From an optimization exercise on the open Yosys and OpenROAD flow, aimed at small area; shortcuts taken in it are not production practice.
RTL that was checked went through simulation tests only; none was proved equivalent to the original.
Not every run is shown, and edits may drop behaviour that the tests do not exercise.
For run 10, only the layout was checked, not whether the RTL still works.
Power and IR drop assume default switching activity.

[flow/config.mk]
export PLATFORM = sky130hd
export DESIGN_NAME = spinn_neu_if
export DESIGN_NICKNAME = spinn_neu_if
export VERILOG_FILES = /design/flow/design.v
export SDC_FILE = /design/flow/constraint.sdc
export NUM_CORES = 4
export LEC_CHECK = 0
export CAP_MARGIN = 20
export CORE_MARGIN = 2
export CORE_UTILIZATION = 40
export SLEW_MARGIN = 20
[flow/design.v]
`timescale 1ns / 1ps
module synchronizer #
(
  parameter SIZE = 1
)
(
  input                   clk,
  input      [SIZE - 1:0] in,
  output reg [SIZE - 1:0] out
);
  reg [SIZE - 1:0] sync;
  always @(posedge clk) begin
    sync <= in;
    out  <= sync;
  end
endmodule
`timescale 1ns / 1ps
module spinn_receiver
(
  input             clk,
  input             rst,
  input             enable,
  output reg        err,
  input       [6:0] data_2of7,
  output reg        ack,
  output reg [31:0] pkt_key,
  output reg        pkt_mc,
  output reg        pkt_par,
  output reg        pkt_vld,
  input             pkt_rdy,
  output      [2:0] dbg_state
);
  localparam REST_ST = 3'd0;
  localparam IDLE_ST = 3'd1;
  localparam TRAN_ST = 3'd2;
  localparam WTRD_ST = 3'd3;
  localparam ERR0_ST = 3'd4;
  localparam EOP0_ST = 3'd5;
  localparam PARK_ST = 3'd6;
  reg  [2:0] state;
  reg  [6:0] old_data_2of7;
  reg  [4:0] cnt;
  reg        long_pkt;
  reg [31:0] key;
  reg        mc2, mc10;      
  reg        par_a, par_b;   
  wire [6:0] d = data_2of7 ^ old_data_2of7;
  reg dat, eop, nsb;
  always @(*) begin
    dat = 1'b0;
    eop = 1'b0;
    nsb = 1'b1;
    case (d)
      7'b0010001, 7'b0010010, 7'b0010100, 7'b0011000,
      7'b0100001, 7'b0100010, 7'b0100100, 7'b0101000,
      7'b1000001, 7'b1000010, 7'b1000100, 7'b1001000,
      7'b0000011, 7'b0000110, 7'b0001100, 7'b0001001: dat = 1'b1;
      7'b1100000:                                     eop = 1'b1;
      7'd0, 7'd1, 7'd2, 7'd4, 7'd8, 7'd16, 7'd32, 7'd64: nsb = 1'b0;
      default: ;
    endcase
  end
  wire bad = nsb & ~dat & ~eop;
  wire       g3 = ~(d[4] | d[5] | d[6]);
  wire [3:0] symbol;
  assign symbol[3] = d[6] | g3;
  assign symbol[2] = d[5] | g3;
  assign symbol[1] = d[3] | (~g3 & d[2]);
  assign symbol[0] = g3 ? ((d[1] & d[2]) | (d[0] & d[3])) : (d[1] | d[3]);
  wire       sym_par = ^symbol;
  wire       sym_mc  = ~symbol[3] & ~symbol[2];
  wire busy    = pkt_vld & ~pkt_rdy;
  wire exp_eop = (~long_pkt & (cnt == 5'd10)) | (cnt == 5'd18);
  wire short18 = ~long_pkt & (cnt == 5'd18);
  wire st_idle = (state == IDLE_ST);
  wire st_tran = (state == TRAN_ST);
  wire st_err  = (state == ERR0_ST);
  wire st_eop  = (state == EOP0_ST);
  wire st_wtrd = (state == WTRD_ST);
  wire take = ((st_eop & exp_eop) | st_wtrd) & ~busy;
  wire adv = (st_idle & nsb) | (st_tran & (dat | bad)) |
             ((st_eop | st_wtrd) & ~busy) | (st_err & (nsb | (cnt == 5'd31)));
  always @(posedge clk or posedge rst)
    if (rst)
      ack <= 1'b0;
    else if (state == REST_ST)
      ack <= 1'b1;
    else if (adv)
      ack <= ~ack;
  always @(posedge clk)
    if ((state == REST_ST) | adv)
      old_data_2of7 <= data_2of7;
  wire [4:0] cnt_inc = cnt + 5'd1;
  always @(posedge clk)
    if (st_idle)
      cnt <= {4'd0, dat};
    else if (st_tran) begin
      if (dat)
        cnt <= cnt_inc;
      else if (bad)
        cnt <= 5'd0;
    end else if (st_err)
      cnt <= cnt_inc;
  wire       sym_in = dat & (st_idle | st_tran);
  wire [4:0] cnew   = st_idle ? 5'd1 : cnt_inc;
  wire [4:0] kidx   = cnew - 5'd3;
  wire       kwr    = sym_in & (cnew >= 5'd3) & (cnew <= 5'd18) &
                      (~long_pkt | (cnew <= 5'd10));
  always @(posedge clk)
    if (st_idle & dat)
      long_pkt <= symbol[1];
  genvar i;
  generate
    for (i = 0; i < 8; i = i + 1) begin : nib
      always @(posedge clk)
        if (kwr & (kidx[2:0] == i))
          key[4*i +: 4] <= symbol;
    end
  endgenerate
  always @(posedge clk)
    if (sym_in) begin
      if (cnew == 5'd2)  mc2  <= sym_mc;
      if (cnew == 5'd10) mc10 <= sym_mc;
      par_a <= (cnew == 5'd1) ? sym_par : (par_a ^ sym_par);
      par_b <= (cnew == 5'd9) ? sym_par : (par_b ^ sym_par);
    end
  always @(posedge clk)
    if (take) begin
      pkt_key <= key;
      pkt_mc  <= short18 ? mc10  : mc2;
      pkt_par <= short18 ? par_b : par_a;
    end
  always @(posedge clk or posedge rst)
    if (rst)
      pkt_vld <= 1'b0;
    else
      pkt_vld <= take | busy;
  always @(posedge clk or posedge rst)
    if (rst)
      err <= 1'b0;
    else
      err <= st_err;
  always @(posedge clk or posedge rst)
    if (rst)
      state <= REST_ST;
    else
      case (state)
        REST_ST, PARK_ST:
          state <= enable ? IDLE_ST : PARK_ST;
        IDLE_ST:
          if (dat)
            state <= TRAN_ST;
          else if (bad)
            state <= ERR0_ST;
        TRAN_ST:
          if (bad)
            state <= ERR0_ST;
          else if (eop)
            state <= EOP0_ST;
        EOP0_ST:
          if (busy)
            state <= exp_eop ? WTRD_ST : EOP0_ST;
          else
            state <= enable ? IDLE_ST : PARK_ST;
        WTRD_ST:
          if (~busy)
            state <= enable ? IDLE_ST : PARK_ST;
        ERR0_ST:
          if (eop)
            state <= enable ? IDLE_ST : PARK_ST;
        default: ;
      endcase
  assign dbg_state = state;
endmodule
`timescale 1ns / 1ps
module spinn_driver
(
  input             clk,
  input             rst,
  input      [31:0] pkt_data,
  input             pkt_par,
  input             pkt_vld,
  output reg        pkt_rdy,
  output reg  [6:0] data_2of7,
  input             ack,
  output      [1:0] dbg_state
);
  localparam IDLE_ST = 2'd0;
  localparam TRAN_ST = 2'd1;
  localparam EOP_ST  = 2'd2;
  function [6:0] code_2of7;
    input [3:0] n;
    case (n)
      4'd0:  code_2of7 = 7'b0010001;
      4'd1:  code_2of7 = 7'b0010010;
      4'd2:  code_2of7 = 7'b0010100;
      4'd3:  code_2of7 = 7'b0011000;
      4'd4:  code_2of7 = 7'b0100001;
      4'd5:  code_2of7 = 7'b0100010;
      4'd6:  code_2of7 = 7'b0100100;
      4'd7:  code_2of7 = 7'b0101000;
      4'd8:  code_2of7 = 7'b1000001;
      4'd9:  code_2of7 = 7'b1000010;
      4'd10: code_2of7 = 7'b1000100;
      4'd11: code_2of7 = 7'b1001000;
      4'd12: code_2of7 = 7'b0000011;
      4'd13: code_2of7 = 7'b0000110;
      4'd14: code_2of7 = 7'b0001100;
      default: code_2of7 = 7'b0001001;
    endcase
  endfunction
  reg  [1:0] state;
  reg        old_ack;
  reg [31:0] buf_data;
  reg  [3:0] cnt;
  wire toggle = old_ack ^ ack;
  wire eop    = (cnt == 4'd10);
  wire first  = (cnt == 4'd1);
  wire st_idle = (state == IDLE_ST);
  wire st_tran = (state == TRAN_ST);
  wire st_eop  = (state == EOP_ST);
  wire       send_first = st_idle & pkt_vld;
  wire       send_next  = st_tran & toggle;
  wire [3:0] nib = send_first ? {3'b000, pkt_par} :
                   first      ? 4'd0 : buf_data[3:0];
  wire [6:0] sym = (send_next & eop) ? 7'b1100000 : code_2of7(nib);
  always @(posedge clk or posedge rst)
    if (rst)
      data_2of7 <= 7'd0;
    else if (send_first | send_next)
      data_2of7 <= data_2of7 ^ sym;
  always @(posedge clk)
    if (send_first | send_next)
      old_ack <= ack;
  always @(posedge clk)
    if (send_first)
      buf_data <= pkt_data;
    else if (send_next & ~first)
      buf_data <= {buf_data[31:28], buf_data[31:4]};
  always @(posedge clk)
    if (send_first)
      cnt <= 4'd1;
    else if (send_next)
      cnt <= cnt + 4'd1;
  always @(posedge clk or posedge rst)
    if (rst)
      pkt_rdy <= 1'b1;
    else if (st_idle)
      pkt_rdy <= ~pkt_vld;
    else if (st_eop)
      pkt_rdy <= toggle;
  always @(posedge clk or posedge rst)
    if (rst)
      state <= IDLE_ST;
    else
      case (state)
        IDLE_ST: if (pkt_vld)           state <= TRAN_ST;
        TRAN_ST: if (toggle & eop)      state <= EOP_ST;
        EOP_ST:  if (toggle)            state <= IDLE_ST;
        default: ;
      endcase
  assign dbg_state = state;
endmodule
`timescale 1ns / 1ps
module fifo3
(
  input             clk,
  input             rst,
  input             wr,
  input             rd,
  input      [31:0] din,
  output     [31:0] dout,
  output            empty,
  output            full
);
  reg  [1:0] len;
  reg [31:0] f0, f1, f2;
  always @(posedge clk or posedge rst)
    if (rst)
      len <= 2'd0;
    else
      len <= len + {1'b0, wr} - {1'b0, rd};
  always @(posedge clk) begin
    if ((len == 2'd0) | ((len == 2'd1) & rd))
      f0 <= din;
    else if (rd)
      f0 <= f1;
    if ((len[1] == 1'b0) | ((len == 2'd2) & rd))
      f1 <= din;
    else if (rd)
      f1 <= f2;
    if (len != 2'd3)
      f2 <= din;
  end
  assign dout  = f0;
  assign empty = (len == 2'd0);
  assign full  = (len == 2'd3);
endmodule
module in_mapper
(
  input             rst,
  input             clk,
  input             enable,
  output reg        dump_mode,
  output reg        offload,
  output            link_timeout,
  input             offload_on,
  input             offload_off,
  input      [31:0] tx_data_mask,
  input             link_timeout_dis,
  input      [31:0] iaer_data,
  input             iaer_vld,
  output            iaer_rdy,
  output     [31:0] ipkt_data,
  output            ipkt_par,
  output            ipkt_vld,
  input             ipkt_rdy
);
  reg [7:0] tcnt;
  always @(posedge clk or posedge rst)
    if (rst)
      tcnt <= 8'd129;
    else if (ipkt_rdy | link_timeout_dis)
      tcnt <= 8'd129;
    else if (tcnt != 8'd0)
      tcnt <= tcnt - 8'd1;
  assign link_timeout = (tcnt == 8'd0);
  always @(posedge clk or posedge rst)
    if (rst)
      offload <= 1'b1;
    else if (offload_off)
      offload <= 1'b0;
    else if (offload_on)
      offload <= 1'b1;
  always @(posedge clk or posedge rst)
    if (rst)
      dump_mode <= 1'b1;
    else
      dump_mode <= offload | link_timeout;
  wire fifo_full;
  wire fifo_empty;
  wire write = ~fifo_full & iaer_vld & enable;
  wire read  = ~fifo_empty & ipkt_rdy;
  fifo3 fifo
  (
    .clk   (clk),
    .rst   (rst),
    .wr    (write),
    .rd    (read),
    .din   (iaer_data & tx_data_mask),
    .dout  (ipkt_data),
    .empty (fifo_empty),
    .full  (fifo_full)
  );
  assign ipkt_par = ~(^ipkt_data);
  assign iaer_rdy = (~fifo_full | dump_mode) & enable;
  assign ipkt_vld = ~fifo_empty & ~dump_mode;
endmodule
`timescale 1ns / 1ps
module out_mapper
(
  input             rst,
  input             clk,
  output reg        parity_err,
  input             keys_enable,
  input      [31:0] start_key,
  input      [31:0] stop_key,
  output reg        cmd_start,
  output reg        cmd_stop,
  input      [31:0] rx_data_mask,
  input      [31:0] pkt_key,
  input             pkt_mc,
  input             pkt_par,
  input             pkt_vld,
  output            pkt_rdy,
  output     [31:0] oaer_data,
  output            oaer_vld,
  input             oaer_rdy
);
  wire fifo_full;
  wire fifo_empty;
  wire mc_ok    = pkt_vld & pkt_mc;
  wire is_start = (pkt_key == start_key);
  wire is_stop  = (pkt_key == stop_key);
  wire good     = mc_ok & pkt_par;
  always @(posedge clk or posedge rst)
    if (rst)
      parity_err <= 1'b0;
    else if (~fifo_full & mc_ok)
      parity_err <= ~pkt_par;
  always @(posedge clk or posedge rst)
    if (rst) begin
      cmd_start <= 1'b0;
      cmd_stop  <= 1'b0;
    end else begin
      cmd_start <= is_start & good & keys_enable;
      cmd_stop  <= is_stop  & good & keys_enable;
    end
  wire write = ~is_start & ~is_stop & ~fifo_full & good;
  wire read  = ~fifo_empty & oaer_rdy;
  fifo3 fifo
  (
    .clk   (clk),
    .rst   (rst),
    .wr    (write),
    .rd    (read),
    .din   (rx_data_mask & pkt_key),
    .dout  (oaer_data),
    .empty (fifo_empty),
    .full  (fifo_full)
  );
  assign pkt_rdy  = ~fifo_full;
  assign oaer_vld = ~fifo_empty;
endmodule
`timescale 1ns / 1ps
module spinn_neu_if #
    (
        parameter C_PSPNNLNK_WIDTH = 32,
        parameter C_HAS_TX         = "true",
        parameter C_HAS_RX         = "true"
    )
    (
        input wire         rst,
        input wire         clk_32,
        input wire         enable,
        output wire        dump_mode,
        output wire        parity_err,
        output wire        rx_err,
        output wire        offload,
        output wire        link_timeout,
        input  wire        link_timeout_dis,
        input  wire  [6:0] data_2of7_from_spinnaker,
        output wire        ack_to_spinnaker,
        output wire  [6:0] data_2of7_to_spinnaker,
        input  wire        ack_from_spinnaker,
        input  wire [31:0] iaer_addr,
        input  wire        iaer_vld,
        output wire        iaer_rdy,
        output wire [31:0] oaer_addr,
        output wire        oaer_vld,
        input  wire        oaer_rdy,
        input  wire        keys_enable,
        input  wire [31:0] start_key,
        input  wire [31:0] stop_key,
        output wire        cmd_start,
        output wire        cmd_stop,
        input  wire [31:0] tx_data_mask,
        input  wire [31:0] rx_data_mask,
        input wire         offload_off,
        input wire         offload_on,
        output wire  [2:0] dbg_rxstate,
        output wire  [1:0] dbg_txstate,
        output wire        dbg_ipkt_vld,
        output wire        dbg_ipkt_rdy,
        output wire        dbg_opkt_vld,
        output wire        dbg_opkt_rdy
    );
    wire  [6:0] s_ispinn_data;
    wire        s_ospinn_ack;
    wire [31:0] opkt_key;
    wire        opkt_mc;
    wire        opkt_par;
    wire        opkt_vld;
    wire        opkt_rdy;
    wire [31:0] ipkt_data;
    wire        ipkt_par;
    wire        ipkt_vld;
    wire        ipkt_rdy;
    synchronizer #(.SIZE(7)) sdat
    (
        .clk (clk_32),
        .in  (data_2of7_from_spinnaker),
        .out (s_ispinn_data)
    );
    spinn_receiver sr
    (
        .rst       (rst),
        .clk       (clk_32),
        .enable    (enable),
        .err       (rx_err),
        .data_2of7 (s_ispinn_data),
        .ack       (ack_to_spinnaker),
        .pkt_key   (opkt_key),
        .pkt_mc    (opkt_mc),
        .pkt_par   (opkt_par),
        .pkt_vld   (opkt_vld),
        .pkt_rdy   (opkt_rdy),
        .dbg_state (dbg_rxstate)
    );
    out_mapper om
    (
        .rst          (rst),
        .clk          (clk_32),
        .parity_err   (parity_err),
        .keys_enable  (keys_enable),
        .start_key    (start_key),
        .stop_key     (stop_key),
        .cmd_start    (cmd_start),
        .cmd_stop     (cmd_stop),
        .rx_data_mask (rx_data_mask),
        .pkt_key      (opkt_key),
        .pkt_mc       (opkt_mc),
        .pkt_par      (opkt_par),
        .pkt_vld      (opkt_vld),
        .pkt_rdy      (opkt_rdy),
        .oaer_data    (oaer_addr),
        .oaer_vld     (oaer_vld),
        .oaer_rdy     (oaer_rdy)
    );
    synchronizer #(.SIZE(1)) ssack
    (
        .clk (clk_32),
        .in  (ack_from_spinnaker),
        .out (s_ospinn_ack)
    );
    in_mapper im
    (
        .rst              (rst),
        .clk              (clk_32),
        .enable           (enable),
        .dump_mode        (dump_mode),
        .offload          (offload),
        .link_timeout     (link_timeout),
        .offload_on       (cmd_stop | offload_on),
        .offload_off      (cmd_start | offload_off),
        .tx_data_mask     (tx_data_mask),
        .link_timeout_dis (link_timeout_dis),
        .iaer_data        (iaer_addr),
        .iaer_vld         (iaer_vld),
        .iaer_rdy         (iaer_rdy),
        .ipkt_data        (ipkt_data),
        .ipkt_par         (ipkt_par),
        .ipkt_vld         (ipkt_vld),
        .ipkt_rdy         (ipkt_rdy)
    );
    spinn_driver sd
    (
        .rst       (rst),
        .clk       (clk_32),
        .pkt_data  (ipkt_data),
        .pkt_par   (ipkt_par),
        .pkt_vld   (ipkt_vld),
        .pkt_rdy   (ipkt_rdy),
        .data_2of7 (data_2of7_to_spinnaker),
        .ack       (s_ospinn_ack),
        .dbg_state (dbg_txstate)
    );
    assign dbg_ipkt_vld = ipkt_vld;
    assign dbg_ipkt_rdy = ipkt_rdy;
    assign dbg_opkt_vld = opkt_vld;
    assign dbg_opkt_rdy = opkt_rdy;
endmodule
[flow/constraint.sdc]
create_clock -name core_clock -period 10.0 [get_ports {clk_32}]
set_input_delay 2.0000 -clock core_clock [delete_from_list [all_inputs] [get_ports {clk_32}]]
set_output_delay 2.0000 -clock core_clock [all_outputs]
set_load 0.01 [all_outputs]
[flow/run.sh]
#!/bin/bash
# synth_recipe.tcl (not shown) runs the flow's synth.tcl, then flattens the netlist and writes it again
# the make line also repeats each setting of config.mk as NAME=value (left out here)
make -C /OpenROAD-flow-scripts/flow DESIGN_CONFIG=/design/flow/config.mk WORK_HOME=/design/flow/orfs CLKGATE_MAP_FILE= SYNTH_SCRIPT=/design/flow/synth_recipe.tcl finish
==> summary.txt, run 1 <==
status timing/DRC/antenna clean; Layout Cells excl Fill 2,147; WP depth 3; diodes inserted 0; comb_multi_in 855; RSZ-0062 raised after global routing no; worst-path cell chain clkdlybuf4s50_1 -> o21a_1 -> clkdlybuf4s50_1; Nets 1,795; flops & latches, synth 361; CP required 8.00 ns; io pins 235; routing usage on met3 0.03228; Power Density 324.1 mW/mm²; Root Buffer clkbuf_16; Sw Pwr 2.224 mW; Synth Area in Compound Gates 0.07835; site row count 72; CP Max Fanout 8; met1 Use GR 0.2533; Worst Hold End sdat.out[1]; DR iter-0 viols 512; H-tree Lvls 2; top cell category registers; Seq pwr share 0.417; Multi-input gate area 0.004935 mm²; most common cell after layout, fill and taps aside nand2_1; first-pass GRT wire length 56,640 µm; Worst-path clk slew 0.06 ns; Slew Limit Fails 0; simple-gate share of the synthesized area 0.1344; GRT overflow 0; gp weighted congestion 0.8188; most frequent cells in the layout 311 x nand2_1, 304 x edfxtp_1, 234 x clkdlybuf4s50_1; hold buffer count at cts 0; Final Cycle Share 0.5484; fraction of area in multi-input gates 0.2443; sequential share of cell area 0.5168; WL met2 16,350 µm; Non-clk invs 89; CTS Buf Count 40; Vert. Die Dim 203.2 µm; Initial Utilization 0.4079
-- run 1: synth_stat cells (all sizes together) (11+ instances only) --
library cell  count  area (µm²)
a21oi            16       80.08
clkbuf           43       161.4
dfrtp            28       700.7
dfxtp            24       480.5
edfxtp          304        9129
ha               21       262.8
inv              89       334.1
nand2           313        1185
nand3            14       70.07
nor2             48       182.7
nor3             11       55.05
nor4             27       175.2
o21ai           152       764.5
xnor2            48       435.4
xor2             87       784.5
-- run 1: worst register-to-register path: cells and delay by family, from the launching register on --
family / cells / cell delay [ns]
flip-flops: 1 / 0.55
AND/OR/NAND/NOR: 5 / 1.72
buffers and inverters: 1 / 0.13
adder cells (fa/ha/maj): 1 / 0.40
AO/OA/AOI/OAI: 2 / 0.29
-- run 1: metrics by stage --
step / area, µm² / setup WS [ns] / util
2_1_floorplan: 15870 / 5.859 / -
3_3_place_gp: 18820 / 4.520 / 0.4836
3_5_place_dp: 18820 / 4.537 / 0.4836
4_1_cts: 20200 / 4.524 / 0.5191
5_1_grt: 20200 / 4.469 / 0.5191
6_report: 20200 / 4.516 / 0.5191
==> run_1/wires.png <==
Scale bar: 50 µm. Two of the layers only.
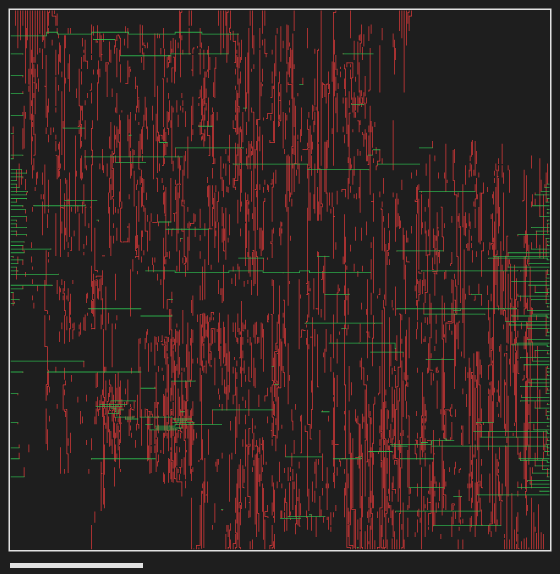
layer	color	wire length
metal 3	green	2,000 µm
metal 2	red	16,400 µm
Avg WL per Cell: 16.96 µm
All-Layer GR Usage: 0.1770

==> run_1/placement_by_type.png <==
Scale bar: 50 µm.
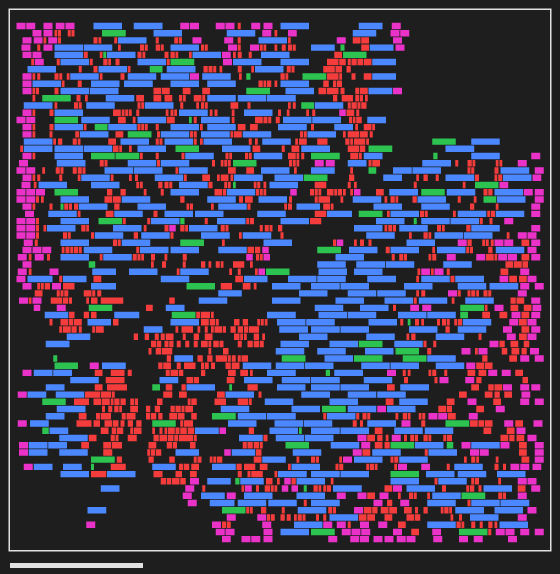
class	color	cells	share of their area
sequential cells	blue	361	53%
clock drivers and dummy loads	green	74	7.1%
combinational and other logic	red	944	27%
remaining buffers and delay cells	magenta	250	13%
Final Cell Area: 0.02020 mm²
Final Util: 0.5191
total core area: 0.03892 mm²

==> run_1/clk_routes.png <==
Scale bar: 50 µm.
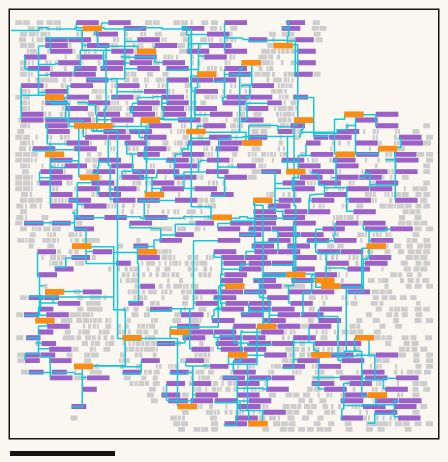
[flip-flops] purple | count: 361
[clock drivers] orange | count: 40
[clock wires] cyan | length: 4,730 µm
routed clock nets	41
Fin Clk Skew: 0.02037 ns
P_clk: 1.54 mW

==> run 2, diff against run 1 <==
==> flow/flow/run.sh (new file) <==
#!/bin/bash
# Standard ORFS layout (standard.sh, standard synthesis unchanged) with
# smaller port buffers and a clock tree of small buffers without dummy loads.
set -euo pipefail
export BUFFER_PORTS_ARGS="-buffer_cell sky130_fd_sc_hd__buf_1"
export CTS_ARGS="-sink_clustering_enable -repair_clock_nets -dont_use_dummy_load -buf_list sky130_fd_sc_hd__clkbuf_4"
bash standard.sh > standard.log 2>&1
==> flow/standard.sh (new file) <==
#!/bin/bash
# synth_recipe.tcl (not shown) runs the flow's synth.tcl, then flattens the netlist and writes it again
# the make line also repeats each setting of config.mk as NAME=value (left out here)
make -C /OpenROAD-flow-scripts/flow DESIGN_CONFIG=/design/flow/config.mk WORK_HOME=/design/flow/orfs CLKGATE_MAP_FILE= SYNTH_SCRIPT=/design/flow/synth_recipe.tcl "${@:-finish}"
--- a/flow/config.mk
+++ b/flow/config.mk
@@ -5,6 +5,7 @@
 export SDC_FILE = /design/flow/constraint.sdc
 export NUM_CORES = 4
 export LEC_CHECK = 0
+export ABC_AREA = 1
 export CAP_MARGIN = 20
 export CORE_MARGIN = 2
 export CORE_UTILIZATION = 40
removed: flow/run.sh
==> summary.txt, run 2 <==
status timing/DRC/antenna clean; comb_multi_in 917; most frequent cells in the layout 374 x nand2_1, 304 x edfxtp_1, 234 x buf_1; Synth Area in Compound Gates 0.06440; biggest area consumer among synthesized cells edfxtp_1; top cell type's share of synthesized area 0.5744; Worst Hold End sdat.out[2]; simple-gate share of the synthesized area 0.1623; Initial Utilization 0.4028; Non-clk invs 167; top cell category registers; H-tree Lvls 3; most common cell after layout, fill and taps aside nand2_1; Worst-path clk slew 0.05 ns; DR iter-0 viols 723; Final Util 0.4608; All-Layer GR Usage 0.1717; Final Cycle Share 0.4676; RSZ-0062 raised after global routing no; diodes inserted 4; Root Buffer clkbuf_4; Multi-input gate area 0.004722 mm²; CTS Buf Count 98; Power Density 285.2 mW/mm²; io pins 235; first-pass GRT wire length 54,940 µm
-- run 2: changes by cell type after synthesis, sizes merged, moves of 10 or more --
cell,previous run,this run
xnor2,48,71
nand2b,10,0
inv,89,167
clkbuf,43,30
nor4,27,11
xor2,87,20
a21oi,16,85
nand2,313,385
o21ai,152,91
nor2,48,137
nand3,14,37
or2,8,19
-- run 2: worst max-delay path by stage --
stage                     to  slack, ns  cells past startpoint    from
floorplan           iaer_rdy       5.79                      2  enable
global placement    iaer_rdy       5.28                      4  enable
detailed placement  iaer_rdy       5.29                      4  enable
CTS                 iaer_rdy       5.29                      4  enable
global route        iaer_rdy       5.27                      4  enable
finish              iaer_rdy       5.32                      4  enable
-- run 2: where the power goes --
part / internal [mW] / switching, mW
Sequential: 2.36 / 0.208
Combinational: 0.566 / 1.09
Clock: 0.440 / 0.516
-- run 2: layer usage --
layer,GRT usage,vias to the layer above,wire length [µm]
li1,-,5559,-
met1,0.2288,5086,15740
met2,0.2608,347,15560
met3,0.05081,78,2675
met4,0.07508,0,1020
met5,0,-,0
-- run 2: critical path, delay by kind of cell --
kind	cells	cell delay (ns)
simple gates	1	0.22
buf+inv	3	0.45
==> run_2/placement_by_type.png <==
Scale bar: 50 µm.
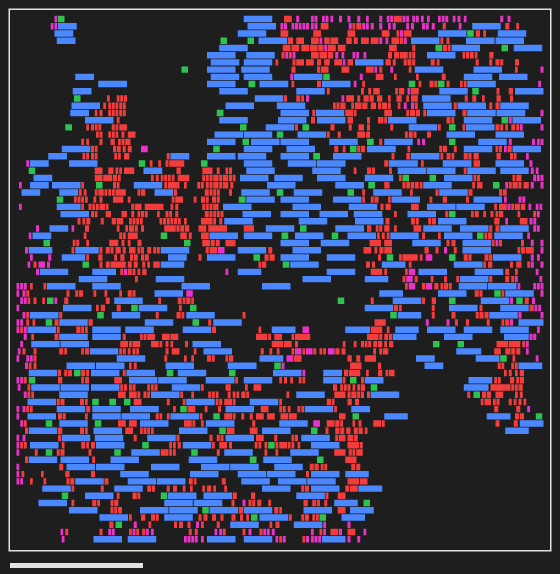
class	color	cells	share of their area
combinational and other logic	red	1,084	31%
sequential cells	blue	361	60%
clock drivers	green	98	4.2%
remaining buffers and delay cells	magenta	249	5.7%
sequential share of cell area: 0.5742
total core area: 0.03946 mm²
Final Cell Area: 0.01818 mm²

==> run_2/wires.png <==
Scale bar: 50 µm. Two of the layers only.
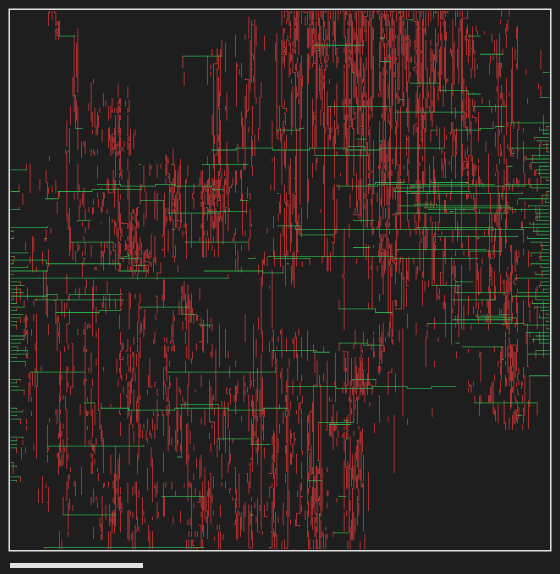
layer	color	wire length
metal 2	red	15,600 µm
metal 3	green	2,680 µm
Routed WL: 34,990 µm
Vias: 11,070
Avg WL per Cell: 15.07 µm

==> run_2/clk_routes.png <==
Scale bar: 50 µm.
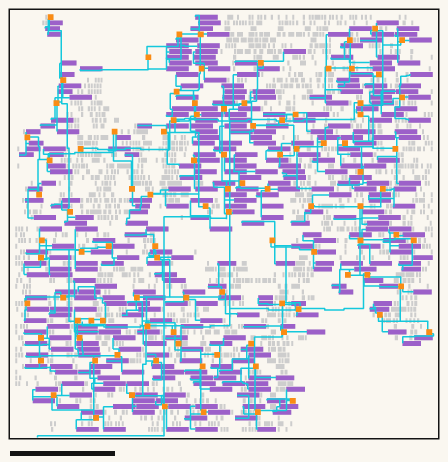
[clock wires] cyan | length: 4,850 µm
[flip-flops] purple | count: 361
[clock drivers] orange | count: 98
routed clock nets	99
Fin Clk Skew: 0.08984 ns
P_clk: 0.956 mW
Worst-Skew Late Latency: 0.80 ns
clock group share of total power: 0.184

==> run 3, diff against run 2 <==
--- a/flow/design.v
+++ b/flow/design.v
@@ -41,8 +41,8 @@
   reg  [6:0] old_data_2of7;
   reg  [4:0] cnt;
   reg        long_pkt;
-  reg [31:0] key;
-  reg        mc2, mc10;      
+  reg [31:0] key;            
+  reg        key_mc;         
   reg        par_a, par_b;   
   wire [6:0] d = data_2of7 ^ old_data_2of7;
   reg dat, eop, nsb;
@@ -68,7 +68,6 @@
   assign symbol[1] = d[3] | (~g3 & d[2]);
   assign symbol[0] = g3 ? ((d[1] & d[2]) | (d[0] & d[3])) : (d[1] | d[3]);
   wire       sym_par = ^symbol;
-  wire       sym_mc  = ~symbol[3] & ~symbol[2];
   wire busy    = pkt_vld & ~pkt_rdy;
   wire exp_eop = (~long_pkt & (cnt == 5'd10)) | (cnt == 5'd18);
   wire short18 = ~long_pkt & (cnt == 5'd18);
@@ -103,31 +102,24 @@
       cnt <= cnt_inc;
   wire       sym_in = dat & (st_idle | st_tran);
   wire [4:0] cnew   = st_idle ? 5'd1 : cnt_inc;
-  wire [4:0] kidx   = cnew - 5'd3;
-  wire       kwr    = sym_in & (cnew >= 5'd3) & (cnew <= 5'd18) &
-                      (~long_pkt | (cnew <= 5'd10));
+  wire       kshift = sym_in & (~long_pkt | (cnew <= 5'd10));
   always @(posedge clk)
     if (st_idle & dat)
       long_pkt <= symbol[1];
-  genvar i;
-  generate
-    for (i = 0; i < 8; i = i + 1) begin : nib
-      always @(posedge clk)
-        if (kwr & (kidx[2:0] == i))
-          key[4*i +: 4] <= symbol;
+  always @(posedge clk)
+    if (kshift) begin
+      key    <= {symbol, key[31:4]};
+      key_mc <= ~key[3] & ~key[2];
     end
-  endgenerate
   always @(posedge clk)
     if (sym_in) begin
-      if (cnew == 5'd2)  mc2  <= sym_mc;
-      if (cnew == 5'd10) mc10 <= sym_mc;
       par_a <= (cnew == 5'd1) ? sym_par : (par_a ^ sym_par);
       par_b <= (cnew == 5'd9) ? sym_par : (par_b ^ sym_par);
     end
   always @(posedge clk)
     if (take) begin
       pkt_key <= key;
-      pkt_mc  <= short18 ? mc10  : mc2;
+      pkt_mc  <= key_mc;
       pkt_par <= short18 ? par_b : par_a;
     end
   always @(posedge clk or posedge rst)
@@ -180,7 +172,7 @@
   input      [31:0] pkt_data,
   input             pkt_par,
   input             pkt_vld,
-  output reg        pkt_rdy,
+  output            pkt_rdy,
   output reg  [6:0] data_2of7,
   input             ack,
   output      [1:0] dbg_state
@@ -242,13 +234,7 @@
       cnt <= 4'd1;
     else if (send_next)
       cnt <= cnt + 4'd1;
-  always @(posedge clk or posedge rst)
-    if (rst)
-      pkt_rdy <= 1'b1;
-    else if (st_idle)
-      pkt_rdy <= ~pkt_vld;
-    else if (st_eop)
-      pkt_rdy <= toggle;
+  assign pkt_rdy = st_idle;
   always @(posedge clk or posedge rst)
     if (rst)
       state <= IDLE_ST;
@@ -316,15 +302,18 @@
   output            ipkt_vld,
   input             ipkt_rdy
 );
-  reg [7:0] tcnt;
+  localparam [7:0] T_START = 8'h01;
+  localparam [7:0] T_END   = 8'h16;
+  reg  [7:0] tcnt;
+  wire [7:0] tnext = {tcnt[6:0], tcnt[7] ^ tcnt[5] ^ tcnt[4] ^ tcnt[3]};
+  assign link_timeout = (tcnt == T_END);
   always @(posedge clk or posedge rst)
     if (rst)
-      tcnt <= 8'd129;
+      tcnt <= T_START;
     else if (ipkt_rdy | link_timeout_dis)
-      tcnt <= 8'd129;
-    else if (tcnt != 8'd0)
-      tcnt <= tcnt - 8'd1;
-  assign link_timeout = (tcnt == 8'd0);
+      tcnt <= T_START;
+    else if (~link_timeout)
+      tcnt <= tnext;
   always @(posedge clk or posedge rst)
     if (rst)
       offload <= 1'b1;
==> flow/flow/run.sh (replaced) <==
#!/bin/bash
# Layout flow: the standard ORFS flow (standard.sh) with
#  - an area-only abc script for the standard synthesis's logic mapping
#    (registers are mapped by the standard dfflibmap step, untouched by abc),
#  - buf_1 port buffers,
#  - a clock tree of clkbuf_4 with small sink clusters and no dummy loads.
set -euo pipefail
HERE=$(pwd)
rm -rf "$HERE/orfs_scripts"
cp -r "$FLOW_HOME/scripts" "$HERE/orfs_scripts"
cp "$HERE/flow/abc_area.script" "$HERE/orfs_scripts/abc_area.script"
export BUFFER_PORTS_ARGS="-buffer_cell sky130_fd_sc_hd__buf_1"
export CTS_ARGS="-sink_clustering_enable -repair_clock_nets -dont_use_dummy_load -buf_list sky130_fd_sc_hd__clkbuf_4 -sink_clustering_size 10 -sink_clustering_max_diameter 40"
bash standard.sh SCRIPTS_DIR="$HERE/orfs_scripts" finish > "$HERE/standard.log" 2>&1
==> flow/flow/abc_area.script (new file) <==
strash
dch -f
amap -F 2 -A 8
topo
==> summary.txt, run 3 <==
comb_multi_in 661; combinational group power 2.06 mW; Multi-input gate area 0.004178 mm²; top cell types by occurrence after synthesis 303 x edfxtp_1, 156 x o22a_1, 125 x nor2_1; met2 usage 0.2748; gr busiest metal met2; CP Max Fanout 5; met1 Use GR 0.2517; Worst-path clk slew 0.10 ns; Nets 1,624; sequential power 2.80 mW; most frequent cells in the layout 303 x edfxtp_1, 234 x buf_1, 156 x o22a_1; sequential share of cell area 0.6122; dominant power group registers; Worst Hold End sdat.out[5]; CTS Buf Count 48; first-pass GRT wire length 52,520 µm; flops & latches, synth 359; Non-clk invs 108; Critical path origin enable; DR iter-0 viols 635; top-count cell post-synth edfxtp_1; top cell type's share of synthesized area 0.6099; most common cell after layout, fill and taps aside edfxtp_1; CP required 8.00 ns; routing usage on met3 0.03176; Root Buffer clkbuf_4; hold buffer count at cts 0; Power Density 325.7 mW/mm²; Layout Cells excl Fill 1,896; biggest area consumer among synthesized cells edfxtp_1; share of power burned in combinational logic 0.372; WL met2 15,620 µm; ranking of synthesized cells by area edfxtp_1 61%, o22a_1 9.2%, dfrtp_1 4.9%; status timing/DRC/antenna clean; Slew Limit Fails 0; gp weighted congestion 0.8578; metal3 WL 2068 µm
-- run 3: changes by cell type in the layout (fill, tap and decap cells not counted), moves of 31 or more --
cell / before / now
xnor2_1: 71 / 0
clkinv_1: 0 / 108
clkbuf_4: 98 / 48
and2_0: 0 / 38
o21ai_0: 87 / 44
inv_1: 153 / 0
nand3_1: 37 / 6
o22a_1: 0 / 156
nand2_1: 374 / 52
-- run 3: logic make-up after synthesis --
kind of cell | count (synthesis) | synth area share
AO/OA/AOI/OAI | 342 | 0.1670
XOR/XNOR | 2 | 0.001174
adder cells (fa/ha/maj) | 18 | 0.01510
buffers and inverters | 108 | 0.02717
flip-flops | 359 | 0.6960
AND/OR/NAND/NOR | 299 | 0.09359
-- run 3: per-stage QoR --
stage / utilization / setup WS, ns
after CTS: 0.4614 / 5.421
after global placement: 0.4506 / 4.589
after floorplan: - / 4.173
final: 0.4622 / 5.409
after global routing: 0.4622 / 5.347
after detailed placement: 0.4516 / 5.088
-- run 3: worst max-delay path, cell delays in order --
cell	delay, ns
buf_1	0.18
clkinv_1	0.12
nor2_1	0.11
buf_1	0.18
==> run_3/wires.png <==
Scale bar: 50 µm. Two of the layers only.
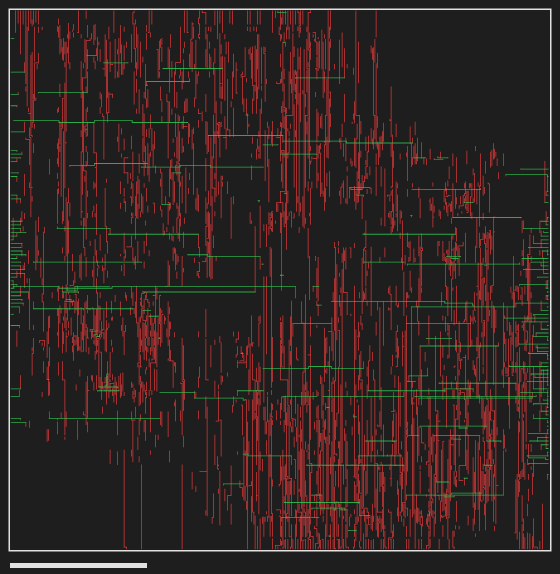
layer	color	wire length
metal 3	green	2,070 µm
metal 2	red	15,600 µm
All-Layer GR Usage: 0.1765
Avg WL per Cell: 18.37 µm
Vias: 10,030
Routed WL: 34,830 µm

==> run_3/clk_routes.png <==
Scale bar: 50 µm.
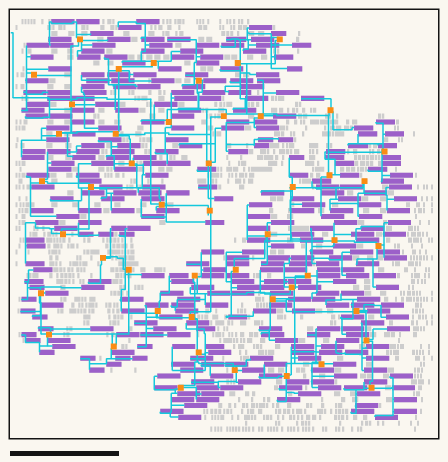
[flip-flops] purple | count: 359
[clock drivers] orange | count: 48
[clock wires] cyan | length: 4,240 µm
routed clock nets	49
flops lie	spread over the die
P_clk: 0.667 mW
Worst-Skew Late Latency: 0.72 ns
clock group share of total power: 0.121
Fin Clk Skew: 0.1042 ns

==> run_3/power_grid.png <==
Pins as bars on the die edge. Tap cells in gray.
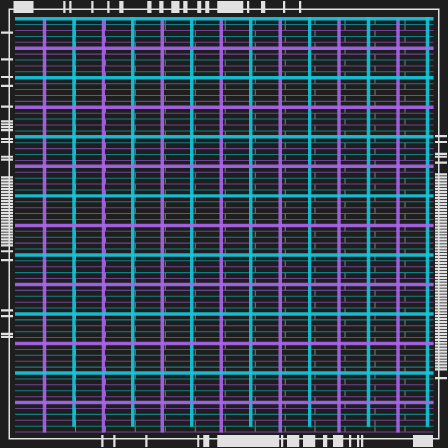
net	color
VSS	purple
VDD	cyan
tap cells	468
signal pins	235
met1 rails	71
DIE WIDTH: 197.1 µm
Vert. Die Dim: 197.1 µm

==> run 4, diff against run 3 <==
--- a/flow/design.v
+++ b/flow/design.v
@@ -213,8 +213,9 @@
   wire st_eop  = (state == EOP_ST);
   wire       send_first = st_idle & pkt_vld;
   wire       send_next  = st_tran & toggle;
+  wire [2:0] nidx = cnt[2:0] - 3'd2;   
   wire [3:0] nib = send_first ? {3'b000, pkt_par} :
-                   first      ? 4'd0 : buf_data[3:0];
+                   first      ? 4'd0 : buf_data[4 * nidx +: 4];
   wire [6:0] sym = (send_next & eop) ? 7'b1100000 : code_2of7(nib);
   always @(posedge clk or posedge rst)
     if (rst)
@@ -227,8 +228,6 @@
   always @(posedge clk)
     if (send_first)
       buf_data <= pkt_data;
-    else if (send_next & ~first)
-      buf_data <= {buf_data[31:28], buf_data[31:4]};
   always @(posedge clk)
     if (send_first)
       cnt <= 4'd1;
@@ -266,15 +265,15 @@
       len <= 2'd0;
     else
       len <= len + {1'b0, wr} - {1'b0, rd};
+  wire f0_din  = (len == 2'd0) | ((len == 2'd1) & rd);
+  wire f0_nxt  = len[1] & rd;
+  wire f0_keep = ~(f0_din | f0_nxt);
+  wire f1_din  = ~len[1] | ((len == 2'd2) & rd);
+  wire f1_nxt  = (len == 2'd3) & rd;
+  wire f1_keep = ~(f1_din | f1_nxt);
   always @(posedge clk) begin
-    if ((len == 2'd0) | ((len == 2'd1) & rd))
-      f0 <= din;
-    else if (rd)
-      f0 <= f1;
-    if ((len[1] == 1'b0) | ((len == 2'd2) & rd))
-      f1 <= din;
-    else if (rd)
-      f1 <= f2;
+    f0 <= ({32{f0_din}} & din) | ({32{f0_nxt}} & f1) | ({32{f0_keep}} & f0);
+    f1 <= ({32{f1_din}} & din) | ({32{f1_nxt}} & f2) | ({32{f1_keep}} & f1);
     if (len != 2'd3)
       f2 <= din;
   end
==> summary.txt, run 4 <==
Worst Hold End sdat.out[3]; Initial Utilization 0.4079; Layout Cells excl Fill 1,996; Power Internal 3.004 mW; status timing/DRC/antenna clean; RSZ-0062 raised after global routing no; pre-CTS WS 5.438 ns; ranking of synthesized cells by area edfxtp_1 37%, dfxtp_1 21%, a222oi_1 9.0%; GRT overflow 0; first-pass GRT wire length 55,700 µm; flops & latches, synth 359; dominant power group registers; routed length on met1 16,770 µm; post-placement cell area 0.01578 mm²; biggest area consumer among synthesized cells edfxtp_1; Avg WL per Cell 18.25 µm; top cell types by occurrence after synthesis 222 x clkinv_1, 175 x edfxtp_1, 152 x dfxtp_1; Root Buffer clkbuf_4; sequential power 2.46 mW; CP required 8.00 ns; most common cell after layout, fill and taps aside buf_1; top cell type's share of synthesized area 0.3711; H-tree Lvls 2; most frequent cells in the layout 234 x buf_1, 222 x clkinv_1, 175 x edfxtp_1; Slew Limit Fails 0; CP Max Fanout 4; All-Layer GR Usage 0.1953; P_clk 0.702 mW; Final Cycle Share 0.4565; Vias 10,980; Multi-input gate area 0.004302 mm²; DR iter-0 viols 1,298; io pins 235; Nets 1,737
[run 4: worst max path at each step]
stage	start	to	slack, ns
6_report	enable	iaer_rdy	5.44
3_5_place_dp	enable	iaer_rdy	5.44
3_3_place_gp	enable	iaer_rdy	5.46
2_1_floorplan	oaer_rdy	om.fifo.f0[0]	4.72
4_1_cts	im.fifo.len[1]	iaer_rdy	5.41
5_1_grt	im.fifo.len[1]	iaer_rdy	5.29
[run 4: final cells by class]
cell class	count	area share
clock buffers	52	0.02413
repair buffers	247	0.06032
diodes	2	0.0003094
multi-input cells	659	0.2659
flip-flops and latches	359	0.5626
well taps	455	0.03519
inverters	222	0.05151
[run 4: logic make-up (layout without fill, tap and decap cells)]
| family | Yosys count | count (layout) | synth area share |
|---|---|---|---|
| compound gates | 336 | 336 | 0.1807 |
| xor+xnor | 4 | 4 | 0.002474 |
| fa+ha+maj | 19 | 19 | 0.01679 |
| buf+inv | 222 | 521 | 0.05885 |
| flops | 359 | 359 | 0.6428 |
| other cells | 0 | 2 | 0 |
| simple gates | 300 | 300 | 0.09835 |
[run 4: critical path: stages]
cell and delay [ns]:
buf_1 0.15, clkinv_1 0.12, nor2_1 0.13, buf_1 0.16
==> run_4/placement_by_type.png <==
Scale bar: 50 µm.
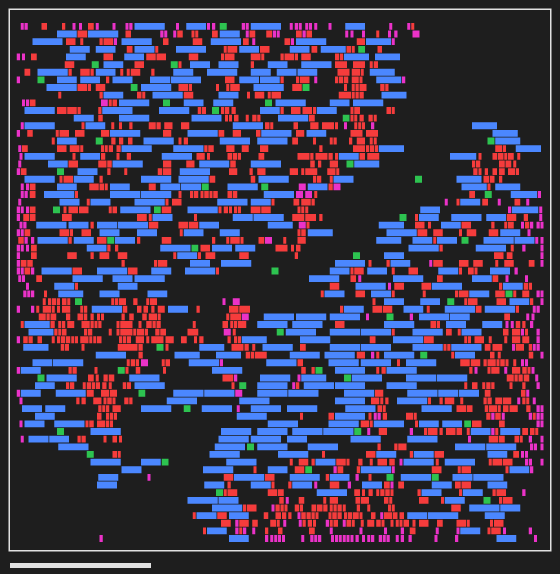
class	color	cells	share of their area
combinational and other logic	red	881	33%
sequential cells	blue	359	58%
clock drivers	green	52	2.5%
remaining buffers and delay cells	magenta	247	6.3%
sequential share of cell area: 0.5626
Final Cell Area: 0.01618 mm²
site row count: 68
Final Util: 0.4660

==> run_4/clk_routes.png <==
Scale bar: 50 µm.
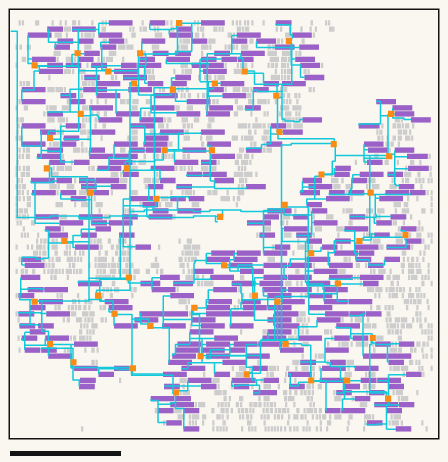
[clock drivers] orange | count: 52
[clock wires] cyan | length: 4,520 µm
[flip-flops] purple | count: 359
flops lie	spread over the die
routed clock nets	53
Worst-Skew Late Latency: 0.78 ns
clock group share of total power: 0.139
Fin Clk Skew: 0.1297 ns

==> run_4/power_grid.png <==
Pins as bars on the die edge. Tap cells in gray.
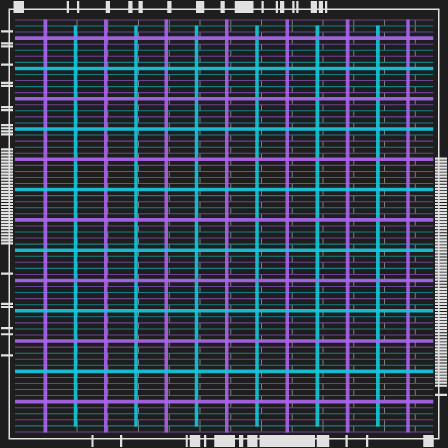
maximum VDD drop: 0.1646 mV
DIE WIDTH: 192.1 µm
total core area: 0.03471 mm²

==> run 5, diff against run 4 <==
==> flow/flow/run.sh (replaced) <==
#!/bin/bash
# Layout flow: the standard ORFS flow (standard.sh) with
#  - its synthesis script unchanged except for an area-only abc script
#    (abc_area.script) and no adder extraction (ADDER_MAP_FILE empty), so
#    the registers are mapped by the same dfflibmap step as the standard
#    synthesis and abc only maps the logic between them,
#  - buf_1 port buffers,
#  - a clock tree of clkbuf_4 with small sink clusters and no dummy loads.
set -euo pipefail
HERE=$(pwd)
rm -rf "$HERE/orfs_scripts"
cp -r "$FLOW_HOME/scripts" "$HERE/orfs_scripts"
cp "$HERE/flow/abc_area.script" "$HERE/orfs_scripts/abc_area.script"
export BUFFER_PORTS_ARGS="-buffer_cell sky130_fd_sc_hd__buf_1"
export CTS_ARGS="-sink_clustering_enable -repair_clock_nets -dont_use_dummy_load -buf_list sky130_fd_sc_hd__clkbuf_4 -sink_clustering_size 10 -sink_clustering_max_diameter 40"
bash standard.sh SCRIPTS_DIR="$HERE/orfs_scripts" ADDER_MAP_FILE= finish > "$HERE/standard.log" 2>&1
==> flow/flow/abc_area.script (replaced) <==
strash
dch -f
amap -F 2 -A 8
topo
strash
dch -f
amap -F 2 -A 8
topo
==> summary.txt, run 5 <==
status timing/DRC/antenna clean; Multi-input gate area 0.004049 mm²; Nets 1,678; GRT overflow 0; multiplexer share of the synthesized area 0; Plain + repair buffers 245; Lkg Pwr 5.516 nW; RSZ-0062 raised after global routing no; io pins 235; final hold slack 0.3246 ns; CTS Buf Count 53; clock buffer count 53; Non-clock buffer share 0.06049; simple-gate share of the synthesized area 0.09538; Slew Limit Fails 0; worst setup margin 5.390 ns; routed length on met1 15,380 µm; Final Cell Area 0.01589 mm²; num sequential 359; top cell type's share of synthesized area 0.3790; share of power burned in combinational logic 0.342; H-tree Lvls 2; CP Max Fanout 4; Power Internal 2.821 mW; DR top layer met4; pre-CTS WS 5.397 ns; Power Density 289.7 mW/mm²; flops & latches, synth 359; diodes inserted 3; DR iter-0 viols 1,337; slowest CP cell buf_1; Non-clk invs 213; ranking of synthesized cells by area edfxtp_1 38%, dfxtp_1 22%, a222oi_1 9.3%; top cell category registers; Top Family by Delay on Critical Path buffers and inverters; clk tree area frac 0.02505; tapcell count 455; Final Util 0.4622; CP required 8.00 ns; top-count cell post-synth clkinv_1; Adder-Cell Fraction of Synth Area 0; WL met2 15,680 µm; fraction of area in multi-input gates 0.2549; worst-path cell chain buf_1 -> clkinv_1 -> nor2_1 -> buf_1; Worst-Skew Late Latency 0.75 ns; most frequent CP cell buf_1; gp weighted congestion 0.8987; Sw Ratio 0.3872; first-pass GRT wire length 54,740 µm; hold buffer count at cts 0; Sw Pwr 1.782 mW; Layout Cells excl Fill 1,957; sequential share of cell area 0.5730; Worst-path clk slew 0.04 ns
==> run 5: changes by cell type in the layout (fill, tap and decap cells not counted), sizes merged, moves of 9 or more <==
cell / change
ha: -19
a21oi: +20
o21ai: -22
clkinv: -9
o22ai: +13
nor2: +15
o221ai: -12
nand2: -33
==> run 5: per-layer routing <==
| metal | vias to the layer above | global-route usage |
|---|---|---|
| met5 | - | 0 |
| met4 | 0 | 0.08140 |
| met3 | 80 | 0.03855 |
| met2 | 484 | 0.3011 |
| met1 | 5051 | 0.2656 |
| li1 | 5149 | - |
==> run 5: worst paths after layout <==
path / cells after the start / end
setup / recovery: 4 / iaer_rdy
hold / removal: 0 / sdat.out[1]
setup reg to reg: 12 / sr.state[1]
hold reg to reg: 0 / sdat.out[1]
max in group asynchronous: 3 / im.offload
min in group asynchronous: 3 / im.fifo.len[0]
==> run 5: power by group through the flow <==
stage          logic, mW  clock network [mW]  registers, mW
2_1_floorplan       1.04                   0           2.31
3_3_place_gp        1.55                   0           2.34
3_5_place_dp        1.57                   0           2.35
4_1_cts             1.58               0.741           2.32
5_1_grt             1.76               0.795           2.38
6_report            1.57               0.700           2.33
==> run_5/power_grid.png <==
Pins as bars on the die edge. Tap cells in gray.
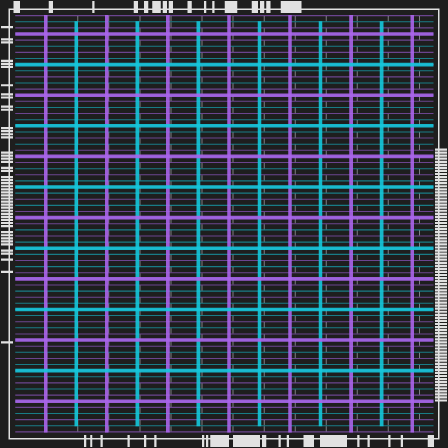
DIE WIDTH: 190.2 µm
total core area: 0.03437 mm²
maximum VDD drop: 0.2731 mV
Vert. Die Dim: 190.2 µm

==> run_5/wires.png <==
Scale bar: 50 µm. Two of the layers only.
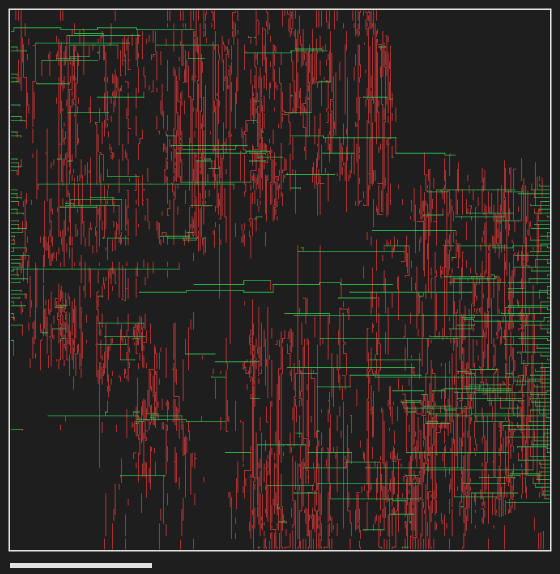
layer	color	wire length
metal 3	green	3,160 µm
metal 2	red	15,700 µm
Avg WL per Cell: 18.08 µm
Vias: 10,760
All-Layer GR Usage: 0.1939
Routed WL: 35,380 µm

==> run_5/clk_routes.png <==
Scale bar: 50 µm.
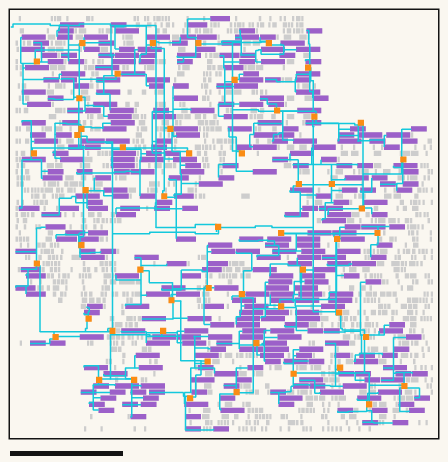
[clock wires] cyan | length: 4,440 µm
[clock drivers] orange | count: 53
[flip-flops] purple | count: 359
flops lie	spread over the die
routed clock nets	54
Fin Clk Skew: 0.1015 ns
clock group share of total power: 0.152

==> run 6, diff against run 5 <==
--- a/flow/design.v
+++ b/flow/design.v
@@ -213,9 +213,8 @@
   wire st_eop  = (state == EOP_ST);
   wire       send_first = st_idle & pkt_vld;
   wire       send_next  = st_tran & toggle;
-  wire [2:0] nidx = cnt[2:0] - 3'd2;   
   wire [3:0] nib = send_first ? {3'b000, pkt_par} :
-                   first      ? 4'd0 : buf_data[4 * nidx +: 4];
+                   first      ? 4'd0 : buf_data[3:0];
   wire [6:0] sym = (send_next & eop) ? 7'b1100000 : code_2of7(nib);
   always @(posedge clk or posedge rst)
     if (rst)
@@ -225,9 +224,15 @@
   always @(posedge clk)
     if (send_first | send_next)
       old_ack <= ack;
-  always @(posedge clk)
+  wire buf_shift = send_next & ~first;
+  wire buf_keep  = ~(send_first | buf_shift);
+  always @(posedge clk) begin
+    buf_data[27:0]  <= ({28{send_first}} & pkt_data[27:0]) |
+                       ({28{buf_shift}} & buf_data[31:4]) |
+                       ({28{buf_keep}} & buf_data[27:0]);
     if (send_first)
-      buf_data <= pkt_data;
+      buf_data[31:28] <= pkt_data[31:28];
+  end
   always @(posedge clk)
     if (send_first)
       cnt <= 4'd1;
==> summary.txt, run 6 <==
met2 usage 0.3163; Worst Hold Depth 0; Synth Area in Compound Gates 0.1881; multiplexer share of the synthesized area 0; top cell types by occurrence after synthesis 222 x clkinv_1, 180 x dfxtp_1, 157 x a222oi_1; Plain + repair buffers 247; share of power burned in combinational logic 0.347; Critical path origin enable; status timing/DRC/antenna clean; Seq pwr share 0.506; Post-Synth XOR/XNOR Area 0.003828; most frequent cells in the layout 234 x buf_1, 222 x clkinv_1, 180 x dfxtp_1; flops & latches, synth 359; ranking of synthesized cells by area edfxtp_1 32%, dfxtp_1 26%, a222oi_1 11%; post-placement cell area 0.01534 mm²; H-tree Lvls 2; DR iter-0 viols 1,334; Worst Hold End sdat.out[0]; pre-CTS WS 5.247 ns; critical path endpoint iaer_rdy; Vias 10,720; biggest area consumer among synthesized cells edfxtp_1; diodes inserted 2; DR top layer met4; most common cell after layout, fill and taps aside buf_1; fraction of area in multi-input gates 0.2639; DIE WIDTH 189.3 µm; sequential share of cell area 0.5602; total core area 0.03370 mm²; top-count cell post-synth clkinv_1; R2R Path End sr.state[1]; top cell category registers; Final Cycle Share 0.4760; Lkg Pwr 5.559 nW; clock buffer count 50; dominant combinational cell family by area after synthesis compound AO/OA/AOI/OAI gates; gr busiest metal met2; io pins 235; first-pass GRT wire length 55,210 µm; Multi-input gate area 0.004155 mm²; top cell type's share of synthesized area 0.3215; WL met2 16,450 µm; site row count 67; Root Buffer clkbuf_4; worst setup margin 5.240 ns; Sw Pwr 1.801 mW
-- run 6: cell types whose count changed after synthesis, moves of 7 or more --
| cell | previous run | this run |
|---|---|---|
| o21ai_0 | 47 | 55 |
| dfxtp_1 | 152 | 180 |
| o221ai_1 | 10 | 3 |
| nand2_1 | 34 | 57 |
| nor4_1 | 6 | 15 |
| edfxtp_1 | 175 | 147 |
| o22ai_1 | 24 | 12 |
| a222oi_1 | 129 | 157 |
| clkinv_1 | 213 | 222 |
-- run 6: power by group through the flow --
| stage | Combinational (mW) | Clock [mW] | Sequential (mW) |
|---|---|---|---|
| global placement | 1.58 | 0 | 2.36 |
| finish | 1.61 | 0.681 | 2.35 |
| detailed placement | 1.61 | 0 | 2.37 |
| global route | 1.82 | 0.773 | 2.41 |
| CTS | 1.62 | 0.714 | 2.35 |
| floorplan | 1.07 | 0 | 2.33 |
-- run 6: worst max-delay path, cell delays in order --
cell and delay, ns:
buf_1 0.23, clkinv_1 0.21, nor2_1 0.15, buf_1 0.17
==> run_6/clk_routes.png <==
Scale bar: 50 µm.
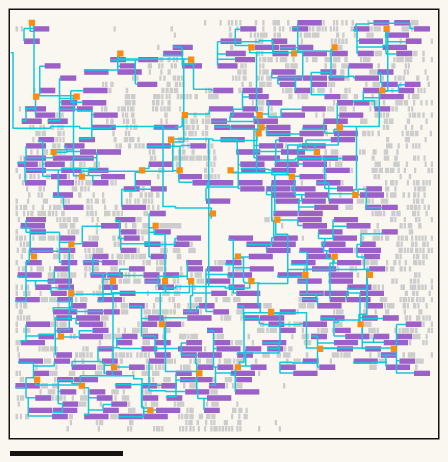
Fin Clk Skew: 0.1029 ns
clock group share of total power: 0.147
P_clk: 0.681 mW
Worst-Skew Late Latency: 0.71 ns

==> run_6/wires.png <==
Scale bar: 50 µm. Two of the layers only.
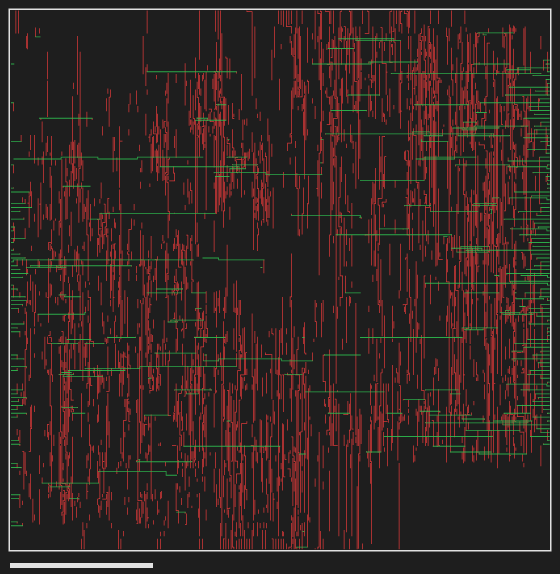
Avg WL per Cell: 18.00 µm
Routed WL: 35,630 µm
All-Layer GR Usage: 0.1932

==> run_6/placement_by_type.png <==
Scale bar: 50 µm.
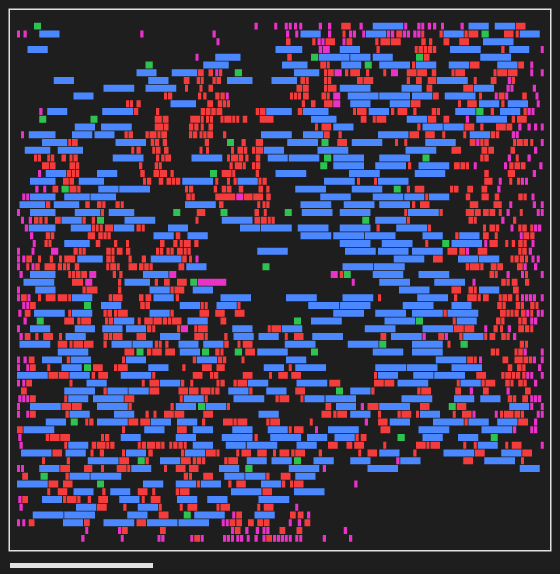
class	color	cells	share of their area
remaining buffers and delay cells	magenta	247	6.6%
clock drivers	green	50	2.5%
combinational and other logic	red	873	33%
sequential cells	blue	359	58%
Final Cell Area: 0.01575 mm²
Final Util: 0.4673

==> run 7, diff against run 6 <==
--- a/flow/design.v
+++ b/flow/design.v
@@ -117,8 +117,9 @@
       par_b <= (cnew == 5'd9) ? sym_par : (par_b ^ sym_par);
     end
   always @(posedge clk)
+    pkt_key <= ({32{take}} & key) | ({32{busy}} & pkt_key);
+  always @(posedge clk)
     if (take) begin
-      pkt_key <= key;
       pkt_mc  <= key_mc;
       pkt_par <= short18 ? par_b : par_a;
     end
@@ -279,8 +280,7 @@
   always @(posedge clk) begin
     f0 <= ({32{f0_din}} & din) | ({32{f0_nxt}} & f1) | ({32{f0_keep}} & f0);
     f1 <= ({32{f1_din}} & din) | ({32{f1_nxt}} & f2) | ({32{f1_keep}} & f1);
-    if (len != 2'd3)
-      f2 <= din;
+    f2 <= ({32{~full}} & din) | ({32{full & ~rd}} & f2);
   end
   assign dout  = f0;
   assign empty = (len == 2'd0);
==> summary.txt, run 7 <==
most frequent cells in the layout 276 x dfxtp_1, 258 x clkinv_1, 234 x buf_1; Nets 1,932; CTS Buf Count 56; Critical path origin im.fifo.len[1]; Sw Pwr 1.903 mW; WP depth 5; worst setup margin 5.146 ns; most frequent CP cell clkinv_1; Power Internal 2.729 mW; hold buffer count at cts 0; Final Cycle Share 0.4854; Power Density 294.3 mW/mm²; FF-to-FF path depth 8; worst-path cell chain clkinv_1 -> nor2_4 -> clkinv_1 -> o21a_1 -> buf_1; Worst Hold Depth 0; post-placement cell area 0.01531 mm²; status timing/DRC/antenna clean; Worst-Skew Late Latency 0.75 ns; Sw Ratio 0.4108; Critical path buffers and inverters 3; flops & latches, synth 359; top cell types by occurrence after synthesis 276 x dfxtp_1, 258 x clkinv_1, 142 x nand2_1; pre-CTS WS 5.302 ns; Worst Hold End sdat.out[6]; first-pass GRT wire length 59,880 µm; Slew Limit Fails 0; top-count cell post-synth dfxtp_1; ranking of synthesized cells by area dfxtp_1 40%, edfxtp_1 11%, clkinv_1 7.1%; GRT overflow 0; Root Buffer clkbuf_4; Layout Cells excl Fill 2,205; biggest area consumer among synthesized cells dfxtp_1; H-tree Lvls 2; Avg WL per Cell 17.36 µm; critical path endpoint iaer_rdy; Worst-path clk slew 0.10 ns; Initial Utilization 0.4065; Seq pwr share 0.471; share of power burned in combinational logic 0.371; top cell type's share of synthesized area 0.4044
run 7: changes by cell type after synthesis, moves of 10 or more:
cell      delta
a221o_1     +33
a22oi_1     +32
clkinv_1    +36
o22ai_1     +58
nand2_1     +85
nor2b_1     -17
nor3_1      +31
and2_0      -46
a222oi_1    -64
a22o_1      +10
o21ai_0     +56
dfxtp_1     +96
edfxtp_1    -96
run 7: cell families after synthesis:
| group | Yosys count | share of synthesized area |
|---|---|---|
| AO/OA/AOI/OAI | 467 | 0.2413 |
| XOR/XNOR | 6 | 0.003846 |
| buffers and inverters | 258 | 0.07087 |
| flip-flops | 359 | 0.5753 |
| AND/OR/NAND/NOR | 357 | 0.1087 |
run 7: per-layer routing:
layer / global-route usage / wire, µm
met3: 0.03893 / 2634
met2: 0.3365 / 17340
met1: 0.2904 / 17320
met5: 0 / 0
met4: 0.07091 / 991
run 7: layout make-up:
cell class	count	area [µm²]	share of cell area
Inverter	258	968.4	0.06153
Sequential cell	359	7861	0.4994
Tap cell	448	560.5	0.03561
Multi-Input combinational cell	830	4921	0.3126
Clock buffer	56	420.4	0.02671
Timing Repair Buffer	250	998.5	0.06343
Antenna cell	4	10.01	0.0006359
==> run_7/placement_by_type.png <==
Scale bar: 50 µm.
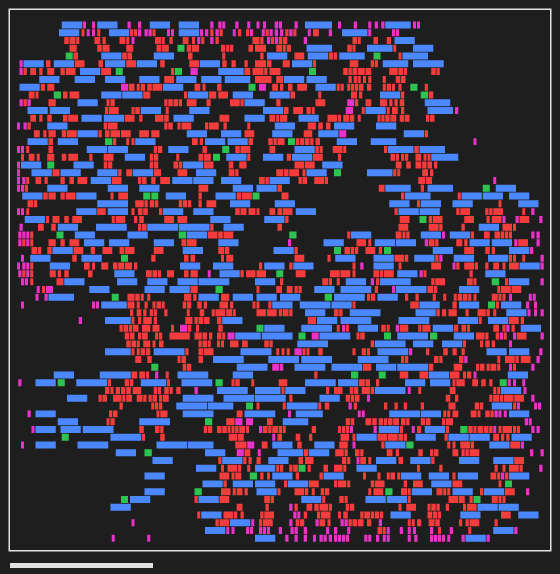
sequential share of cell area: 0.4994
Final Util: 0.4682
site row count: 67

==> run_7/power_grid.png <==
Pins as bars on the die edge. Tap cells in gray.
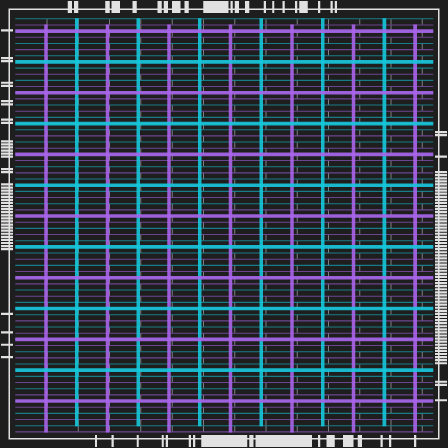
total core area: 0.03362 mm²
DIE WIDTH: 188.8 µm
maximum VDD drop: 0.1471 mV
Vert. Die Dim: 188.8 µm

==> run_7/wires.png <==
Scale bar: 50 µm. Two of the layers only.
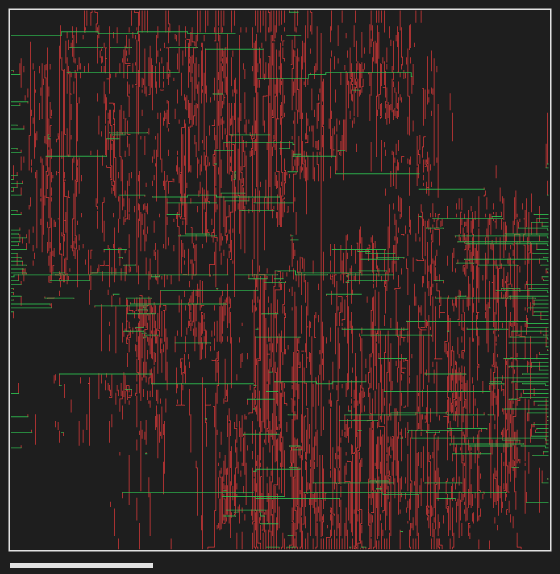
layer	color	wire length
metal 2	red	17,300 µm
metal 3	green	2,630 µm
Vias: 11,890
Routed WL: 38,290 µm
All-Layer GR Usage: 0.2115

==> run 8, diff against run 7 <==
--- a/flow/config.mk
+++ b/flow/config.mk
@@ -8,5 +8,5 @@
 export ABC_AREA = 1
 export CAP_MARGIN = 20
 export CORE_MARGIN = 2
-export CORE_UTILIZATION = 40
+export CORE_UTILIZATION = 60
 export SLEW_MARGIN = 20
==> summary.txt, run 8 <==
site row count 55; Critical path buffers and inverters 4; most frequent CP cell clkinv_1; final hold slack 0.3067 ns; All-Layer GR Usage 0.2944; Final Cycle Share 0.4503; Sw Pwr 1.878 mW; ranking of synthesized cells by area dfxtp_1 40%, edfxtp_1 11%, clkinv_1 7.1%; most frequent cells in the layout 276 x dfxtp_1, 258 x clkinv_1, 234 x buf_1; slowest CP cell buf_4; Worst-path clk slew 0.10 ns; met1 Use GR 0.4135; DR iter-0 viols 1,415; Sw Ratio 0.4107; Avg WL per Cell 17.76 µm; RSZ-0062 raised after global routing no; gr busiest metal met2; Seq pwr share 0.478; first-pass GRT wire length 56,480 µm; metal3 WL 3517 µm; status timing/DRC/antenna clean; Routed WL 36,160 µm; Vias 12,100; Layout Cells excl Fill 2,036; combinational group power 1.72 mW; gp weighted congestion 0.8864; io pins 235; biggest area consumer among synthesized cells dfxtp_1; Lkg Pwr 5.478 nW; top cell type's share of synthesized area 0.4044; sequential power 2.18 mW; met2 usage 0.4561; top-count cell post-synth dfxtp_1; flops & latches, synth 359; share of power burned in combinational logic 0.376; Initial Utilization 0.6072; post-placement cell area 0.01512 mm²; DR top layer met5; Slew Limit Fails 0; routed length on met1 15,710 µm; WL met2 16,010 µm; Power Internal 2.695 mW; hold buffer count at cts 0; routing usage on met3 0.06295; Nets 1,927; top cell types by occurrence after synthesis 276 x dfxtp_1, 258 x clkinv_1, 142 x nand2_1; Root Buffer clkbuf_4
-- run 8: cell counts after synthesis --
Identical to the previous run, type by type.
-- run 8: logic make-up after synthesis --
| family | count (synthesis) | share of synthesized area |
|---|---|---|
| buffers and inverters | 258 | 0.07087 |
| AND/OR/NAND/NOR | 357 | 0.1087 |
| AO/OA/AOI/OAI | 467 | 0.2413 |
| XOR/XNOR | 6 | 0.003846 |
| flip-flops | 359 | 0.5753 |
-- run 8: area by class of cell --
cell class | count | area, µm²
clock buffer | 47 | 352.8
tap | 285 | 356.6
inverter | 258 | 968.4
fill | 1875 | 7019
timing repair buffer | 254 | 1028
multi-input combinational | 830 | 4908
sequential | 359 | 7861
antenna | 3 | 7.507
-- run 8: path summary, 6_finish.rpt --
kind | cells after the start | from | endpoint | slack [ns]
hold reg to reg | 0 | sdat.sync[6] | sdat.out[6] | 0.31
max in group asynchronous | 3 | rst | im.dump_mode | 8.23
hold / removal | 0 | sdat.sync[6] | sdat.out[6] | 0.31
min in group asynchronous | 3 | rst | sd.data_2of7[3] | 1.36
setup reg to reg | 10 | im.fifo.len[1] | sd.buf_data[21] | 6.55
setup / recovery | 6 | im.fifo.len[1] | iaer_rdy | 5.50
==> run_8/power_grid.png <==
Pins as bars on the die edge. Tap cells in gray.
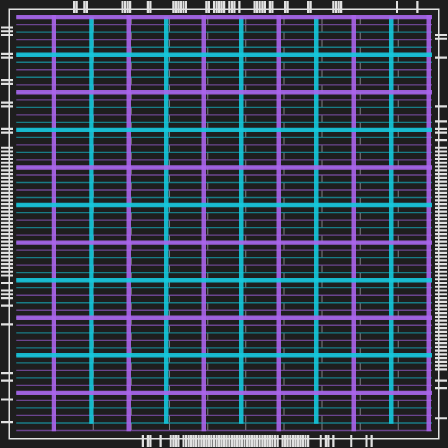
maximum VDD drop: 0.1774 mV
DIE WIDTH: 154.9 µm

==> run_8/clk_routes.png <==
Scale bar: 50 µm.
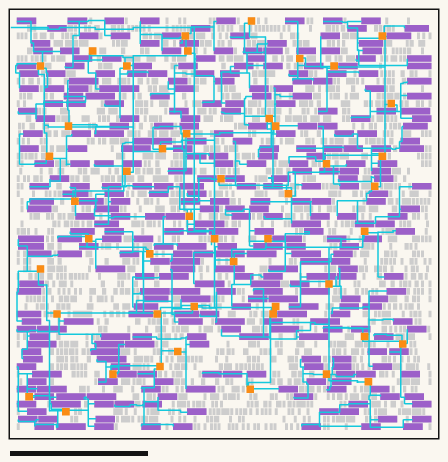
Worst-Skew Late Latency: 0.69 ns
P_clk: 0.667 mW
clock group share of total power: 0.146
Fin Clk Skew: 0.05327 ns

==> run_8/placement_by_type.png <==
Scale bar: 50 µm.
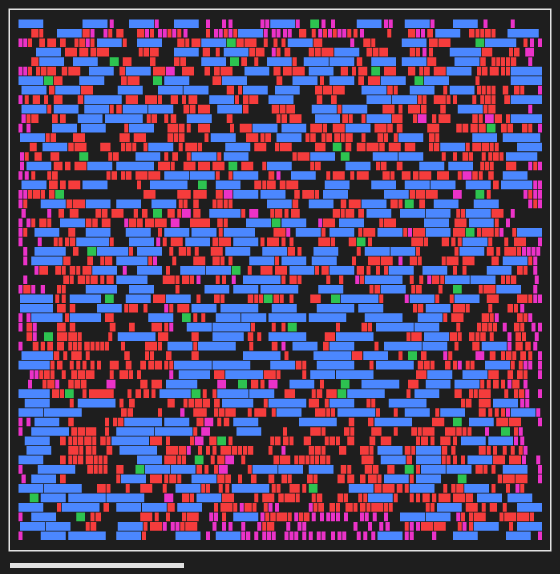
class	color	cells	share of their area
combinational and other logic	red	1,088	39%
remaining buffers and delay cells	magenta	254	6.8%
clock drivers	green	47	2.3%
sequential cells	blue	359	52%
Final Cell Area: 0.01548 mm²
total core area: 0.02250 mm²
sequential share of cell area: 0.5077

==> run 9, diff against run 8 <==
--- a/flow/config.mk
+++ b/flow/config.mk
@@ -8,5 +8,5 @@
 export ABC_AREA = 1
 export CAP_MARGIN = 20
 export CORE_MARGIN = 2
-export CORE_UTILIZATION = 60
+export CORE_UTILIZATION = 75
 export SLEW_MARGIN = 20
==> summary.txt, run 9 <==
biggest area consumer among synthesized cells dfxtp_1; slowest CP cell buf_1; Non-clk invs 258; Final Cell Area 0.01538 mm²; met1 Use GR 0.4743; Critical path buffers and inverters 2; Plain + repair buffers 253; WL met2 18,050 µm; most frequent CP cell buf_1; first-pass GRT wire length 59,650 µm; ranking of synthesized cells by area dfxtp_1 40%, edfxtp_1 11%, clkinv_1 7.1%; RSZ-0062 raised after global routing no; worst setup margin 5.534 ns; clk tree area frac 0.02196; top cell type's share of synthesized area 0.4044; routing usage on met3 0.09807; max incr delay on CP 0.17 ns; top-count cell post-synth dfxtp_1; Initial Utilization 0.7633; GRT overflow 0; Lkg Pwr 5.464 nW; worst-path cell chain buf_1 -> o21a_1 -> buf_1; status timing/DRC/antenna clean; gp weighted congestion 0.9509; metal3 WL 4785 µm; hold buffer count at cts 0; Multi-input gate area 0.004901 mm²; Final Util 0.8593; CP required 8.00 ns; gr busiest metal met2; Vert. Die Dim 139.0 µm; tapcell count 229; Vias 12,780; FF+latch area 0.007861 mm²; H-tree Lvls 2; top cell types by occurrence after synthesis 276 x dfxtp_1, 258 x clkinv_1, 142 x nand2_1; clock buffer count 45; Root Buffer clkbuf_4; DR iter-0 viols 1,749; final hold slack 0.2833 ns; Nets 1,924; diodes inserted 3; comb_multi_in 830
==> run 9: worst paths after layout <==
| kind | from | endpoint | slack, ns | depth (start not counted) |
|---|---|---|---|---|
| max | enable | iaer_rdy | 5.53 | 3 |
| min | sdat.sync[1] | sdat.out[1] | 0.28 | 0 |
| max reg2reg | om.fifo.len[1] | om.fifo.f1[0] | 6.21 | 9 |
| min reg2reg | sdat.sync[1] | sdat.out[1] | 0.28 | 0 |
| max in group asynchronous | rst | im.offload | 8.17 | 3 |
| min in group asynchronous | rst | sd.data_2of7[5] | 1.38 | 3 |
==> run 9: power breakdown <==
| part | switching, mW | total [mW] | internal, mW |
|---|---|---|---|
| Clock | 0.445 | 0.652 | 0.207 |
| Sequential | 0.306 | 2.20 | 1.90 |
| Combinational | 1.18 | 1.76 | 0.581 |
==> run 9: cells by family after synthesis <==
kind of cell / count (synthesis) / share of synthesized area
and+or+nand+nor: 357 / 0.1087
xor gates and xnor gates: 6 / 0.003846
buffers and inverters: 258 / 0.07087
DFF: 359 / 0.5753
AOI/OAI and AO/OA: 467 / 0.2413
==> run_9/clk_routes.png <==
Scale bar: 50 µm.
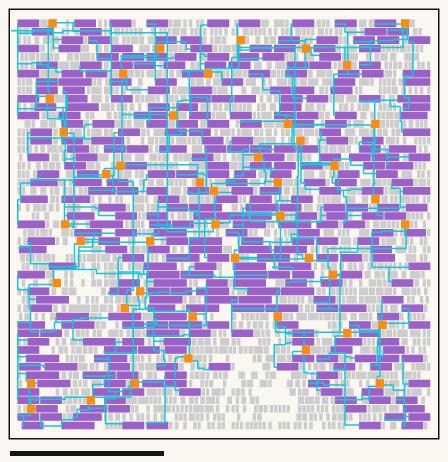
[clock drivers] orange | count: 45
[clock wires] cyan | length: 3,650 µm
[flip-flops] purple | count: 359
routed clock nets	46
flops lie	spread over the die
Worst-Skew Late Latency: 0.70 ns
Fin Clk Skew: 0.1018 ns
clock group share of total power: 0.141

==> run_9/wires.png <==
Scale bar: 50 µm. Two of the layers only.
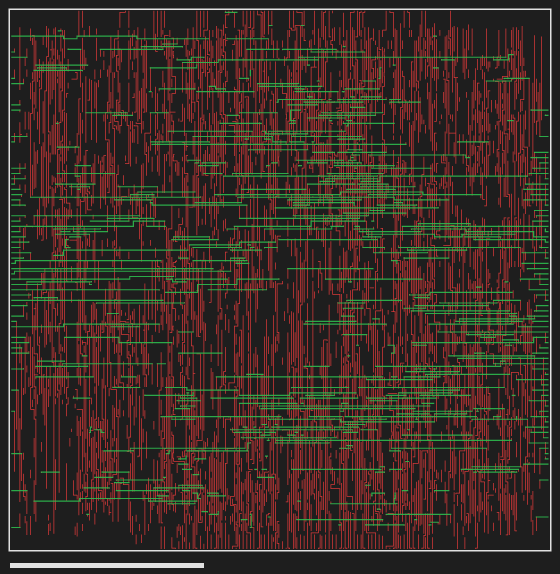
layer	color	wire length
metal 2	red	18,100 µm
metal 3	green	4,790 µm
All-Layer GR Usage: 0.3795
Routed WL: 37,960 µm
Avg WL per Cell: 19.20 µm

==> run_9/placement_by_type.png <==
Scale bar: 50 µm.
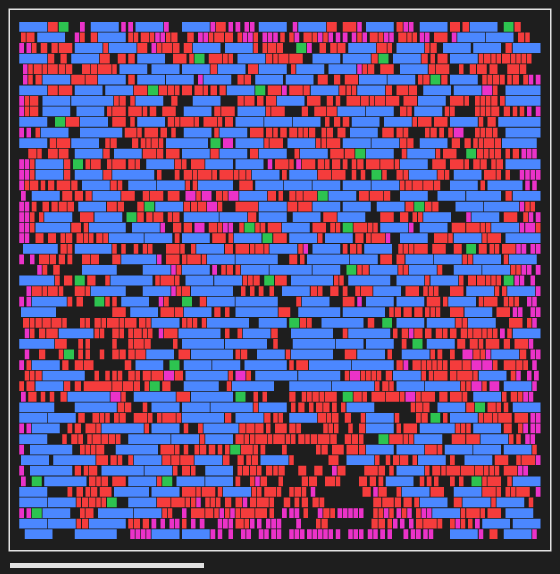
site row count: 49
total core area: 0.01790 mm²
sequential share of cell area: 0.5110

--- run 10 (changed files replaced; the others as in run 9) ---
removed: flow/flow/run.sh
removed: flow/flow/abc_area.script
removed: flow/standard.sh
==> flow/design.v <==
`timescale 1ns / 1ps
module synchronizer #
(
  parameter SIZE = 1,
  parameter DEPTH = 2
)
(
  input                   clk,
  input      [SIZE - 1:0] in,
  output reg [SIZE - 1:0] out
);
  reg  [SIZE - 1:0] sync [DEPTH - 2:0];
  genvar i;
  always @ (posedge clk)
    out <= sync[DEPTH - 2];
  always @ (posedge clk)
    sync[0] <= in;
  generate
    for (i = 0; i < (DEPTH - 2); i = i + 1)
    begin : flops
      always @ (posedge clk)
        sync[i + 1] <= sync[i];
    end
  endgenerate
endmodule
`timescale 1ns / 1ps
module spinn_receiver
(
  input                         clk,
  input                         rst,
  input                         enable,
  output reg                    err,
  input                   [6:0] data_2of7,
  output reg                    ack,
  output reg  [72 - 1:0] pkt_data,
  output reg                    pkt_vld,
  input                         pkt_rdy,
  output wire [2:0]             dbg_state
);
  localparam STATE_BITS = 3;
  localparam REST_ST    = 0;
  localparam IDLE_ST    = REST_ST + 1;
  localparam TRAN_ST    = IDLE_ST + 1;
  localparam WTRD_ST    = TRAN_ST + 1;
  localparam ERR0_ST    = WTRD_ST + 1;
  localparam EOP0_ST    = ERR0_ST + 1;
  localparam PARK_ST    = EOP0_ST + 1;              
  reg  [STATE_BITS - 1:0] state;
  reg                     busy;   
  reg                     nsb;    
  reg                     dat;    
  reg                     eop;    
  reg                     bad;    
  reg               [6:0] old_data_2of7;
  reg               [3:0] symbol;
  reg                     long_pkt;
  reg               [4:0] symbol_cnt;
  reg                     exp_eop;
  reg               [4:0] err_cnt;
  reg   [72 - 1:0] pkt_buf;
  reg   [72 - 1:0] nxt_data;
  reg                     nxt_vld;
  function [3:0] decode_2of7 ;
    input [6:0] data;
    input [6:0] old_data;
    case (data ^ old_data)
      7'b0010001: decode_2of7 = 0;     
      7'b0010010: decode_2of7 = 1;     
      7'b0010100: decode_2of7 = 2;     
      7'b0011000: decode_2of7 = 3;     
      7'b0100001: decode_2of7 = 4;     
      7'b0100010: decode_2of7 = 5;     
      7'b0100100: decode_2of7 = 6;     
      7'b0101000: decode_2of7 = 7;     
      7'b1000001: decode_2of7 = 8;     
      7'b1000010: decode_2of7 = 9;     
      7'b1000100: decode_2of7 = 10;    
      7'b1001000: decode_2of7 = 11;    
      7'b0000011: decode_2of7 = 12;    
      7'b0000110: decode_2of7 = 13;    
      7'b0001100: decode_2of7 = 14;    
      7'b0001001: decode_2of7 = 15;    
      default:    decode_2of7 = 4'hx;  
    endcase
  endfunction
  always @(posedge clk or posedge rst)
    if (rst)
    begin
        old_data_2of7 <= 7'd0;   
        ack           <= 1'b0;
    end
    else
        case (state)
            PARK_ST : 
                begin
                    old_data_2of7 <= old_data_2of7;   
                    ack           <= ack;             
                end
            REST_ST:    
                begin
                    old_data_2of7 <= data_2of7;   
	                ack           <= 1'b1;        
                end
            IDLE_ST: if (nsb)  
                begin
                    old_data_2of7 <= data_2of7;       
	                ack           <= ~ack;            
                end
             else
                begin
                    old_data_2of7 <= old_data_2of7;   
                    ack           <= ack;             
                end
            TRAN_ST: if (dat || bad)
                begin
                    old_data_2of7 <= data_2of7;   
                    ack           <= ~ack;        
                end
             else
                begin
                    old_data_2of7 <= old_data_2of7;   
                    ack           <= ack;             
	            end
	       EOP0_ST: if (!busy)  
                begin
                    old_data_2of7 <= data_2of7;       
                    ack           <= ~ack;            
                end
                else
                begin
                    old_data_2of7 <= old_data_2of7;   
                    ack           <= ack;             
                end
            WTRD_ST: if (!busy)  
                begin
                    old_data_2of7 <= data_2of7;       
                    ack           <= ~ack;            
                end
                else
                begin
                    old_data_2of7 <= old_data_2of7;   
                    ack           <= ack;             
                end
            ERR0_ST: if (nsb || (err_cnt == 0))  
                begin
                    old_data_2of7 <= data_2of7;       
                    ack           <= ~ack;            
                end
                else
                begin
                    old_data_2of7 <= old_data_2of7;   
                    ack           <= ack;             
                end
            default: 
                begin
                    old_data_2of7 <= old_data_2of7;   
                    ack           <= ack;             
                end
        endcase 
  always @(posedge clk or posedge rst)
    if (rst)
      pkt_vld <= 1'b0;   
    else
      if (nxt_vld || busy)
        pkt_vld <= 1'b1;
      else
        pkt_vld <= 1'b0;
  always @(posedge clk or posedge rst)
    if (rst)
      pkt_data <= 72'd0;   
    else
      case (state)
	EOP0_ST: if (exp_eop && !busy)
		   pkt_data <= nxt_data;
                 else
		   pkt_data <= pkt_data;   
	WTRD_ST: if (!busy)
		   pkt_data <= nxt_data;
                 else
		   pkt_data <= pkt_data;   
	default:   pkt_data <= pkt_data;   
      endcase 
  always @(*)
    if (long_pkt)
      nxt_data[40 +: 32] = pkt_buf[40 +: 32];   
    else
      nxt_data[40 +: 32] = 32'd0;               
  always @(*)
    if (long_pkt)
      nxt_data[0 +: 40] = pkt_buf[0 +: 40];
    else
      nxt_data[0 +: 40] = pkt_buf[32 +: 40];   
  always @(*)
    case (state)
    	EOP0_ST: if (exp_eop && !busy)
                   nxt_vld <= 1'b1;
                 else
                   nxt_vld <= 1'b0;
    	WTRD_ST: if (!busy)
    	           nxt_vld <= 1'b1;
                 else
    	           nxt_vld <= 1'b0;
    	default:   nxt_vld <= 1'b0;
    endcase 
  always @(posedge clk or posedge rst)
    if (rst)
      pkt_buf <= 72'd0;   
    else
      if (((state == IDLE_ST) || (state == TRAN_ST)) && dat)
        pkt_buf <= {symbol, pkt_buf[72 - 1:4]};
  always @(posedge clk or posedge rst)
    if (rst)
      symbol_cnt <= 5'd0;   
    else
      case (state)
	IDLE_ST: if (dat)
                   symbol_cnt <= 5'd1;   
                 else
                   symbol_cnt <= 5'd0;   
	TRAN_ST: if (dat)
		   symbol_cnt <= symbol_cnt + 1;   
                 else
		   symbol_cnt <= symbol_cnt;       
	default:   symbol_cnt <= symbol_cnt;       
      endcase 
  always @(posedge clk or posedge rst)
    if (rst)
      long_pkt <= 1'b0;   
    else
      case (state)
	IDLE_ST: if (dat)
                   long_pkt <= symbol[1];
        default:   long_pkt <= long_pkt;    
      endcase 
  always @(*)
    symbol = decode_2of7(data_2of7, old_data_2of7);
  always @(*)
    busy = pkt_vld && !pkt_rdy;
  always @(*)
    case (data_2of7 ^ old_data_2of7)
      7'b0010001: begin dat = 1; eop = 0; nsb = 1; bad = 0; end   
      7'b0010010: begin dat = 1; eop = 0; nsb = 1; bad = 0; end   
      7'b0010100: begin dat = 1; eop = 0; nsb = 1; bad = 0; end   
      7'b0011000: begin dat = 1; eop = 0; nsb = 1; bad = 0; end   
      7'b0100001: begin dat = 1; eop = 0; nsb = 1; bad = 0; end   
      7'b0100010: begin dat = 1; eop = 0; nsb = 1; bad = 0; end   
      7'b0100100: begin dat = 1; eop = 0; nsb = 1; bad = 0; end   
      7'b0101000: begin dat = 1; eop = 0; nsb = 1; bad = 0; end   
      7'b1000001: begin dat = 1; eop = 0; nsb = 1; bad = 0; end   
      7'b1000010: begin dat = 1; eop = 0; nsb = 1; bad = 0; end   
      7'b1000100: begin dat = 1; eop = 0; nsb = 1; bad = 0; end   
      7'b1001000: begin dat = 1; eop = 0; nsb = 1; bad = 0; end   
      7'b0000011: begin dat = 1; eop = 0; nsb = 1; bad = 0; end   
      7'b0000110: begin dat = 1; eop = 0; nsb = 1; bad = 0; end   
      7'b0001100: begin dat = 1; eop = 0; nsb = 1; bad = 0; end   
      7'b0001001: begin dat = 1; eop = 0; nsb = 1; bad = 0; end   
      7'b1100000: begin dat = 0; eop = 1; nsb = 1; bad = 0; end   
      0, 1, 2, 4,	  	   	  	  
      8, 16, 32,                                     
      64:         begin dat = 0; eop = 0; nsb = 0; bad = 0; end
      default:    begin dat = 0; eop = 0; nsb = 1; bad = 1; end
    endcase
  always @ (*)
    exp_eop = (!long_pkt && (symbol_cnt == 10)) || (symbol_cnt == 18);
  always @(posedge clk or posedge rst)
    if (rst)
      err <= 1'b0;
    else
      if (state == ERR0_ST)
        err <= 1'b1;
      else
        err <= 1'b0;   
  always @(posedge clk or posedge rst)
    if (rst)
      err_cnt <= 5'd31;
    else
      case (state)
	ERR0_ST: if (err_cnt != 0)
		   err_cnt <= err_cnt - 1;
                 else
		   err_cnt <= 5'd31;
	default:   err_cnt <= 5'd31;     
      endcase 
  always @(posedge clk or posedge rst)
    if (rst)
      state <= REST_ST;
    else
      case (state)
	REST_ST: if (enable)
	             state <= IDLE_ST;
             else
                 state <= PARK_ST;
    PARK_ST : if (enable)
                 state <= IDLE_ST;
              else
                 state <= PARK_ST;
	IDLE_ST: casex ({dat, bad})
                   2'b1x:   state <= TRAN_ST;   
                   2'bx1:   state <= ERR0_ST;   
                   default: state <= IDLE_ST;   
                 endcase
	TRAN_ST: casex ({bad, eop})
		           2'b1x:   
                     state <= ERR0_ST;
	               2'bx1:   
                     state <= EOP0_ST;
                   default:   
                     state <= TRAN_ST;
                 endcase
	EOP0_ST: casex ({exp_eop, busy})
		           2'b01:   
                     state <= EOP0_ST;
	               2'b11:   
                     state <= WTRD_ST;
                   default:   
                     if (enable)
                        state <= IDLE_ST;
                     else
                        state <= PARK_ST;
                 endcase
        WTRD_ST:  if (!busy)
                      if (enable)
                          state <= IDLE_ST;   
                      else 
                          state <= PARK_ST;
                 else
                   state <= WTRD_ST;   
        ERR0_ST:  if (eop)
                      if (enable)
                          state <= IDLE_ST;
                      else 
                          state <= PARK_ST;
                  else
                      state <= ERR0_ST;   
        default: state <= state;   
      endcase
  assign dbg_state = state;
endmodule
`timescale 1ns / 1ps
module spinn_driver
(
  input                        clk,
  input                        rst,
  input      [72 - 1:0] pkt_data,
  input                        pkt_vld,
  output reg                   pkt_rdy,
  output reg             [6:0] data_2of7,
  input                        ack,
  output wire [1:0]            dbg_state
);
  localparam STATE_BITS = 2;
  localparam IDLE_ST    = 0;
  localparam TRAN_ST    = IDLE_ST + 1;
  localparam EOP_ST     = TRAN_ST + 1;
  reg  [STATE_BITS - 1:0] state;
  reg                     eop;
  reg                     old_ack;
  reg   [72 - 5:0] pkt_buf;  
  reg                     long_pkt;
  reg               [4:0] symbol_cnt;
  function [6:0] encode_2of7 ;
    input [4:0] din;
    input [6:0] code_2of7;
    casex (din)
      5'b00000 : encode_2of7 = code_2of7 ^ 7'b0010001;  
      5'b00001 : encode_2of7 = code_2of7 ^ 7'b0010010;  
      5'b00010 : encode_2of7 = code_2of7 ^ 7'b0010100;  
      5'b00011 : encode_2of7 = code_2of7 ^ 7'b0011000;  
      5'b00100 : encode_2of7 = code_2of7 ^ 7'b0100001;  
      5'b00101 : encode_2of7 = code_2of7 ^ 7'b0100010;  
      5'b00110 : encode_2of7 = code_2of7 ^ 7'b0100100;  
      5'b00111 : encode_2of7 = code_2of7 ^ 7'b0101000;  
      5'b01000 : encode_2of7 = code_2of7 ^ 7'b1000001;  
      5'b01001 : encode_2of7 = code_2of7 ^ 7'b1000010;  
      5'b01010 : encode_2of7 = code_2of7 ^ 7'b1000100;  
      5'b01011 : encode_2of7 = code_2of7 ^ 7'b1001000;  
      5'b01100 : encode_2of7 = code_2of7 ^ 7'b0000011;  
      5'b01101 : encode_2of7 = code_2of7 ^ 7'b0000110;  
      5'b01110 : encode_2of7 = code_2of7 ^ 7'b0001100;  
      5'b01111 : encode_2of7 = code_2of7 ^ 7'b0001001;  
      5'b1xxxx : encode_2of7 = code_2of7 ^ 7'b1100000;  
      default  : encode_2of7 = 7'bxxxxxxx;
    endcase
  endfunction
  always @(posedge clk or posedge rst)
    if (rst)
    begin
      data_2of7 <= 7'd0;
      old_ack   <= 1'b0;   
    end
    else
      case (state)
        IDLE_ST: if (pkt_vld)
                 begin
                   data_2of7 <= encode_2of7({1'b0, pkt_data[3:0]},
                                             data_2of7
                                           );   
	           old_ack <= ack;              
	         end
                 else
                 begin
                   data_2of7 <= data_2of7;      
	           old_ack   <= old_ack;        
	         end
	TRAN_ST: if (old_ack != ack)
	         begin
                   if (eop)
                     data_2of7 <= encode_2of7({1'b1, pkt_buf[3:0]},
                                                 data_2of7
                                               );   
	           else
                     data_2of7 <= encode_2of7({1'b0, pkt_buf[3:0]},
                                                 data_2of7
                                               );   
	           old_ack <= ack;   
	         end
                 else
                 begin
                   data_2of7 <= data_2of7;   
	           old_ack   <= old_ack;     
	         end
        default: begin
                   data_2of7 <= data_2of7;   
	           old_ack   <= old_ack;     
	         end
      endcase 
  always @(posedge clk or posedge rst)
    if (rst)
      pkt_rdy <= 1'b1;
    else
      case (state)
        IDLE_ST: if (pkt_vld)
	           pkt_rdy <= 1'b0;
                 else
	           pkt_rdy <= 1'b1;
	EOP_ST:  if (old_ack != ack)
	           pkt_rdy <= 1'b1;      
                 else
	           pkt_rdy <= 1'b0;
        default:   pkt_rdy <= pkt_rdy;   
      endcase 
  always @(posedge clk or posedge rst)
    if (rst)
      pkt_buf <= {(72 - 4) {1'b0}};   
    else
      case (state)
        IDLE_ST: if (pkt_vld)
	           pkt_buf <= pkt_data[72 - 1:4];  
                 else
                   pkt_buf <= pkt_buf;                    
	TRAN_ST: if (old_ack != ack)
	           pkt_buf <= pkt_buf >> 4;   
                 else
                   pkt_buf <= pkt_buf;        
        default:   pkt_buf <= pkt_buf;        
      endcase 
  always @(posedge clk or posedge rst)
    if (rst)
      symbol_cnt <= 5'd0;   
    else
      case (state)
        IDLE_ST: if (pkt_vld)
                   symbol_cnt <= 5'd1;   
                 else
                   symbol_cnt <= 5'd0;
	TRAN_ST: if (old_ack != ack)
                   symbol_cnt <= symbol_cnt + 1;
                 else
                   symbol_cnt <= symbol_cnt;   
        default:   symbol_cnt <= symbol_cnt;   
      endcase 
  always @(posedge clk or posedge rst)
    if (rst)
      long_pkt <= 1'b0;   
    else
      case (state)
        IDLE_ST: if (pkt_vld)
                   long_pkt <= pkt_data[1];   
                 else
                   long_pkt <= long_pkt;      
        default:   long_pkt <= long_pkt;      
      endcase 
  always @ (*)
    eop = (!long_pkt && (symbol_cnt == 10)) || (symbol_cnt == 18);
  always @(posedge clk or posedge rst)
    if (rst)
      state <= IDLE_ST;
    else
      case (state)
        IDLE_ST: if (pkt_vld)
                   state <= TRAN_ST;
                 else
                   state <= IDLE_ST;   
	TRAN_ST: if ((old_ack != ack) && eop)
                   state <= EOP_ST;
                 else
                   state <= TRAN_ST;   
	EOP_ST:  if (old_ack != ack)
                   state <= IDLE_ST;
                 else
                   state <= EOP_ST;    
        default:   state <= state;     
      endcase 
  assign dbg_state = state;
endmodule
`timescale 1ns / 1ps
module in_mapper #
	(
		parameter AER_WIDTH = 32
	)
    (
        input  wire        			rst,
        input  wire        			clk,
        input  wire                 enable,
        output reg         			dump_mode,
        output reg                  offload,
        output reg                  link_timeout,
        input wire                  offload_on,
        input wire                  offload_off,
        input  wire [31:0]          tx_data_mask,
        input  wire                 link_timeout_dis,
        input  wire [AER_WIDTH-1:0] iaer_data,
        input  wire        			iaer_vld,
        output             			iaer_rdy,
        output      [71:0] 			ipkt_data,
        output             			ipkt_vld,
        input  wire        			ipkt_rdy
    );
    localparam FIFO_DEPTH  = 3;
    localparam FIFO_WIDTH  = 40;
    reg              [7:0] link_timeout_cnt;
    always @(posedge clk or posedge rst) begin
        if (rst) begin
            link_timeout_cnt <= 8'd128;
            link_timeout     <= 1'b0;
        end else begin
            link_timeout <= 1'b0;
            if (ipkt_rdy | link_timeout_dis) begin
                link_timeout_cnt <= 8'd128;   
            end else if (link_timeout_cnt != 8'd0) begin
                link_timeout_cnt <= link_timeout_cnt - 1;
            end else begin
                link_timeout_cnt <= link_timeout_cnt;   
                link_timeout <= 1'b1;
            end
        end
    end
    always @(posedge clk or posedge rst) begin
        if (rst) 
            offload <= 1'b1;
        else begin
            if (offload_off) 
                offload <= 1'b0;
            else if (offload_on) 
                offload <= 1'b1;
            end
        end
    always @(posedge clk or posedge rst) begin
        if (rst) 
            dump_mode <= 1'b1;
        else 
            dump_mode <= offload | link_timeout;
        end
    wire [38:0]  pkt_bits;
    wire         parity;
    assign pkt_bits = {{(32-AER_WIDTH){1'b0}}, (iaer_data & tx_data_mask), 7'd0};
    assign parity   = ~(^pkt_bits);
    reg [FIFO_WIDTH-1:0] data_fifo[0:FIFO_DEPTH-1];
    integer fifo_len;
    wire write;
    wire read;
    wire fifo_full;
    wire fifo_empty;
    integer i;
    assign write = ~fifo_full  & iaer_vld & enable;
    assign read  = ~fifo_empty & ipkt_rdy;
    always @(posedge clk or posedge rst) begin
        if (rst) begin
            fifo_len <= 0;
        end else begin
            case ({write, read})
                2'b01 :
                    begin
                        fifo_len <= fifo_len - 1;
                        for (i=0; i<FIFO_DEPTH-1; i=i+1)
                            data_fifo[i] <= data_fifo[i+1];
                    end
                2'b10 :
                    begin
                        fifo_len <= fifo_len + 1;
                        data_fifo[fifo_len] <= {pkt_bits, parity};
                    end
                2'b11 :
                    begin
                        for (i=0; i<FIFO_DEPTH-1; i=i+1)
                            data_fifo[i] <= data_fifo[i+1];
                        data_fifo[fifo_len-1] <= {pkt_bits, parity};
                    end
            endcase
        end
    end
    assign fifo_full  = (fifo_len == FIFO_DEPTH);
    assign fifo_empty = (fifo_len == 0);
    assign iaer_rdy   = (~fifo_full | dump_mode) & enable;
    assign ipkt_vld   = ~fifo_empty & ~dump_mode;
    assign ipkt_data  = {32'h0, data_fifo[0]};
endmodule
`timescale 1ns / 1ps
module out_mapper #
	(
		parameter AER_WIDTH = 32
	)
    (
        input              			rst,
        input           			clk,
        output reg         			parity_err,
        input  wire                 keys_enable,
        input  wire [31:0]          start_key,
        input  wire [31:0]          stop_key, 
        output reg                  cmd_start,
        output reg                  cmd_stop,
        input  wire [31:0]          rx_data_mask,
        input  wire [71:0] 			opkt_data,
        input  wire        			opkt_vld,
        output             			opkt_rdy,
        output      [AER_WIDTH-1:0] oaer_data,
        output             			oaer_vld,
        input  wire        			oaer_rdy
    );
    localparam FIFO_DEPTH  = 3;
    localparam FIFO_WIDTH  = 32;
    wire mc_pkt;
    wire parity_chk;
    wire fifo_full;
    wire fifo_empty;    
    assign mc_pkt = ~opkt_data[7] & ~opkt_data[6];
    assign parity_chk = ^opkt_data;
    always @(posedge clk or posedge rst) begin
        if (rst)
            parity_err <= 1'b0;
        else
            if (~fifo_full & opkt_vld & mc_pkt)
                parity_err <= ~parity_chk;
    end
    reg [FIFO_WIDTH-1:0] data_fifo[0:FIFO_DEPTH-1];
    integer fifo_len;
    wire write;
    wire read;
    wire cmd_vld, cmd_flag;    
    assign cmd_flag = (opkt_data[39:8] == start_key) | (opkt_data[39:8] == stop_key);
    assign cmd_vld = cmd_flag & opkt_vld & mc_pkt & parity_chk;     
    always @(posedge clk or posedge rst) begin
        if (rst) 
            begin
            cmd_start <= 0;
            cmd_stop  <= 0;
            end 
        else begin
            cmd_start <= (opkt_data[39:8] == start_key) & cmd_vld & keys_enable;
            cmd_stop  <= (opkt_data[39:8] == stop_key) & cmd_vld & keys_enable;
            end
        end
    integer i;
    assign write   = ~cmd_flag & ~fifo_full & opkt_vld & mc_pkt & parity_chk;
    assign read    = ~fifo_empty & oaer_rdy;
    always @(posedge clk or posedge rst) begin
        if (rst) begin
            fifo_len <= 0;
        end else begin
            case ({write, read})
                2'b01 :
                    begin
                        fifo_len <= fifo_len - 1;
                        for (i=0; i<FIFO_DEPTH-1; i=i+1)
                            data_fifo[i] <= data_fifo[i+1];
                    end
                2'b10 :
                    begin
                        fifo_len <= fifo_len + 1;
                        data_fifo[fifo_len] <= (rx_data_mask & opkt_data[39:8]);
                    end
                2'b11 :
                    begin
                        for (i=0; i<FIFO_DEPTH-1; i=i+1)
                            data_fifo[i] <= data_fifo[i+1];
                        data_fifo[fifo_len-1] <= (rx_data_mask & opkt_data[39:8]);
                    end
            endcase
        end
    end
    assign fifo_full  = (fifo_len == FIFO_DEPTH);
    assign fifo_empty = (fifo_len == 0);
    assign opkt_rdy   = ~fifo_full;
    assign oaer_vld   = ~fifo_empty;
    assign oaer_data  = data_fifo[0];
endmodule
`timescale 1ns / 1ps
module spinn_neu_if #
    (
    	parameter C_PSPNNLNK_WIDTH = 32,
    	parameter C_HAS_TX         = "true",
    	parameter C_HAS_RX         = "true"
    )
    (
        input wire         rst,
        input wire         clk_32,
        input wire         enable,
        output wire        dump_mode,
        output wire        parity_err,
        output wire        rx_err,
        output wire        offload,
        output wire        link_timeout,
        input  wire        link_timeout_dis,
        input  wire  [6:0] data_2of7_from_spinnaker,
        output wire        ack_to_spinnaker,
        output wire  [6:0] data_2of7_to_spinnaker,
        input  wire        ack_from_spinnaker,
        input  wire [31:0] iaer_addr,
        input  wire        iaer_vld,
        output wire        iaer_rdy,
        output wire [31:0] oaer_addr,
        output wire        oaer_vld,
        input  wire        oaer_rdy,
        input  wire        keys_enable,
        input  wire [31:0] start_key,
        input  wire [31:0] stop_key, 
        output wire        cmd_start,
        output wire        cmd_stop,
        input  wire [31:0] tx_data_mask,
        input  wire [31:0] rx_data_mask,
        input wire         offload_off,
        input wire         offload_on,
        output wire  [2:0] dbg_rxstate,
        output wire  [1:0] dbg_txstate,
        output wire        dbg_ipkt_vld,
        output wire        dbg_ipkt_rdy,
        output wire        dbg_opkt_vld,
        output wire        dbg_opkt_rdy
    );
    wire        clk_sync;
    wire        clk_mod;
    wire [31:0] i_iaer_addr;
    wire        i_iaer_rdy;
    wire        i_iaer_vld;
    wire        i_ispinn_ack;
    wire  [6:0] i_ispinn_data;
    wire  [6:0] s_ispinn_data;
    wire [31:0] i_oaer_addr;
    wire        i_oaer_rdy;
    wire        i_oaer_vld;
    wire        i_ospinn_ack;
    wire  [6:0] i_ospinn_data;
    wire        s_ospinn_ack;
    wire [71:0] i_ipkt_data;
    wire        i_ipkt_vld;
    wire        i_ipkt_rdy;
    wire [71:0] i_opkt_data;
    wire        i_opkt_vld;
    wire        i_opkt_rdy;
    wire        i_cmd_start;
    wire        i_cmd_stop;
    wire        i_offload_on;
    wire        i_offload_off;
    assign clk_sync = clk_32;
    assign clk_mod  = clk_32;
    assign i_ispinn_data    = data_2of7_from_spinnaker;
    assign ack_to_spinnaker = i_ispinn_ack;
    assign data_2of7_to_spinnaker = i_ospinn_data;
    assign i_ospinn_ack           = ack_from_spinnaker;
    assign i_iaer_addr = iaer_addr;
    assign i_iaer_vld  = iaer_vld;
    assign iaer_rdy    = i_iaer_rdy;
    assign oaer_addr   = i_oaer_addr;
    assign oaer_vld    = i_oaer_vld;
    assign i_oaer_rdy  = oaer_rdy;
generate
    if(C_HAS_RX == "true") 
    begin
    synchronizer
    #(
        .SIZE  (7),
        .DEPTH (2)
    ) sdat
    (
        .clk (clk_sync),
        .in  (i_ispinn_data),
        .out (s_ispinn_data)
    );
    spinn_receiver sr
    (
        .rst       (rst),
        .clk       (clk_mod),
        .enable    (enable),
        .err       (rx_err),
        .data_2of7 (s_ispinn_data),
        .ack       (i_ispinn_ack),
        .pkt_data  (i_opkt_data),
        .pkt_vld   (i_opkt_vld),
        .pkt_rdy   (i_opkt_rdy),
        .dbg_state (dbg_rxstate)
    );
    out_mapper     #(
        .AER_WIDTH     (C_PSPNNLNK_WIDTH)
    ) om
    (
        .rst           (rst),
        .clk           (clk_mod),
        .parity_err    (parity_err),
        .keys_enable   (keys_enable),       
        .start_key     (start_key),
        .stop_key      (stop_key),
        .cmd_start     (i_cmd_start),
        .cmd_stop      (i_cmd_stop),
        .rx_data_mask  (rx_data_mask),
        .opkt_data     (i_opkt_data),
        .opkt_vld      (i_opkt_vld),
        .opkt_rdy      (i_opkt_rdy),
        .oaer_data     (i_oaer_addr),
        .oaer_vld      (i_oaer_vld),
        .oaer_rdy      (i_oaer_rdy)
    );
    end  
endgenerate   
generate
    if(C_HAS_TX == "true")
    begin    
    synchronizer
    #(
        .SIZE  (1),
        .DEPTH (2)
    ) ssack
    (
        .clk (clk_sync),
        .in  (i_ospinn_ack),
        .out (s_ospinn_ack)
    );
    in_mapper     #(
        .AER_WIDTH (C_PSPNNLNK_WIDTH)
    ) im
    (
        .rst              (rst),
        .clk              (clk_mod),
        .enable           (enable),
        .dump_mode        (dump_mode),
        .offload          (offload),        
        .link_timeout     (link_timeout),
        .offload_on       (i_offload_on),
        .offload_off      (i_offload_off),  
        .tx_data_mask     (tx_data_mask),
        .link_timeout_dis (link_timeout_dis),
        .iaer_data        (i_iaer_addr),
        .iaer_vld         (i_iaer_vld),
        .iaer_rdy         (i_iaer_rdy),
        .ipkt_data        (i_ipkt_data),
        .ipkt_vld         (i_ipkt_vld),
        .ipkt_rdy         (i_ipkt_rdy)
    );
    spinn_driver sd
    (
        .rst       (rst),
        .clk       (clk_mod),
        .pkt_data  (i_ipkt_data),
        .pkt_vld   (i_ipkt_vld),
        .pkt_rdy   (i_ipkt_rdy),
        .data_2of7 (i_ospinn_data),
        .ack       (s_ospinn_ack),
        .dbg_state (dbg_txstate)
    );
    end
endgenerate
    assign dbg_ipkt_vld = i_ipkt_vld;
    assign dbg_ipkt_rdy = i_ipkt_rdy;
    assign dbg_opkt_vld = i_opkt_vld;
    assign dbg_opkt_rdy = i_opkt_rdy;
    assign i_offload_off = ((C_HAS_RX == "true") & i_cmd_start) | ((C_HAS_TX == "true") & offload_off);
    assign i_offload_on  = ((C_HAS_RX == "true") & i_cmd_stop)  | ((C_HAS_TX == "true") & offload_on );
    assign cmd_start     = (C_HAS_RX == "true") & i_cmd_start;
    assign cmd_stop      = (C_HAS_RX == "true") & i_cmd_stop;
endmodule
==> flow/run.sh <==
#!/bin/bash
# synth_recipe.tcl (not shown) runs the flow's synth.tcl, then flattens the netlist and writes it again
# the make line also repeats each setting of config.mk as NAME=value (left out here)
make -C /OpenROAD-flow-scripts/flow DESIGN_CONFIG=/design/flow/config.mk WORK_HOME=/design/flow/orfs CLKGATE_MAP_FILE= SYNTH_SCRIPT=/design/flow/synth_recipe.tcl finish
==> flow/config.mk <==
export PLATFORM = sky130hd
export DESIGN_NAME = spinn_neu_if
export DESIGN_NICKNAME = spinn_neu_if
export VERILOG_FILES = /design/flow/design.v
export SDC_FILE = /design/flow/constraint.sdc
export NUM_CORES = 4
export LEC_CHECK = 0
export CAP_MARGIN = 20
export CORE_MARGIN = 2
export CORE_UTILIZATION = 40
export SLEW_MARGIN = 20
==> summary.txt, run 10 <==
flops & latches, synth 509; most common cell after layout, fill and taps aside dfrtp_1; Power Density 217.4 mW/mm²; CP Max Fanout 25; final hold slack 0.3261 ns; Layout Cells excl Fill 3,394; share of power burned in combinational logic 0.253; fill cell count 5,757; comb_multi_in 1,632; Seq pwr share 0.423; DR iter-0 viols 1,245; H-tree Lvls 2; maximum VDD drop 0.1361 mV; FF-to-FF path depth 17; FF+latch area 0.01365 mm²; multiplexer share of the synthesized area 0.08877; Worst-path clk slew 0.06 ns; Non-clk invs 41; most frequent CP cell nor2_1; Lkg Pwr 12.64 nW; Final Cycle Share 0.5745; critical path endpoint genblk1.om.data_fifo[1][18]; first-pass GRT wire length 100,900 µm; CTS Buf Count 56; post-placement cell area 0.02859 mm²; Multi-input gate area 0.01119 mm²; Top Family by Delay on Critical Path simple AND/OR/NAND/NOR gates; most frequent cells in the layout 288 x dfrtp_1, 234 x clkdlybuf4s50_1, 228 x nand2_1; status timing/DRC/antenna clean; Non-clock buffer share 0.08481; io pins 235; biggest area consumer among synthesized cells dfrtp_1; Power Internal 4.539 mW; simple-gate share of the synthesized area 0.1317; reg2reg setup slack 5.04 ns; GRT overflow 0; Sw Ratio 0.3174; slowest CP cell nor4_1; top cell types by occurrence after synthesis 289 x dfrtp_1, 228 x nand2_1, 195 x edfxtp_1; Initial Utilization 0.4044
[run 10: how the worst min path moves through the flow]
stage	endpoint	slack (ns)	cells after the start
after detailed placement	genblk1.sdat.out[3]	0.31	0
after floorplan	genblk1.sdat.out[0]	0.31	0
after CTS	genblk1.sdat.out[3]	0.33	0
after global placement	genblk1.sdat.out[5]	0.31	0
final	genblk1.sdat.out[1]	0.33	0
after global routing	genblk1.sdat.out[3]	0.33	0
[run 10: per-layer routing]
metal  wire, µm  track usage  vias up  share of wire
met5         14            0        -        0.00022
li1           -            -     8647              -
met3       3087      0.03410       88          0.049
met4       1384      0.04942        2          0.022
met2      29410       0.3057      442           0.47
met1      29150       0.2650     8850           0.46
[run 10: power groups by stage]
| stage | clock network, mW | registers [mW] | logic (mW) |
|---|---|---|---|
| 3_5_place_dp | 0 | 2.85 | 1.69 |
| 3_3_place_gp | 0 | 2.84 | 1.65 |
| 4_1_cts | 2.21 | 2.81 | 1.70 |
| 5_1_grt | 2.30 | 2.86 | 1.89 |
| 2_1_floorplan | 0 | 2.73 | 1.31 |
| 6_report | 2.15 | 2.82 | 1.68 |
==> run_10/clk_routes.png <==
Scale bar: 100 µm.
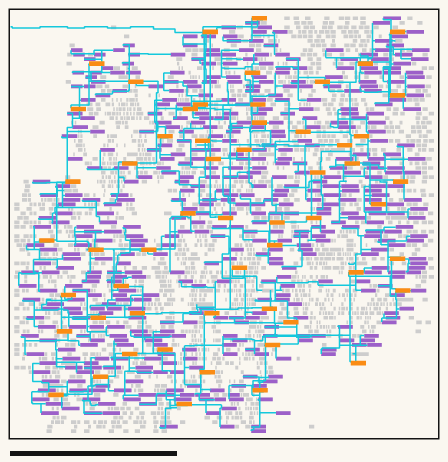
[flip-flops] purple | count: 509
[clock drivers] orange | count: 56
[clock wires] cyan | length: 6,920 µm
routed clock nets	57
flops lie	spread over the die
Fin Clk Skew: 0.02933 ns
Worst-Skew Late Latency: 0.62 ns
clock group share of total power: 0.324

==> run_10/wires.png <==
Scale bar: 100 µm. Two of the layers only.
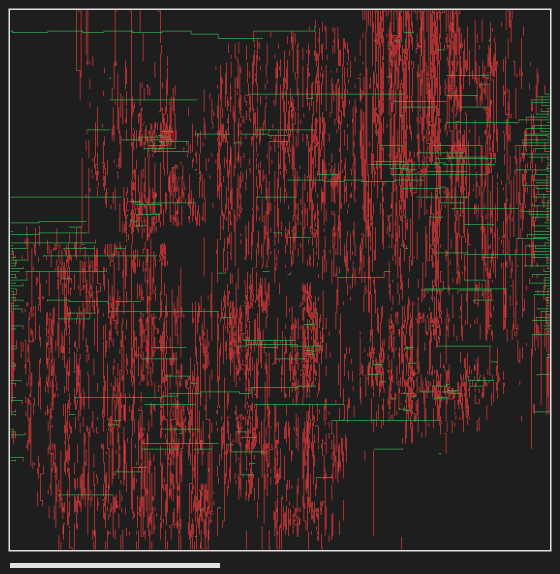
layer	color	wire length
metal 2	red	29.4 mm
metal 3	green	3,090 µm
Avg WL per Cell: 18.58 µm
All-Layer GR Usage: 0.1900
Routed WL: 63,050 µm
Vias: 18,030

==> run_10/placement_by_type.png <==
Scale bar: 100 µm.
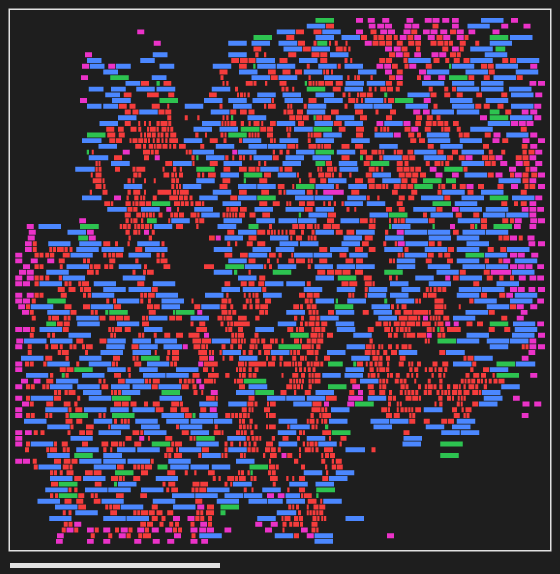
class	color	cells	share of their area
combinational and other logic	red	1,673	38%
sequential cells	blue	509	46%
clock drivers and dummy loads	green	105	6.6%
remaining buffers and delay cells	magenta	260	8.8%
Final Util: 0.4848
sequential share of cell area: 0.4462
total core area: 0.06308 mm²
site row count: 92
Final Cell Area: 0.03058 mm²

-- re-timing with driven ports --
How much do the figures lean on ideal ports? The routed layouts below were timed once more, with nothing changed but the port constraints. Step 1 assumes that a clkbuf_16 drives the clock port and a buf_2 every other input. Step 2 also shifts input and output timing later by t, the mid clock arrival at the registers, as if the neighbouring blocks saw the same clock. a / b / c = ideal ports / drivers / drivers and shift; a / b = the first two.
run | t, ns | setup WS [ns] | hold WS [ns] | worst register clock-pin slew, ns | worst slew at a driven data input, ns
run 1 | 0.597 | 4.516 / 4.474 / 4.474 | 0.315 / 0.315 / 0.315 | 0.06 / 0.06 | 0.09
run 2 | 0.804 | 5.324 / 5.267 / 5.267 | 0.321 / 0.321 / 0.321 | 0.07 / 0.07 | 0.06
run 3 | 0.712 | 5.409 / 5.386 / 5.108 | 0.312 / 0.312 / 0.312 | 0.11 / 0.11 | 0.07
run 4 | 0.762 | 5.435 / 5.412 / 5.412 | 0.325 / 0.325 / 0.325 | 0.11 / 0.11 | 0.08
run 5 | 0.756 | 5.390 / 5.365 / 5.365 | 0.325 / 0.325 / 0.325 | 0.11 / 0.11 | 0.07
run 6 | 0.693 | 5.240 / 5.197 / 5.197 | 0.280 / 0.280 / 0.280 | 0.11 / 0.11 | 0.08
run 7 | 0.750 | 5.146 / 5.095 / 5.280 | 0.297 / 0.297 / 0.297 | 0.11 / 0.11 | 0.09
run 8 | 0.702 | 5.497 / 5.453 / 5.494 | 0.307 / 0.307 / 0.307 | 0.11 / 0.11 | 0.08
run 9 | 0.697 | 5.533 / 5.511 / 5.469 | 0.283 / 0.283 / 0.283 | 0.11 / 0.11 | 0.10
run 10 | 0.661 | 4.255 / 4.287 / 3.626 | 0.326 / 0.326 / 0.326 | 0.07 / 0.07 | 0.08
After both steps every run listed still meets setup and hold. For run 10, which loses most, drivers alone change the setup slack by +0.032 ns; drivers and shift together by -0.629 ns.
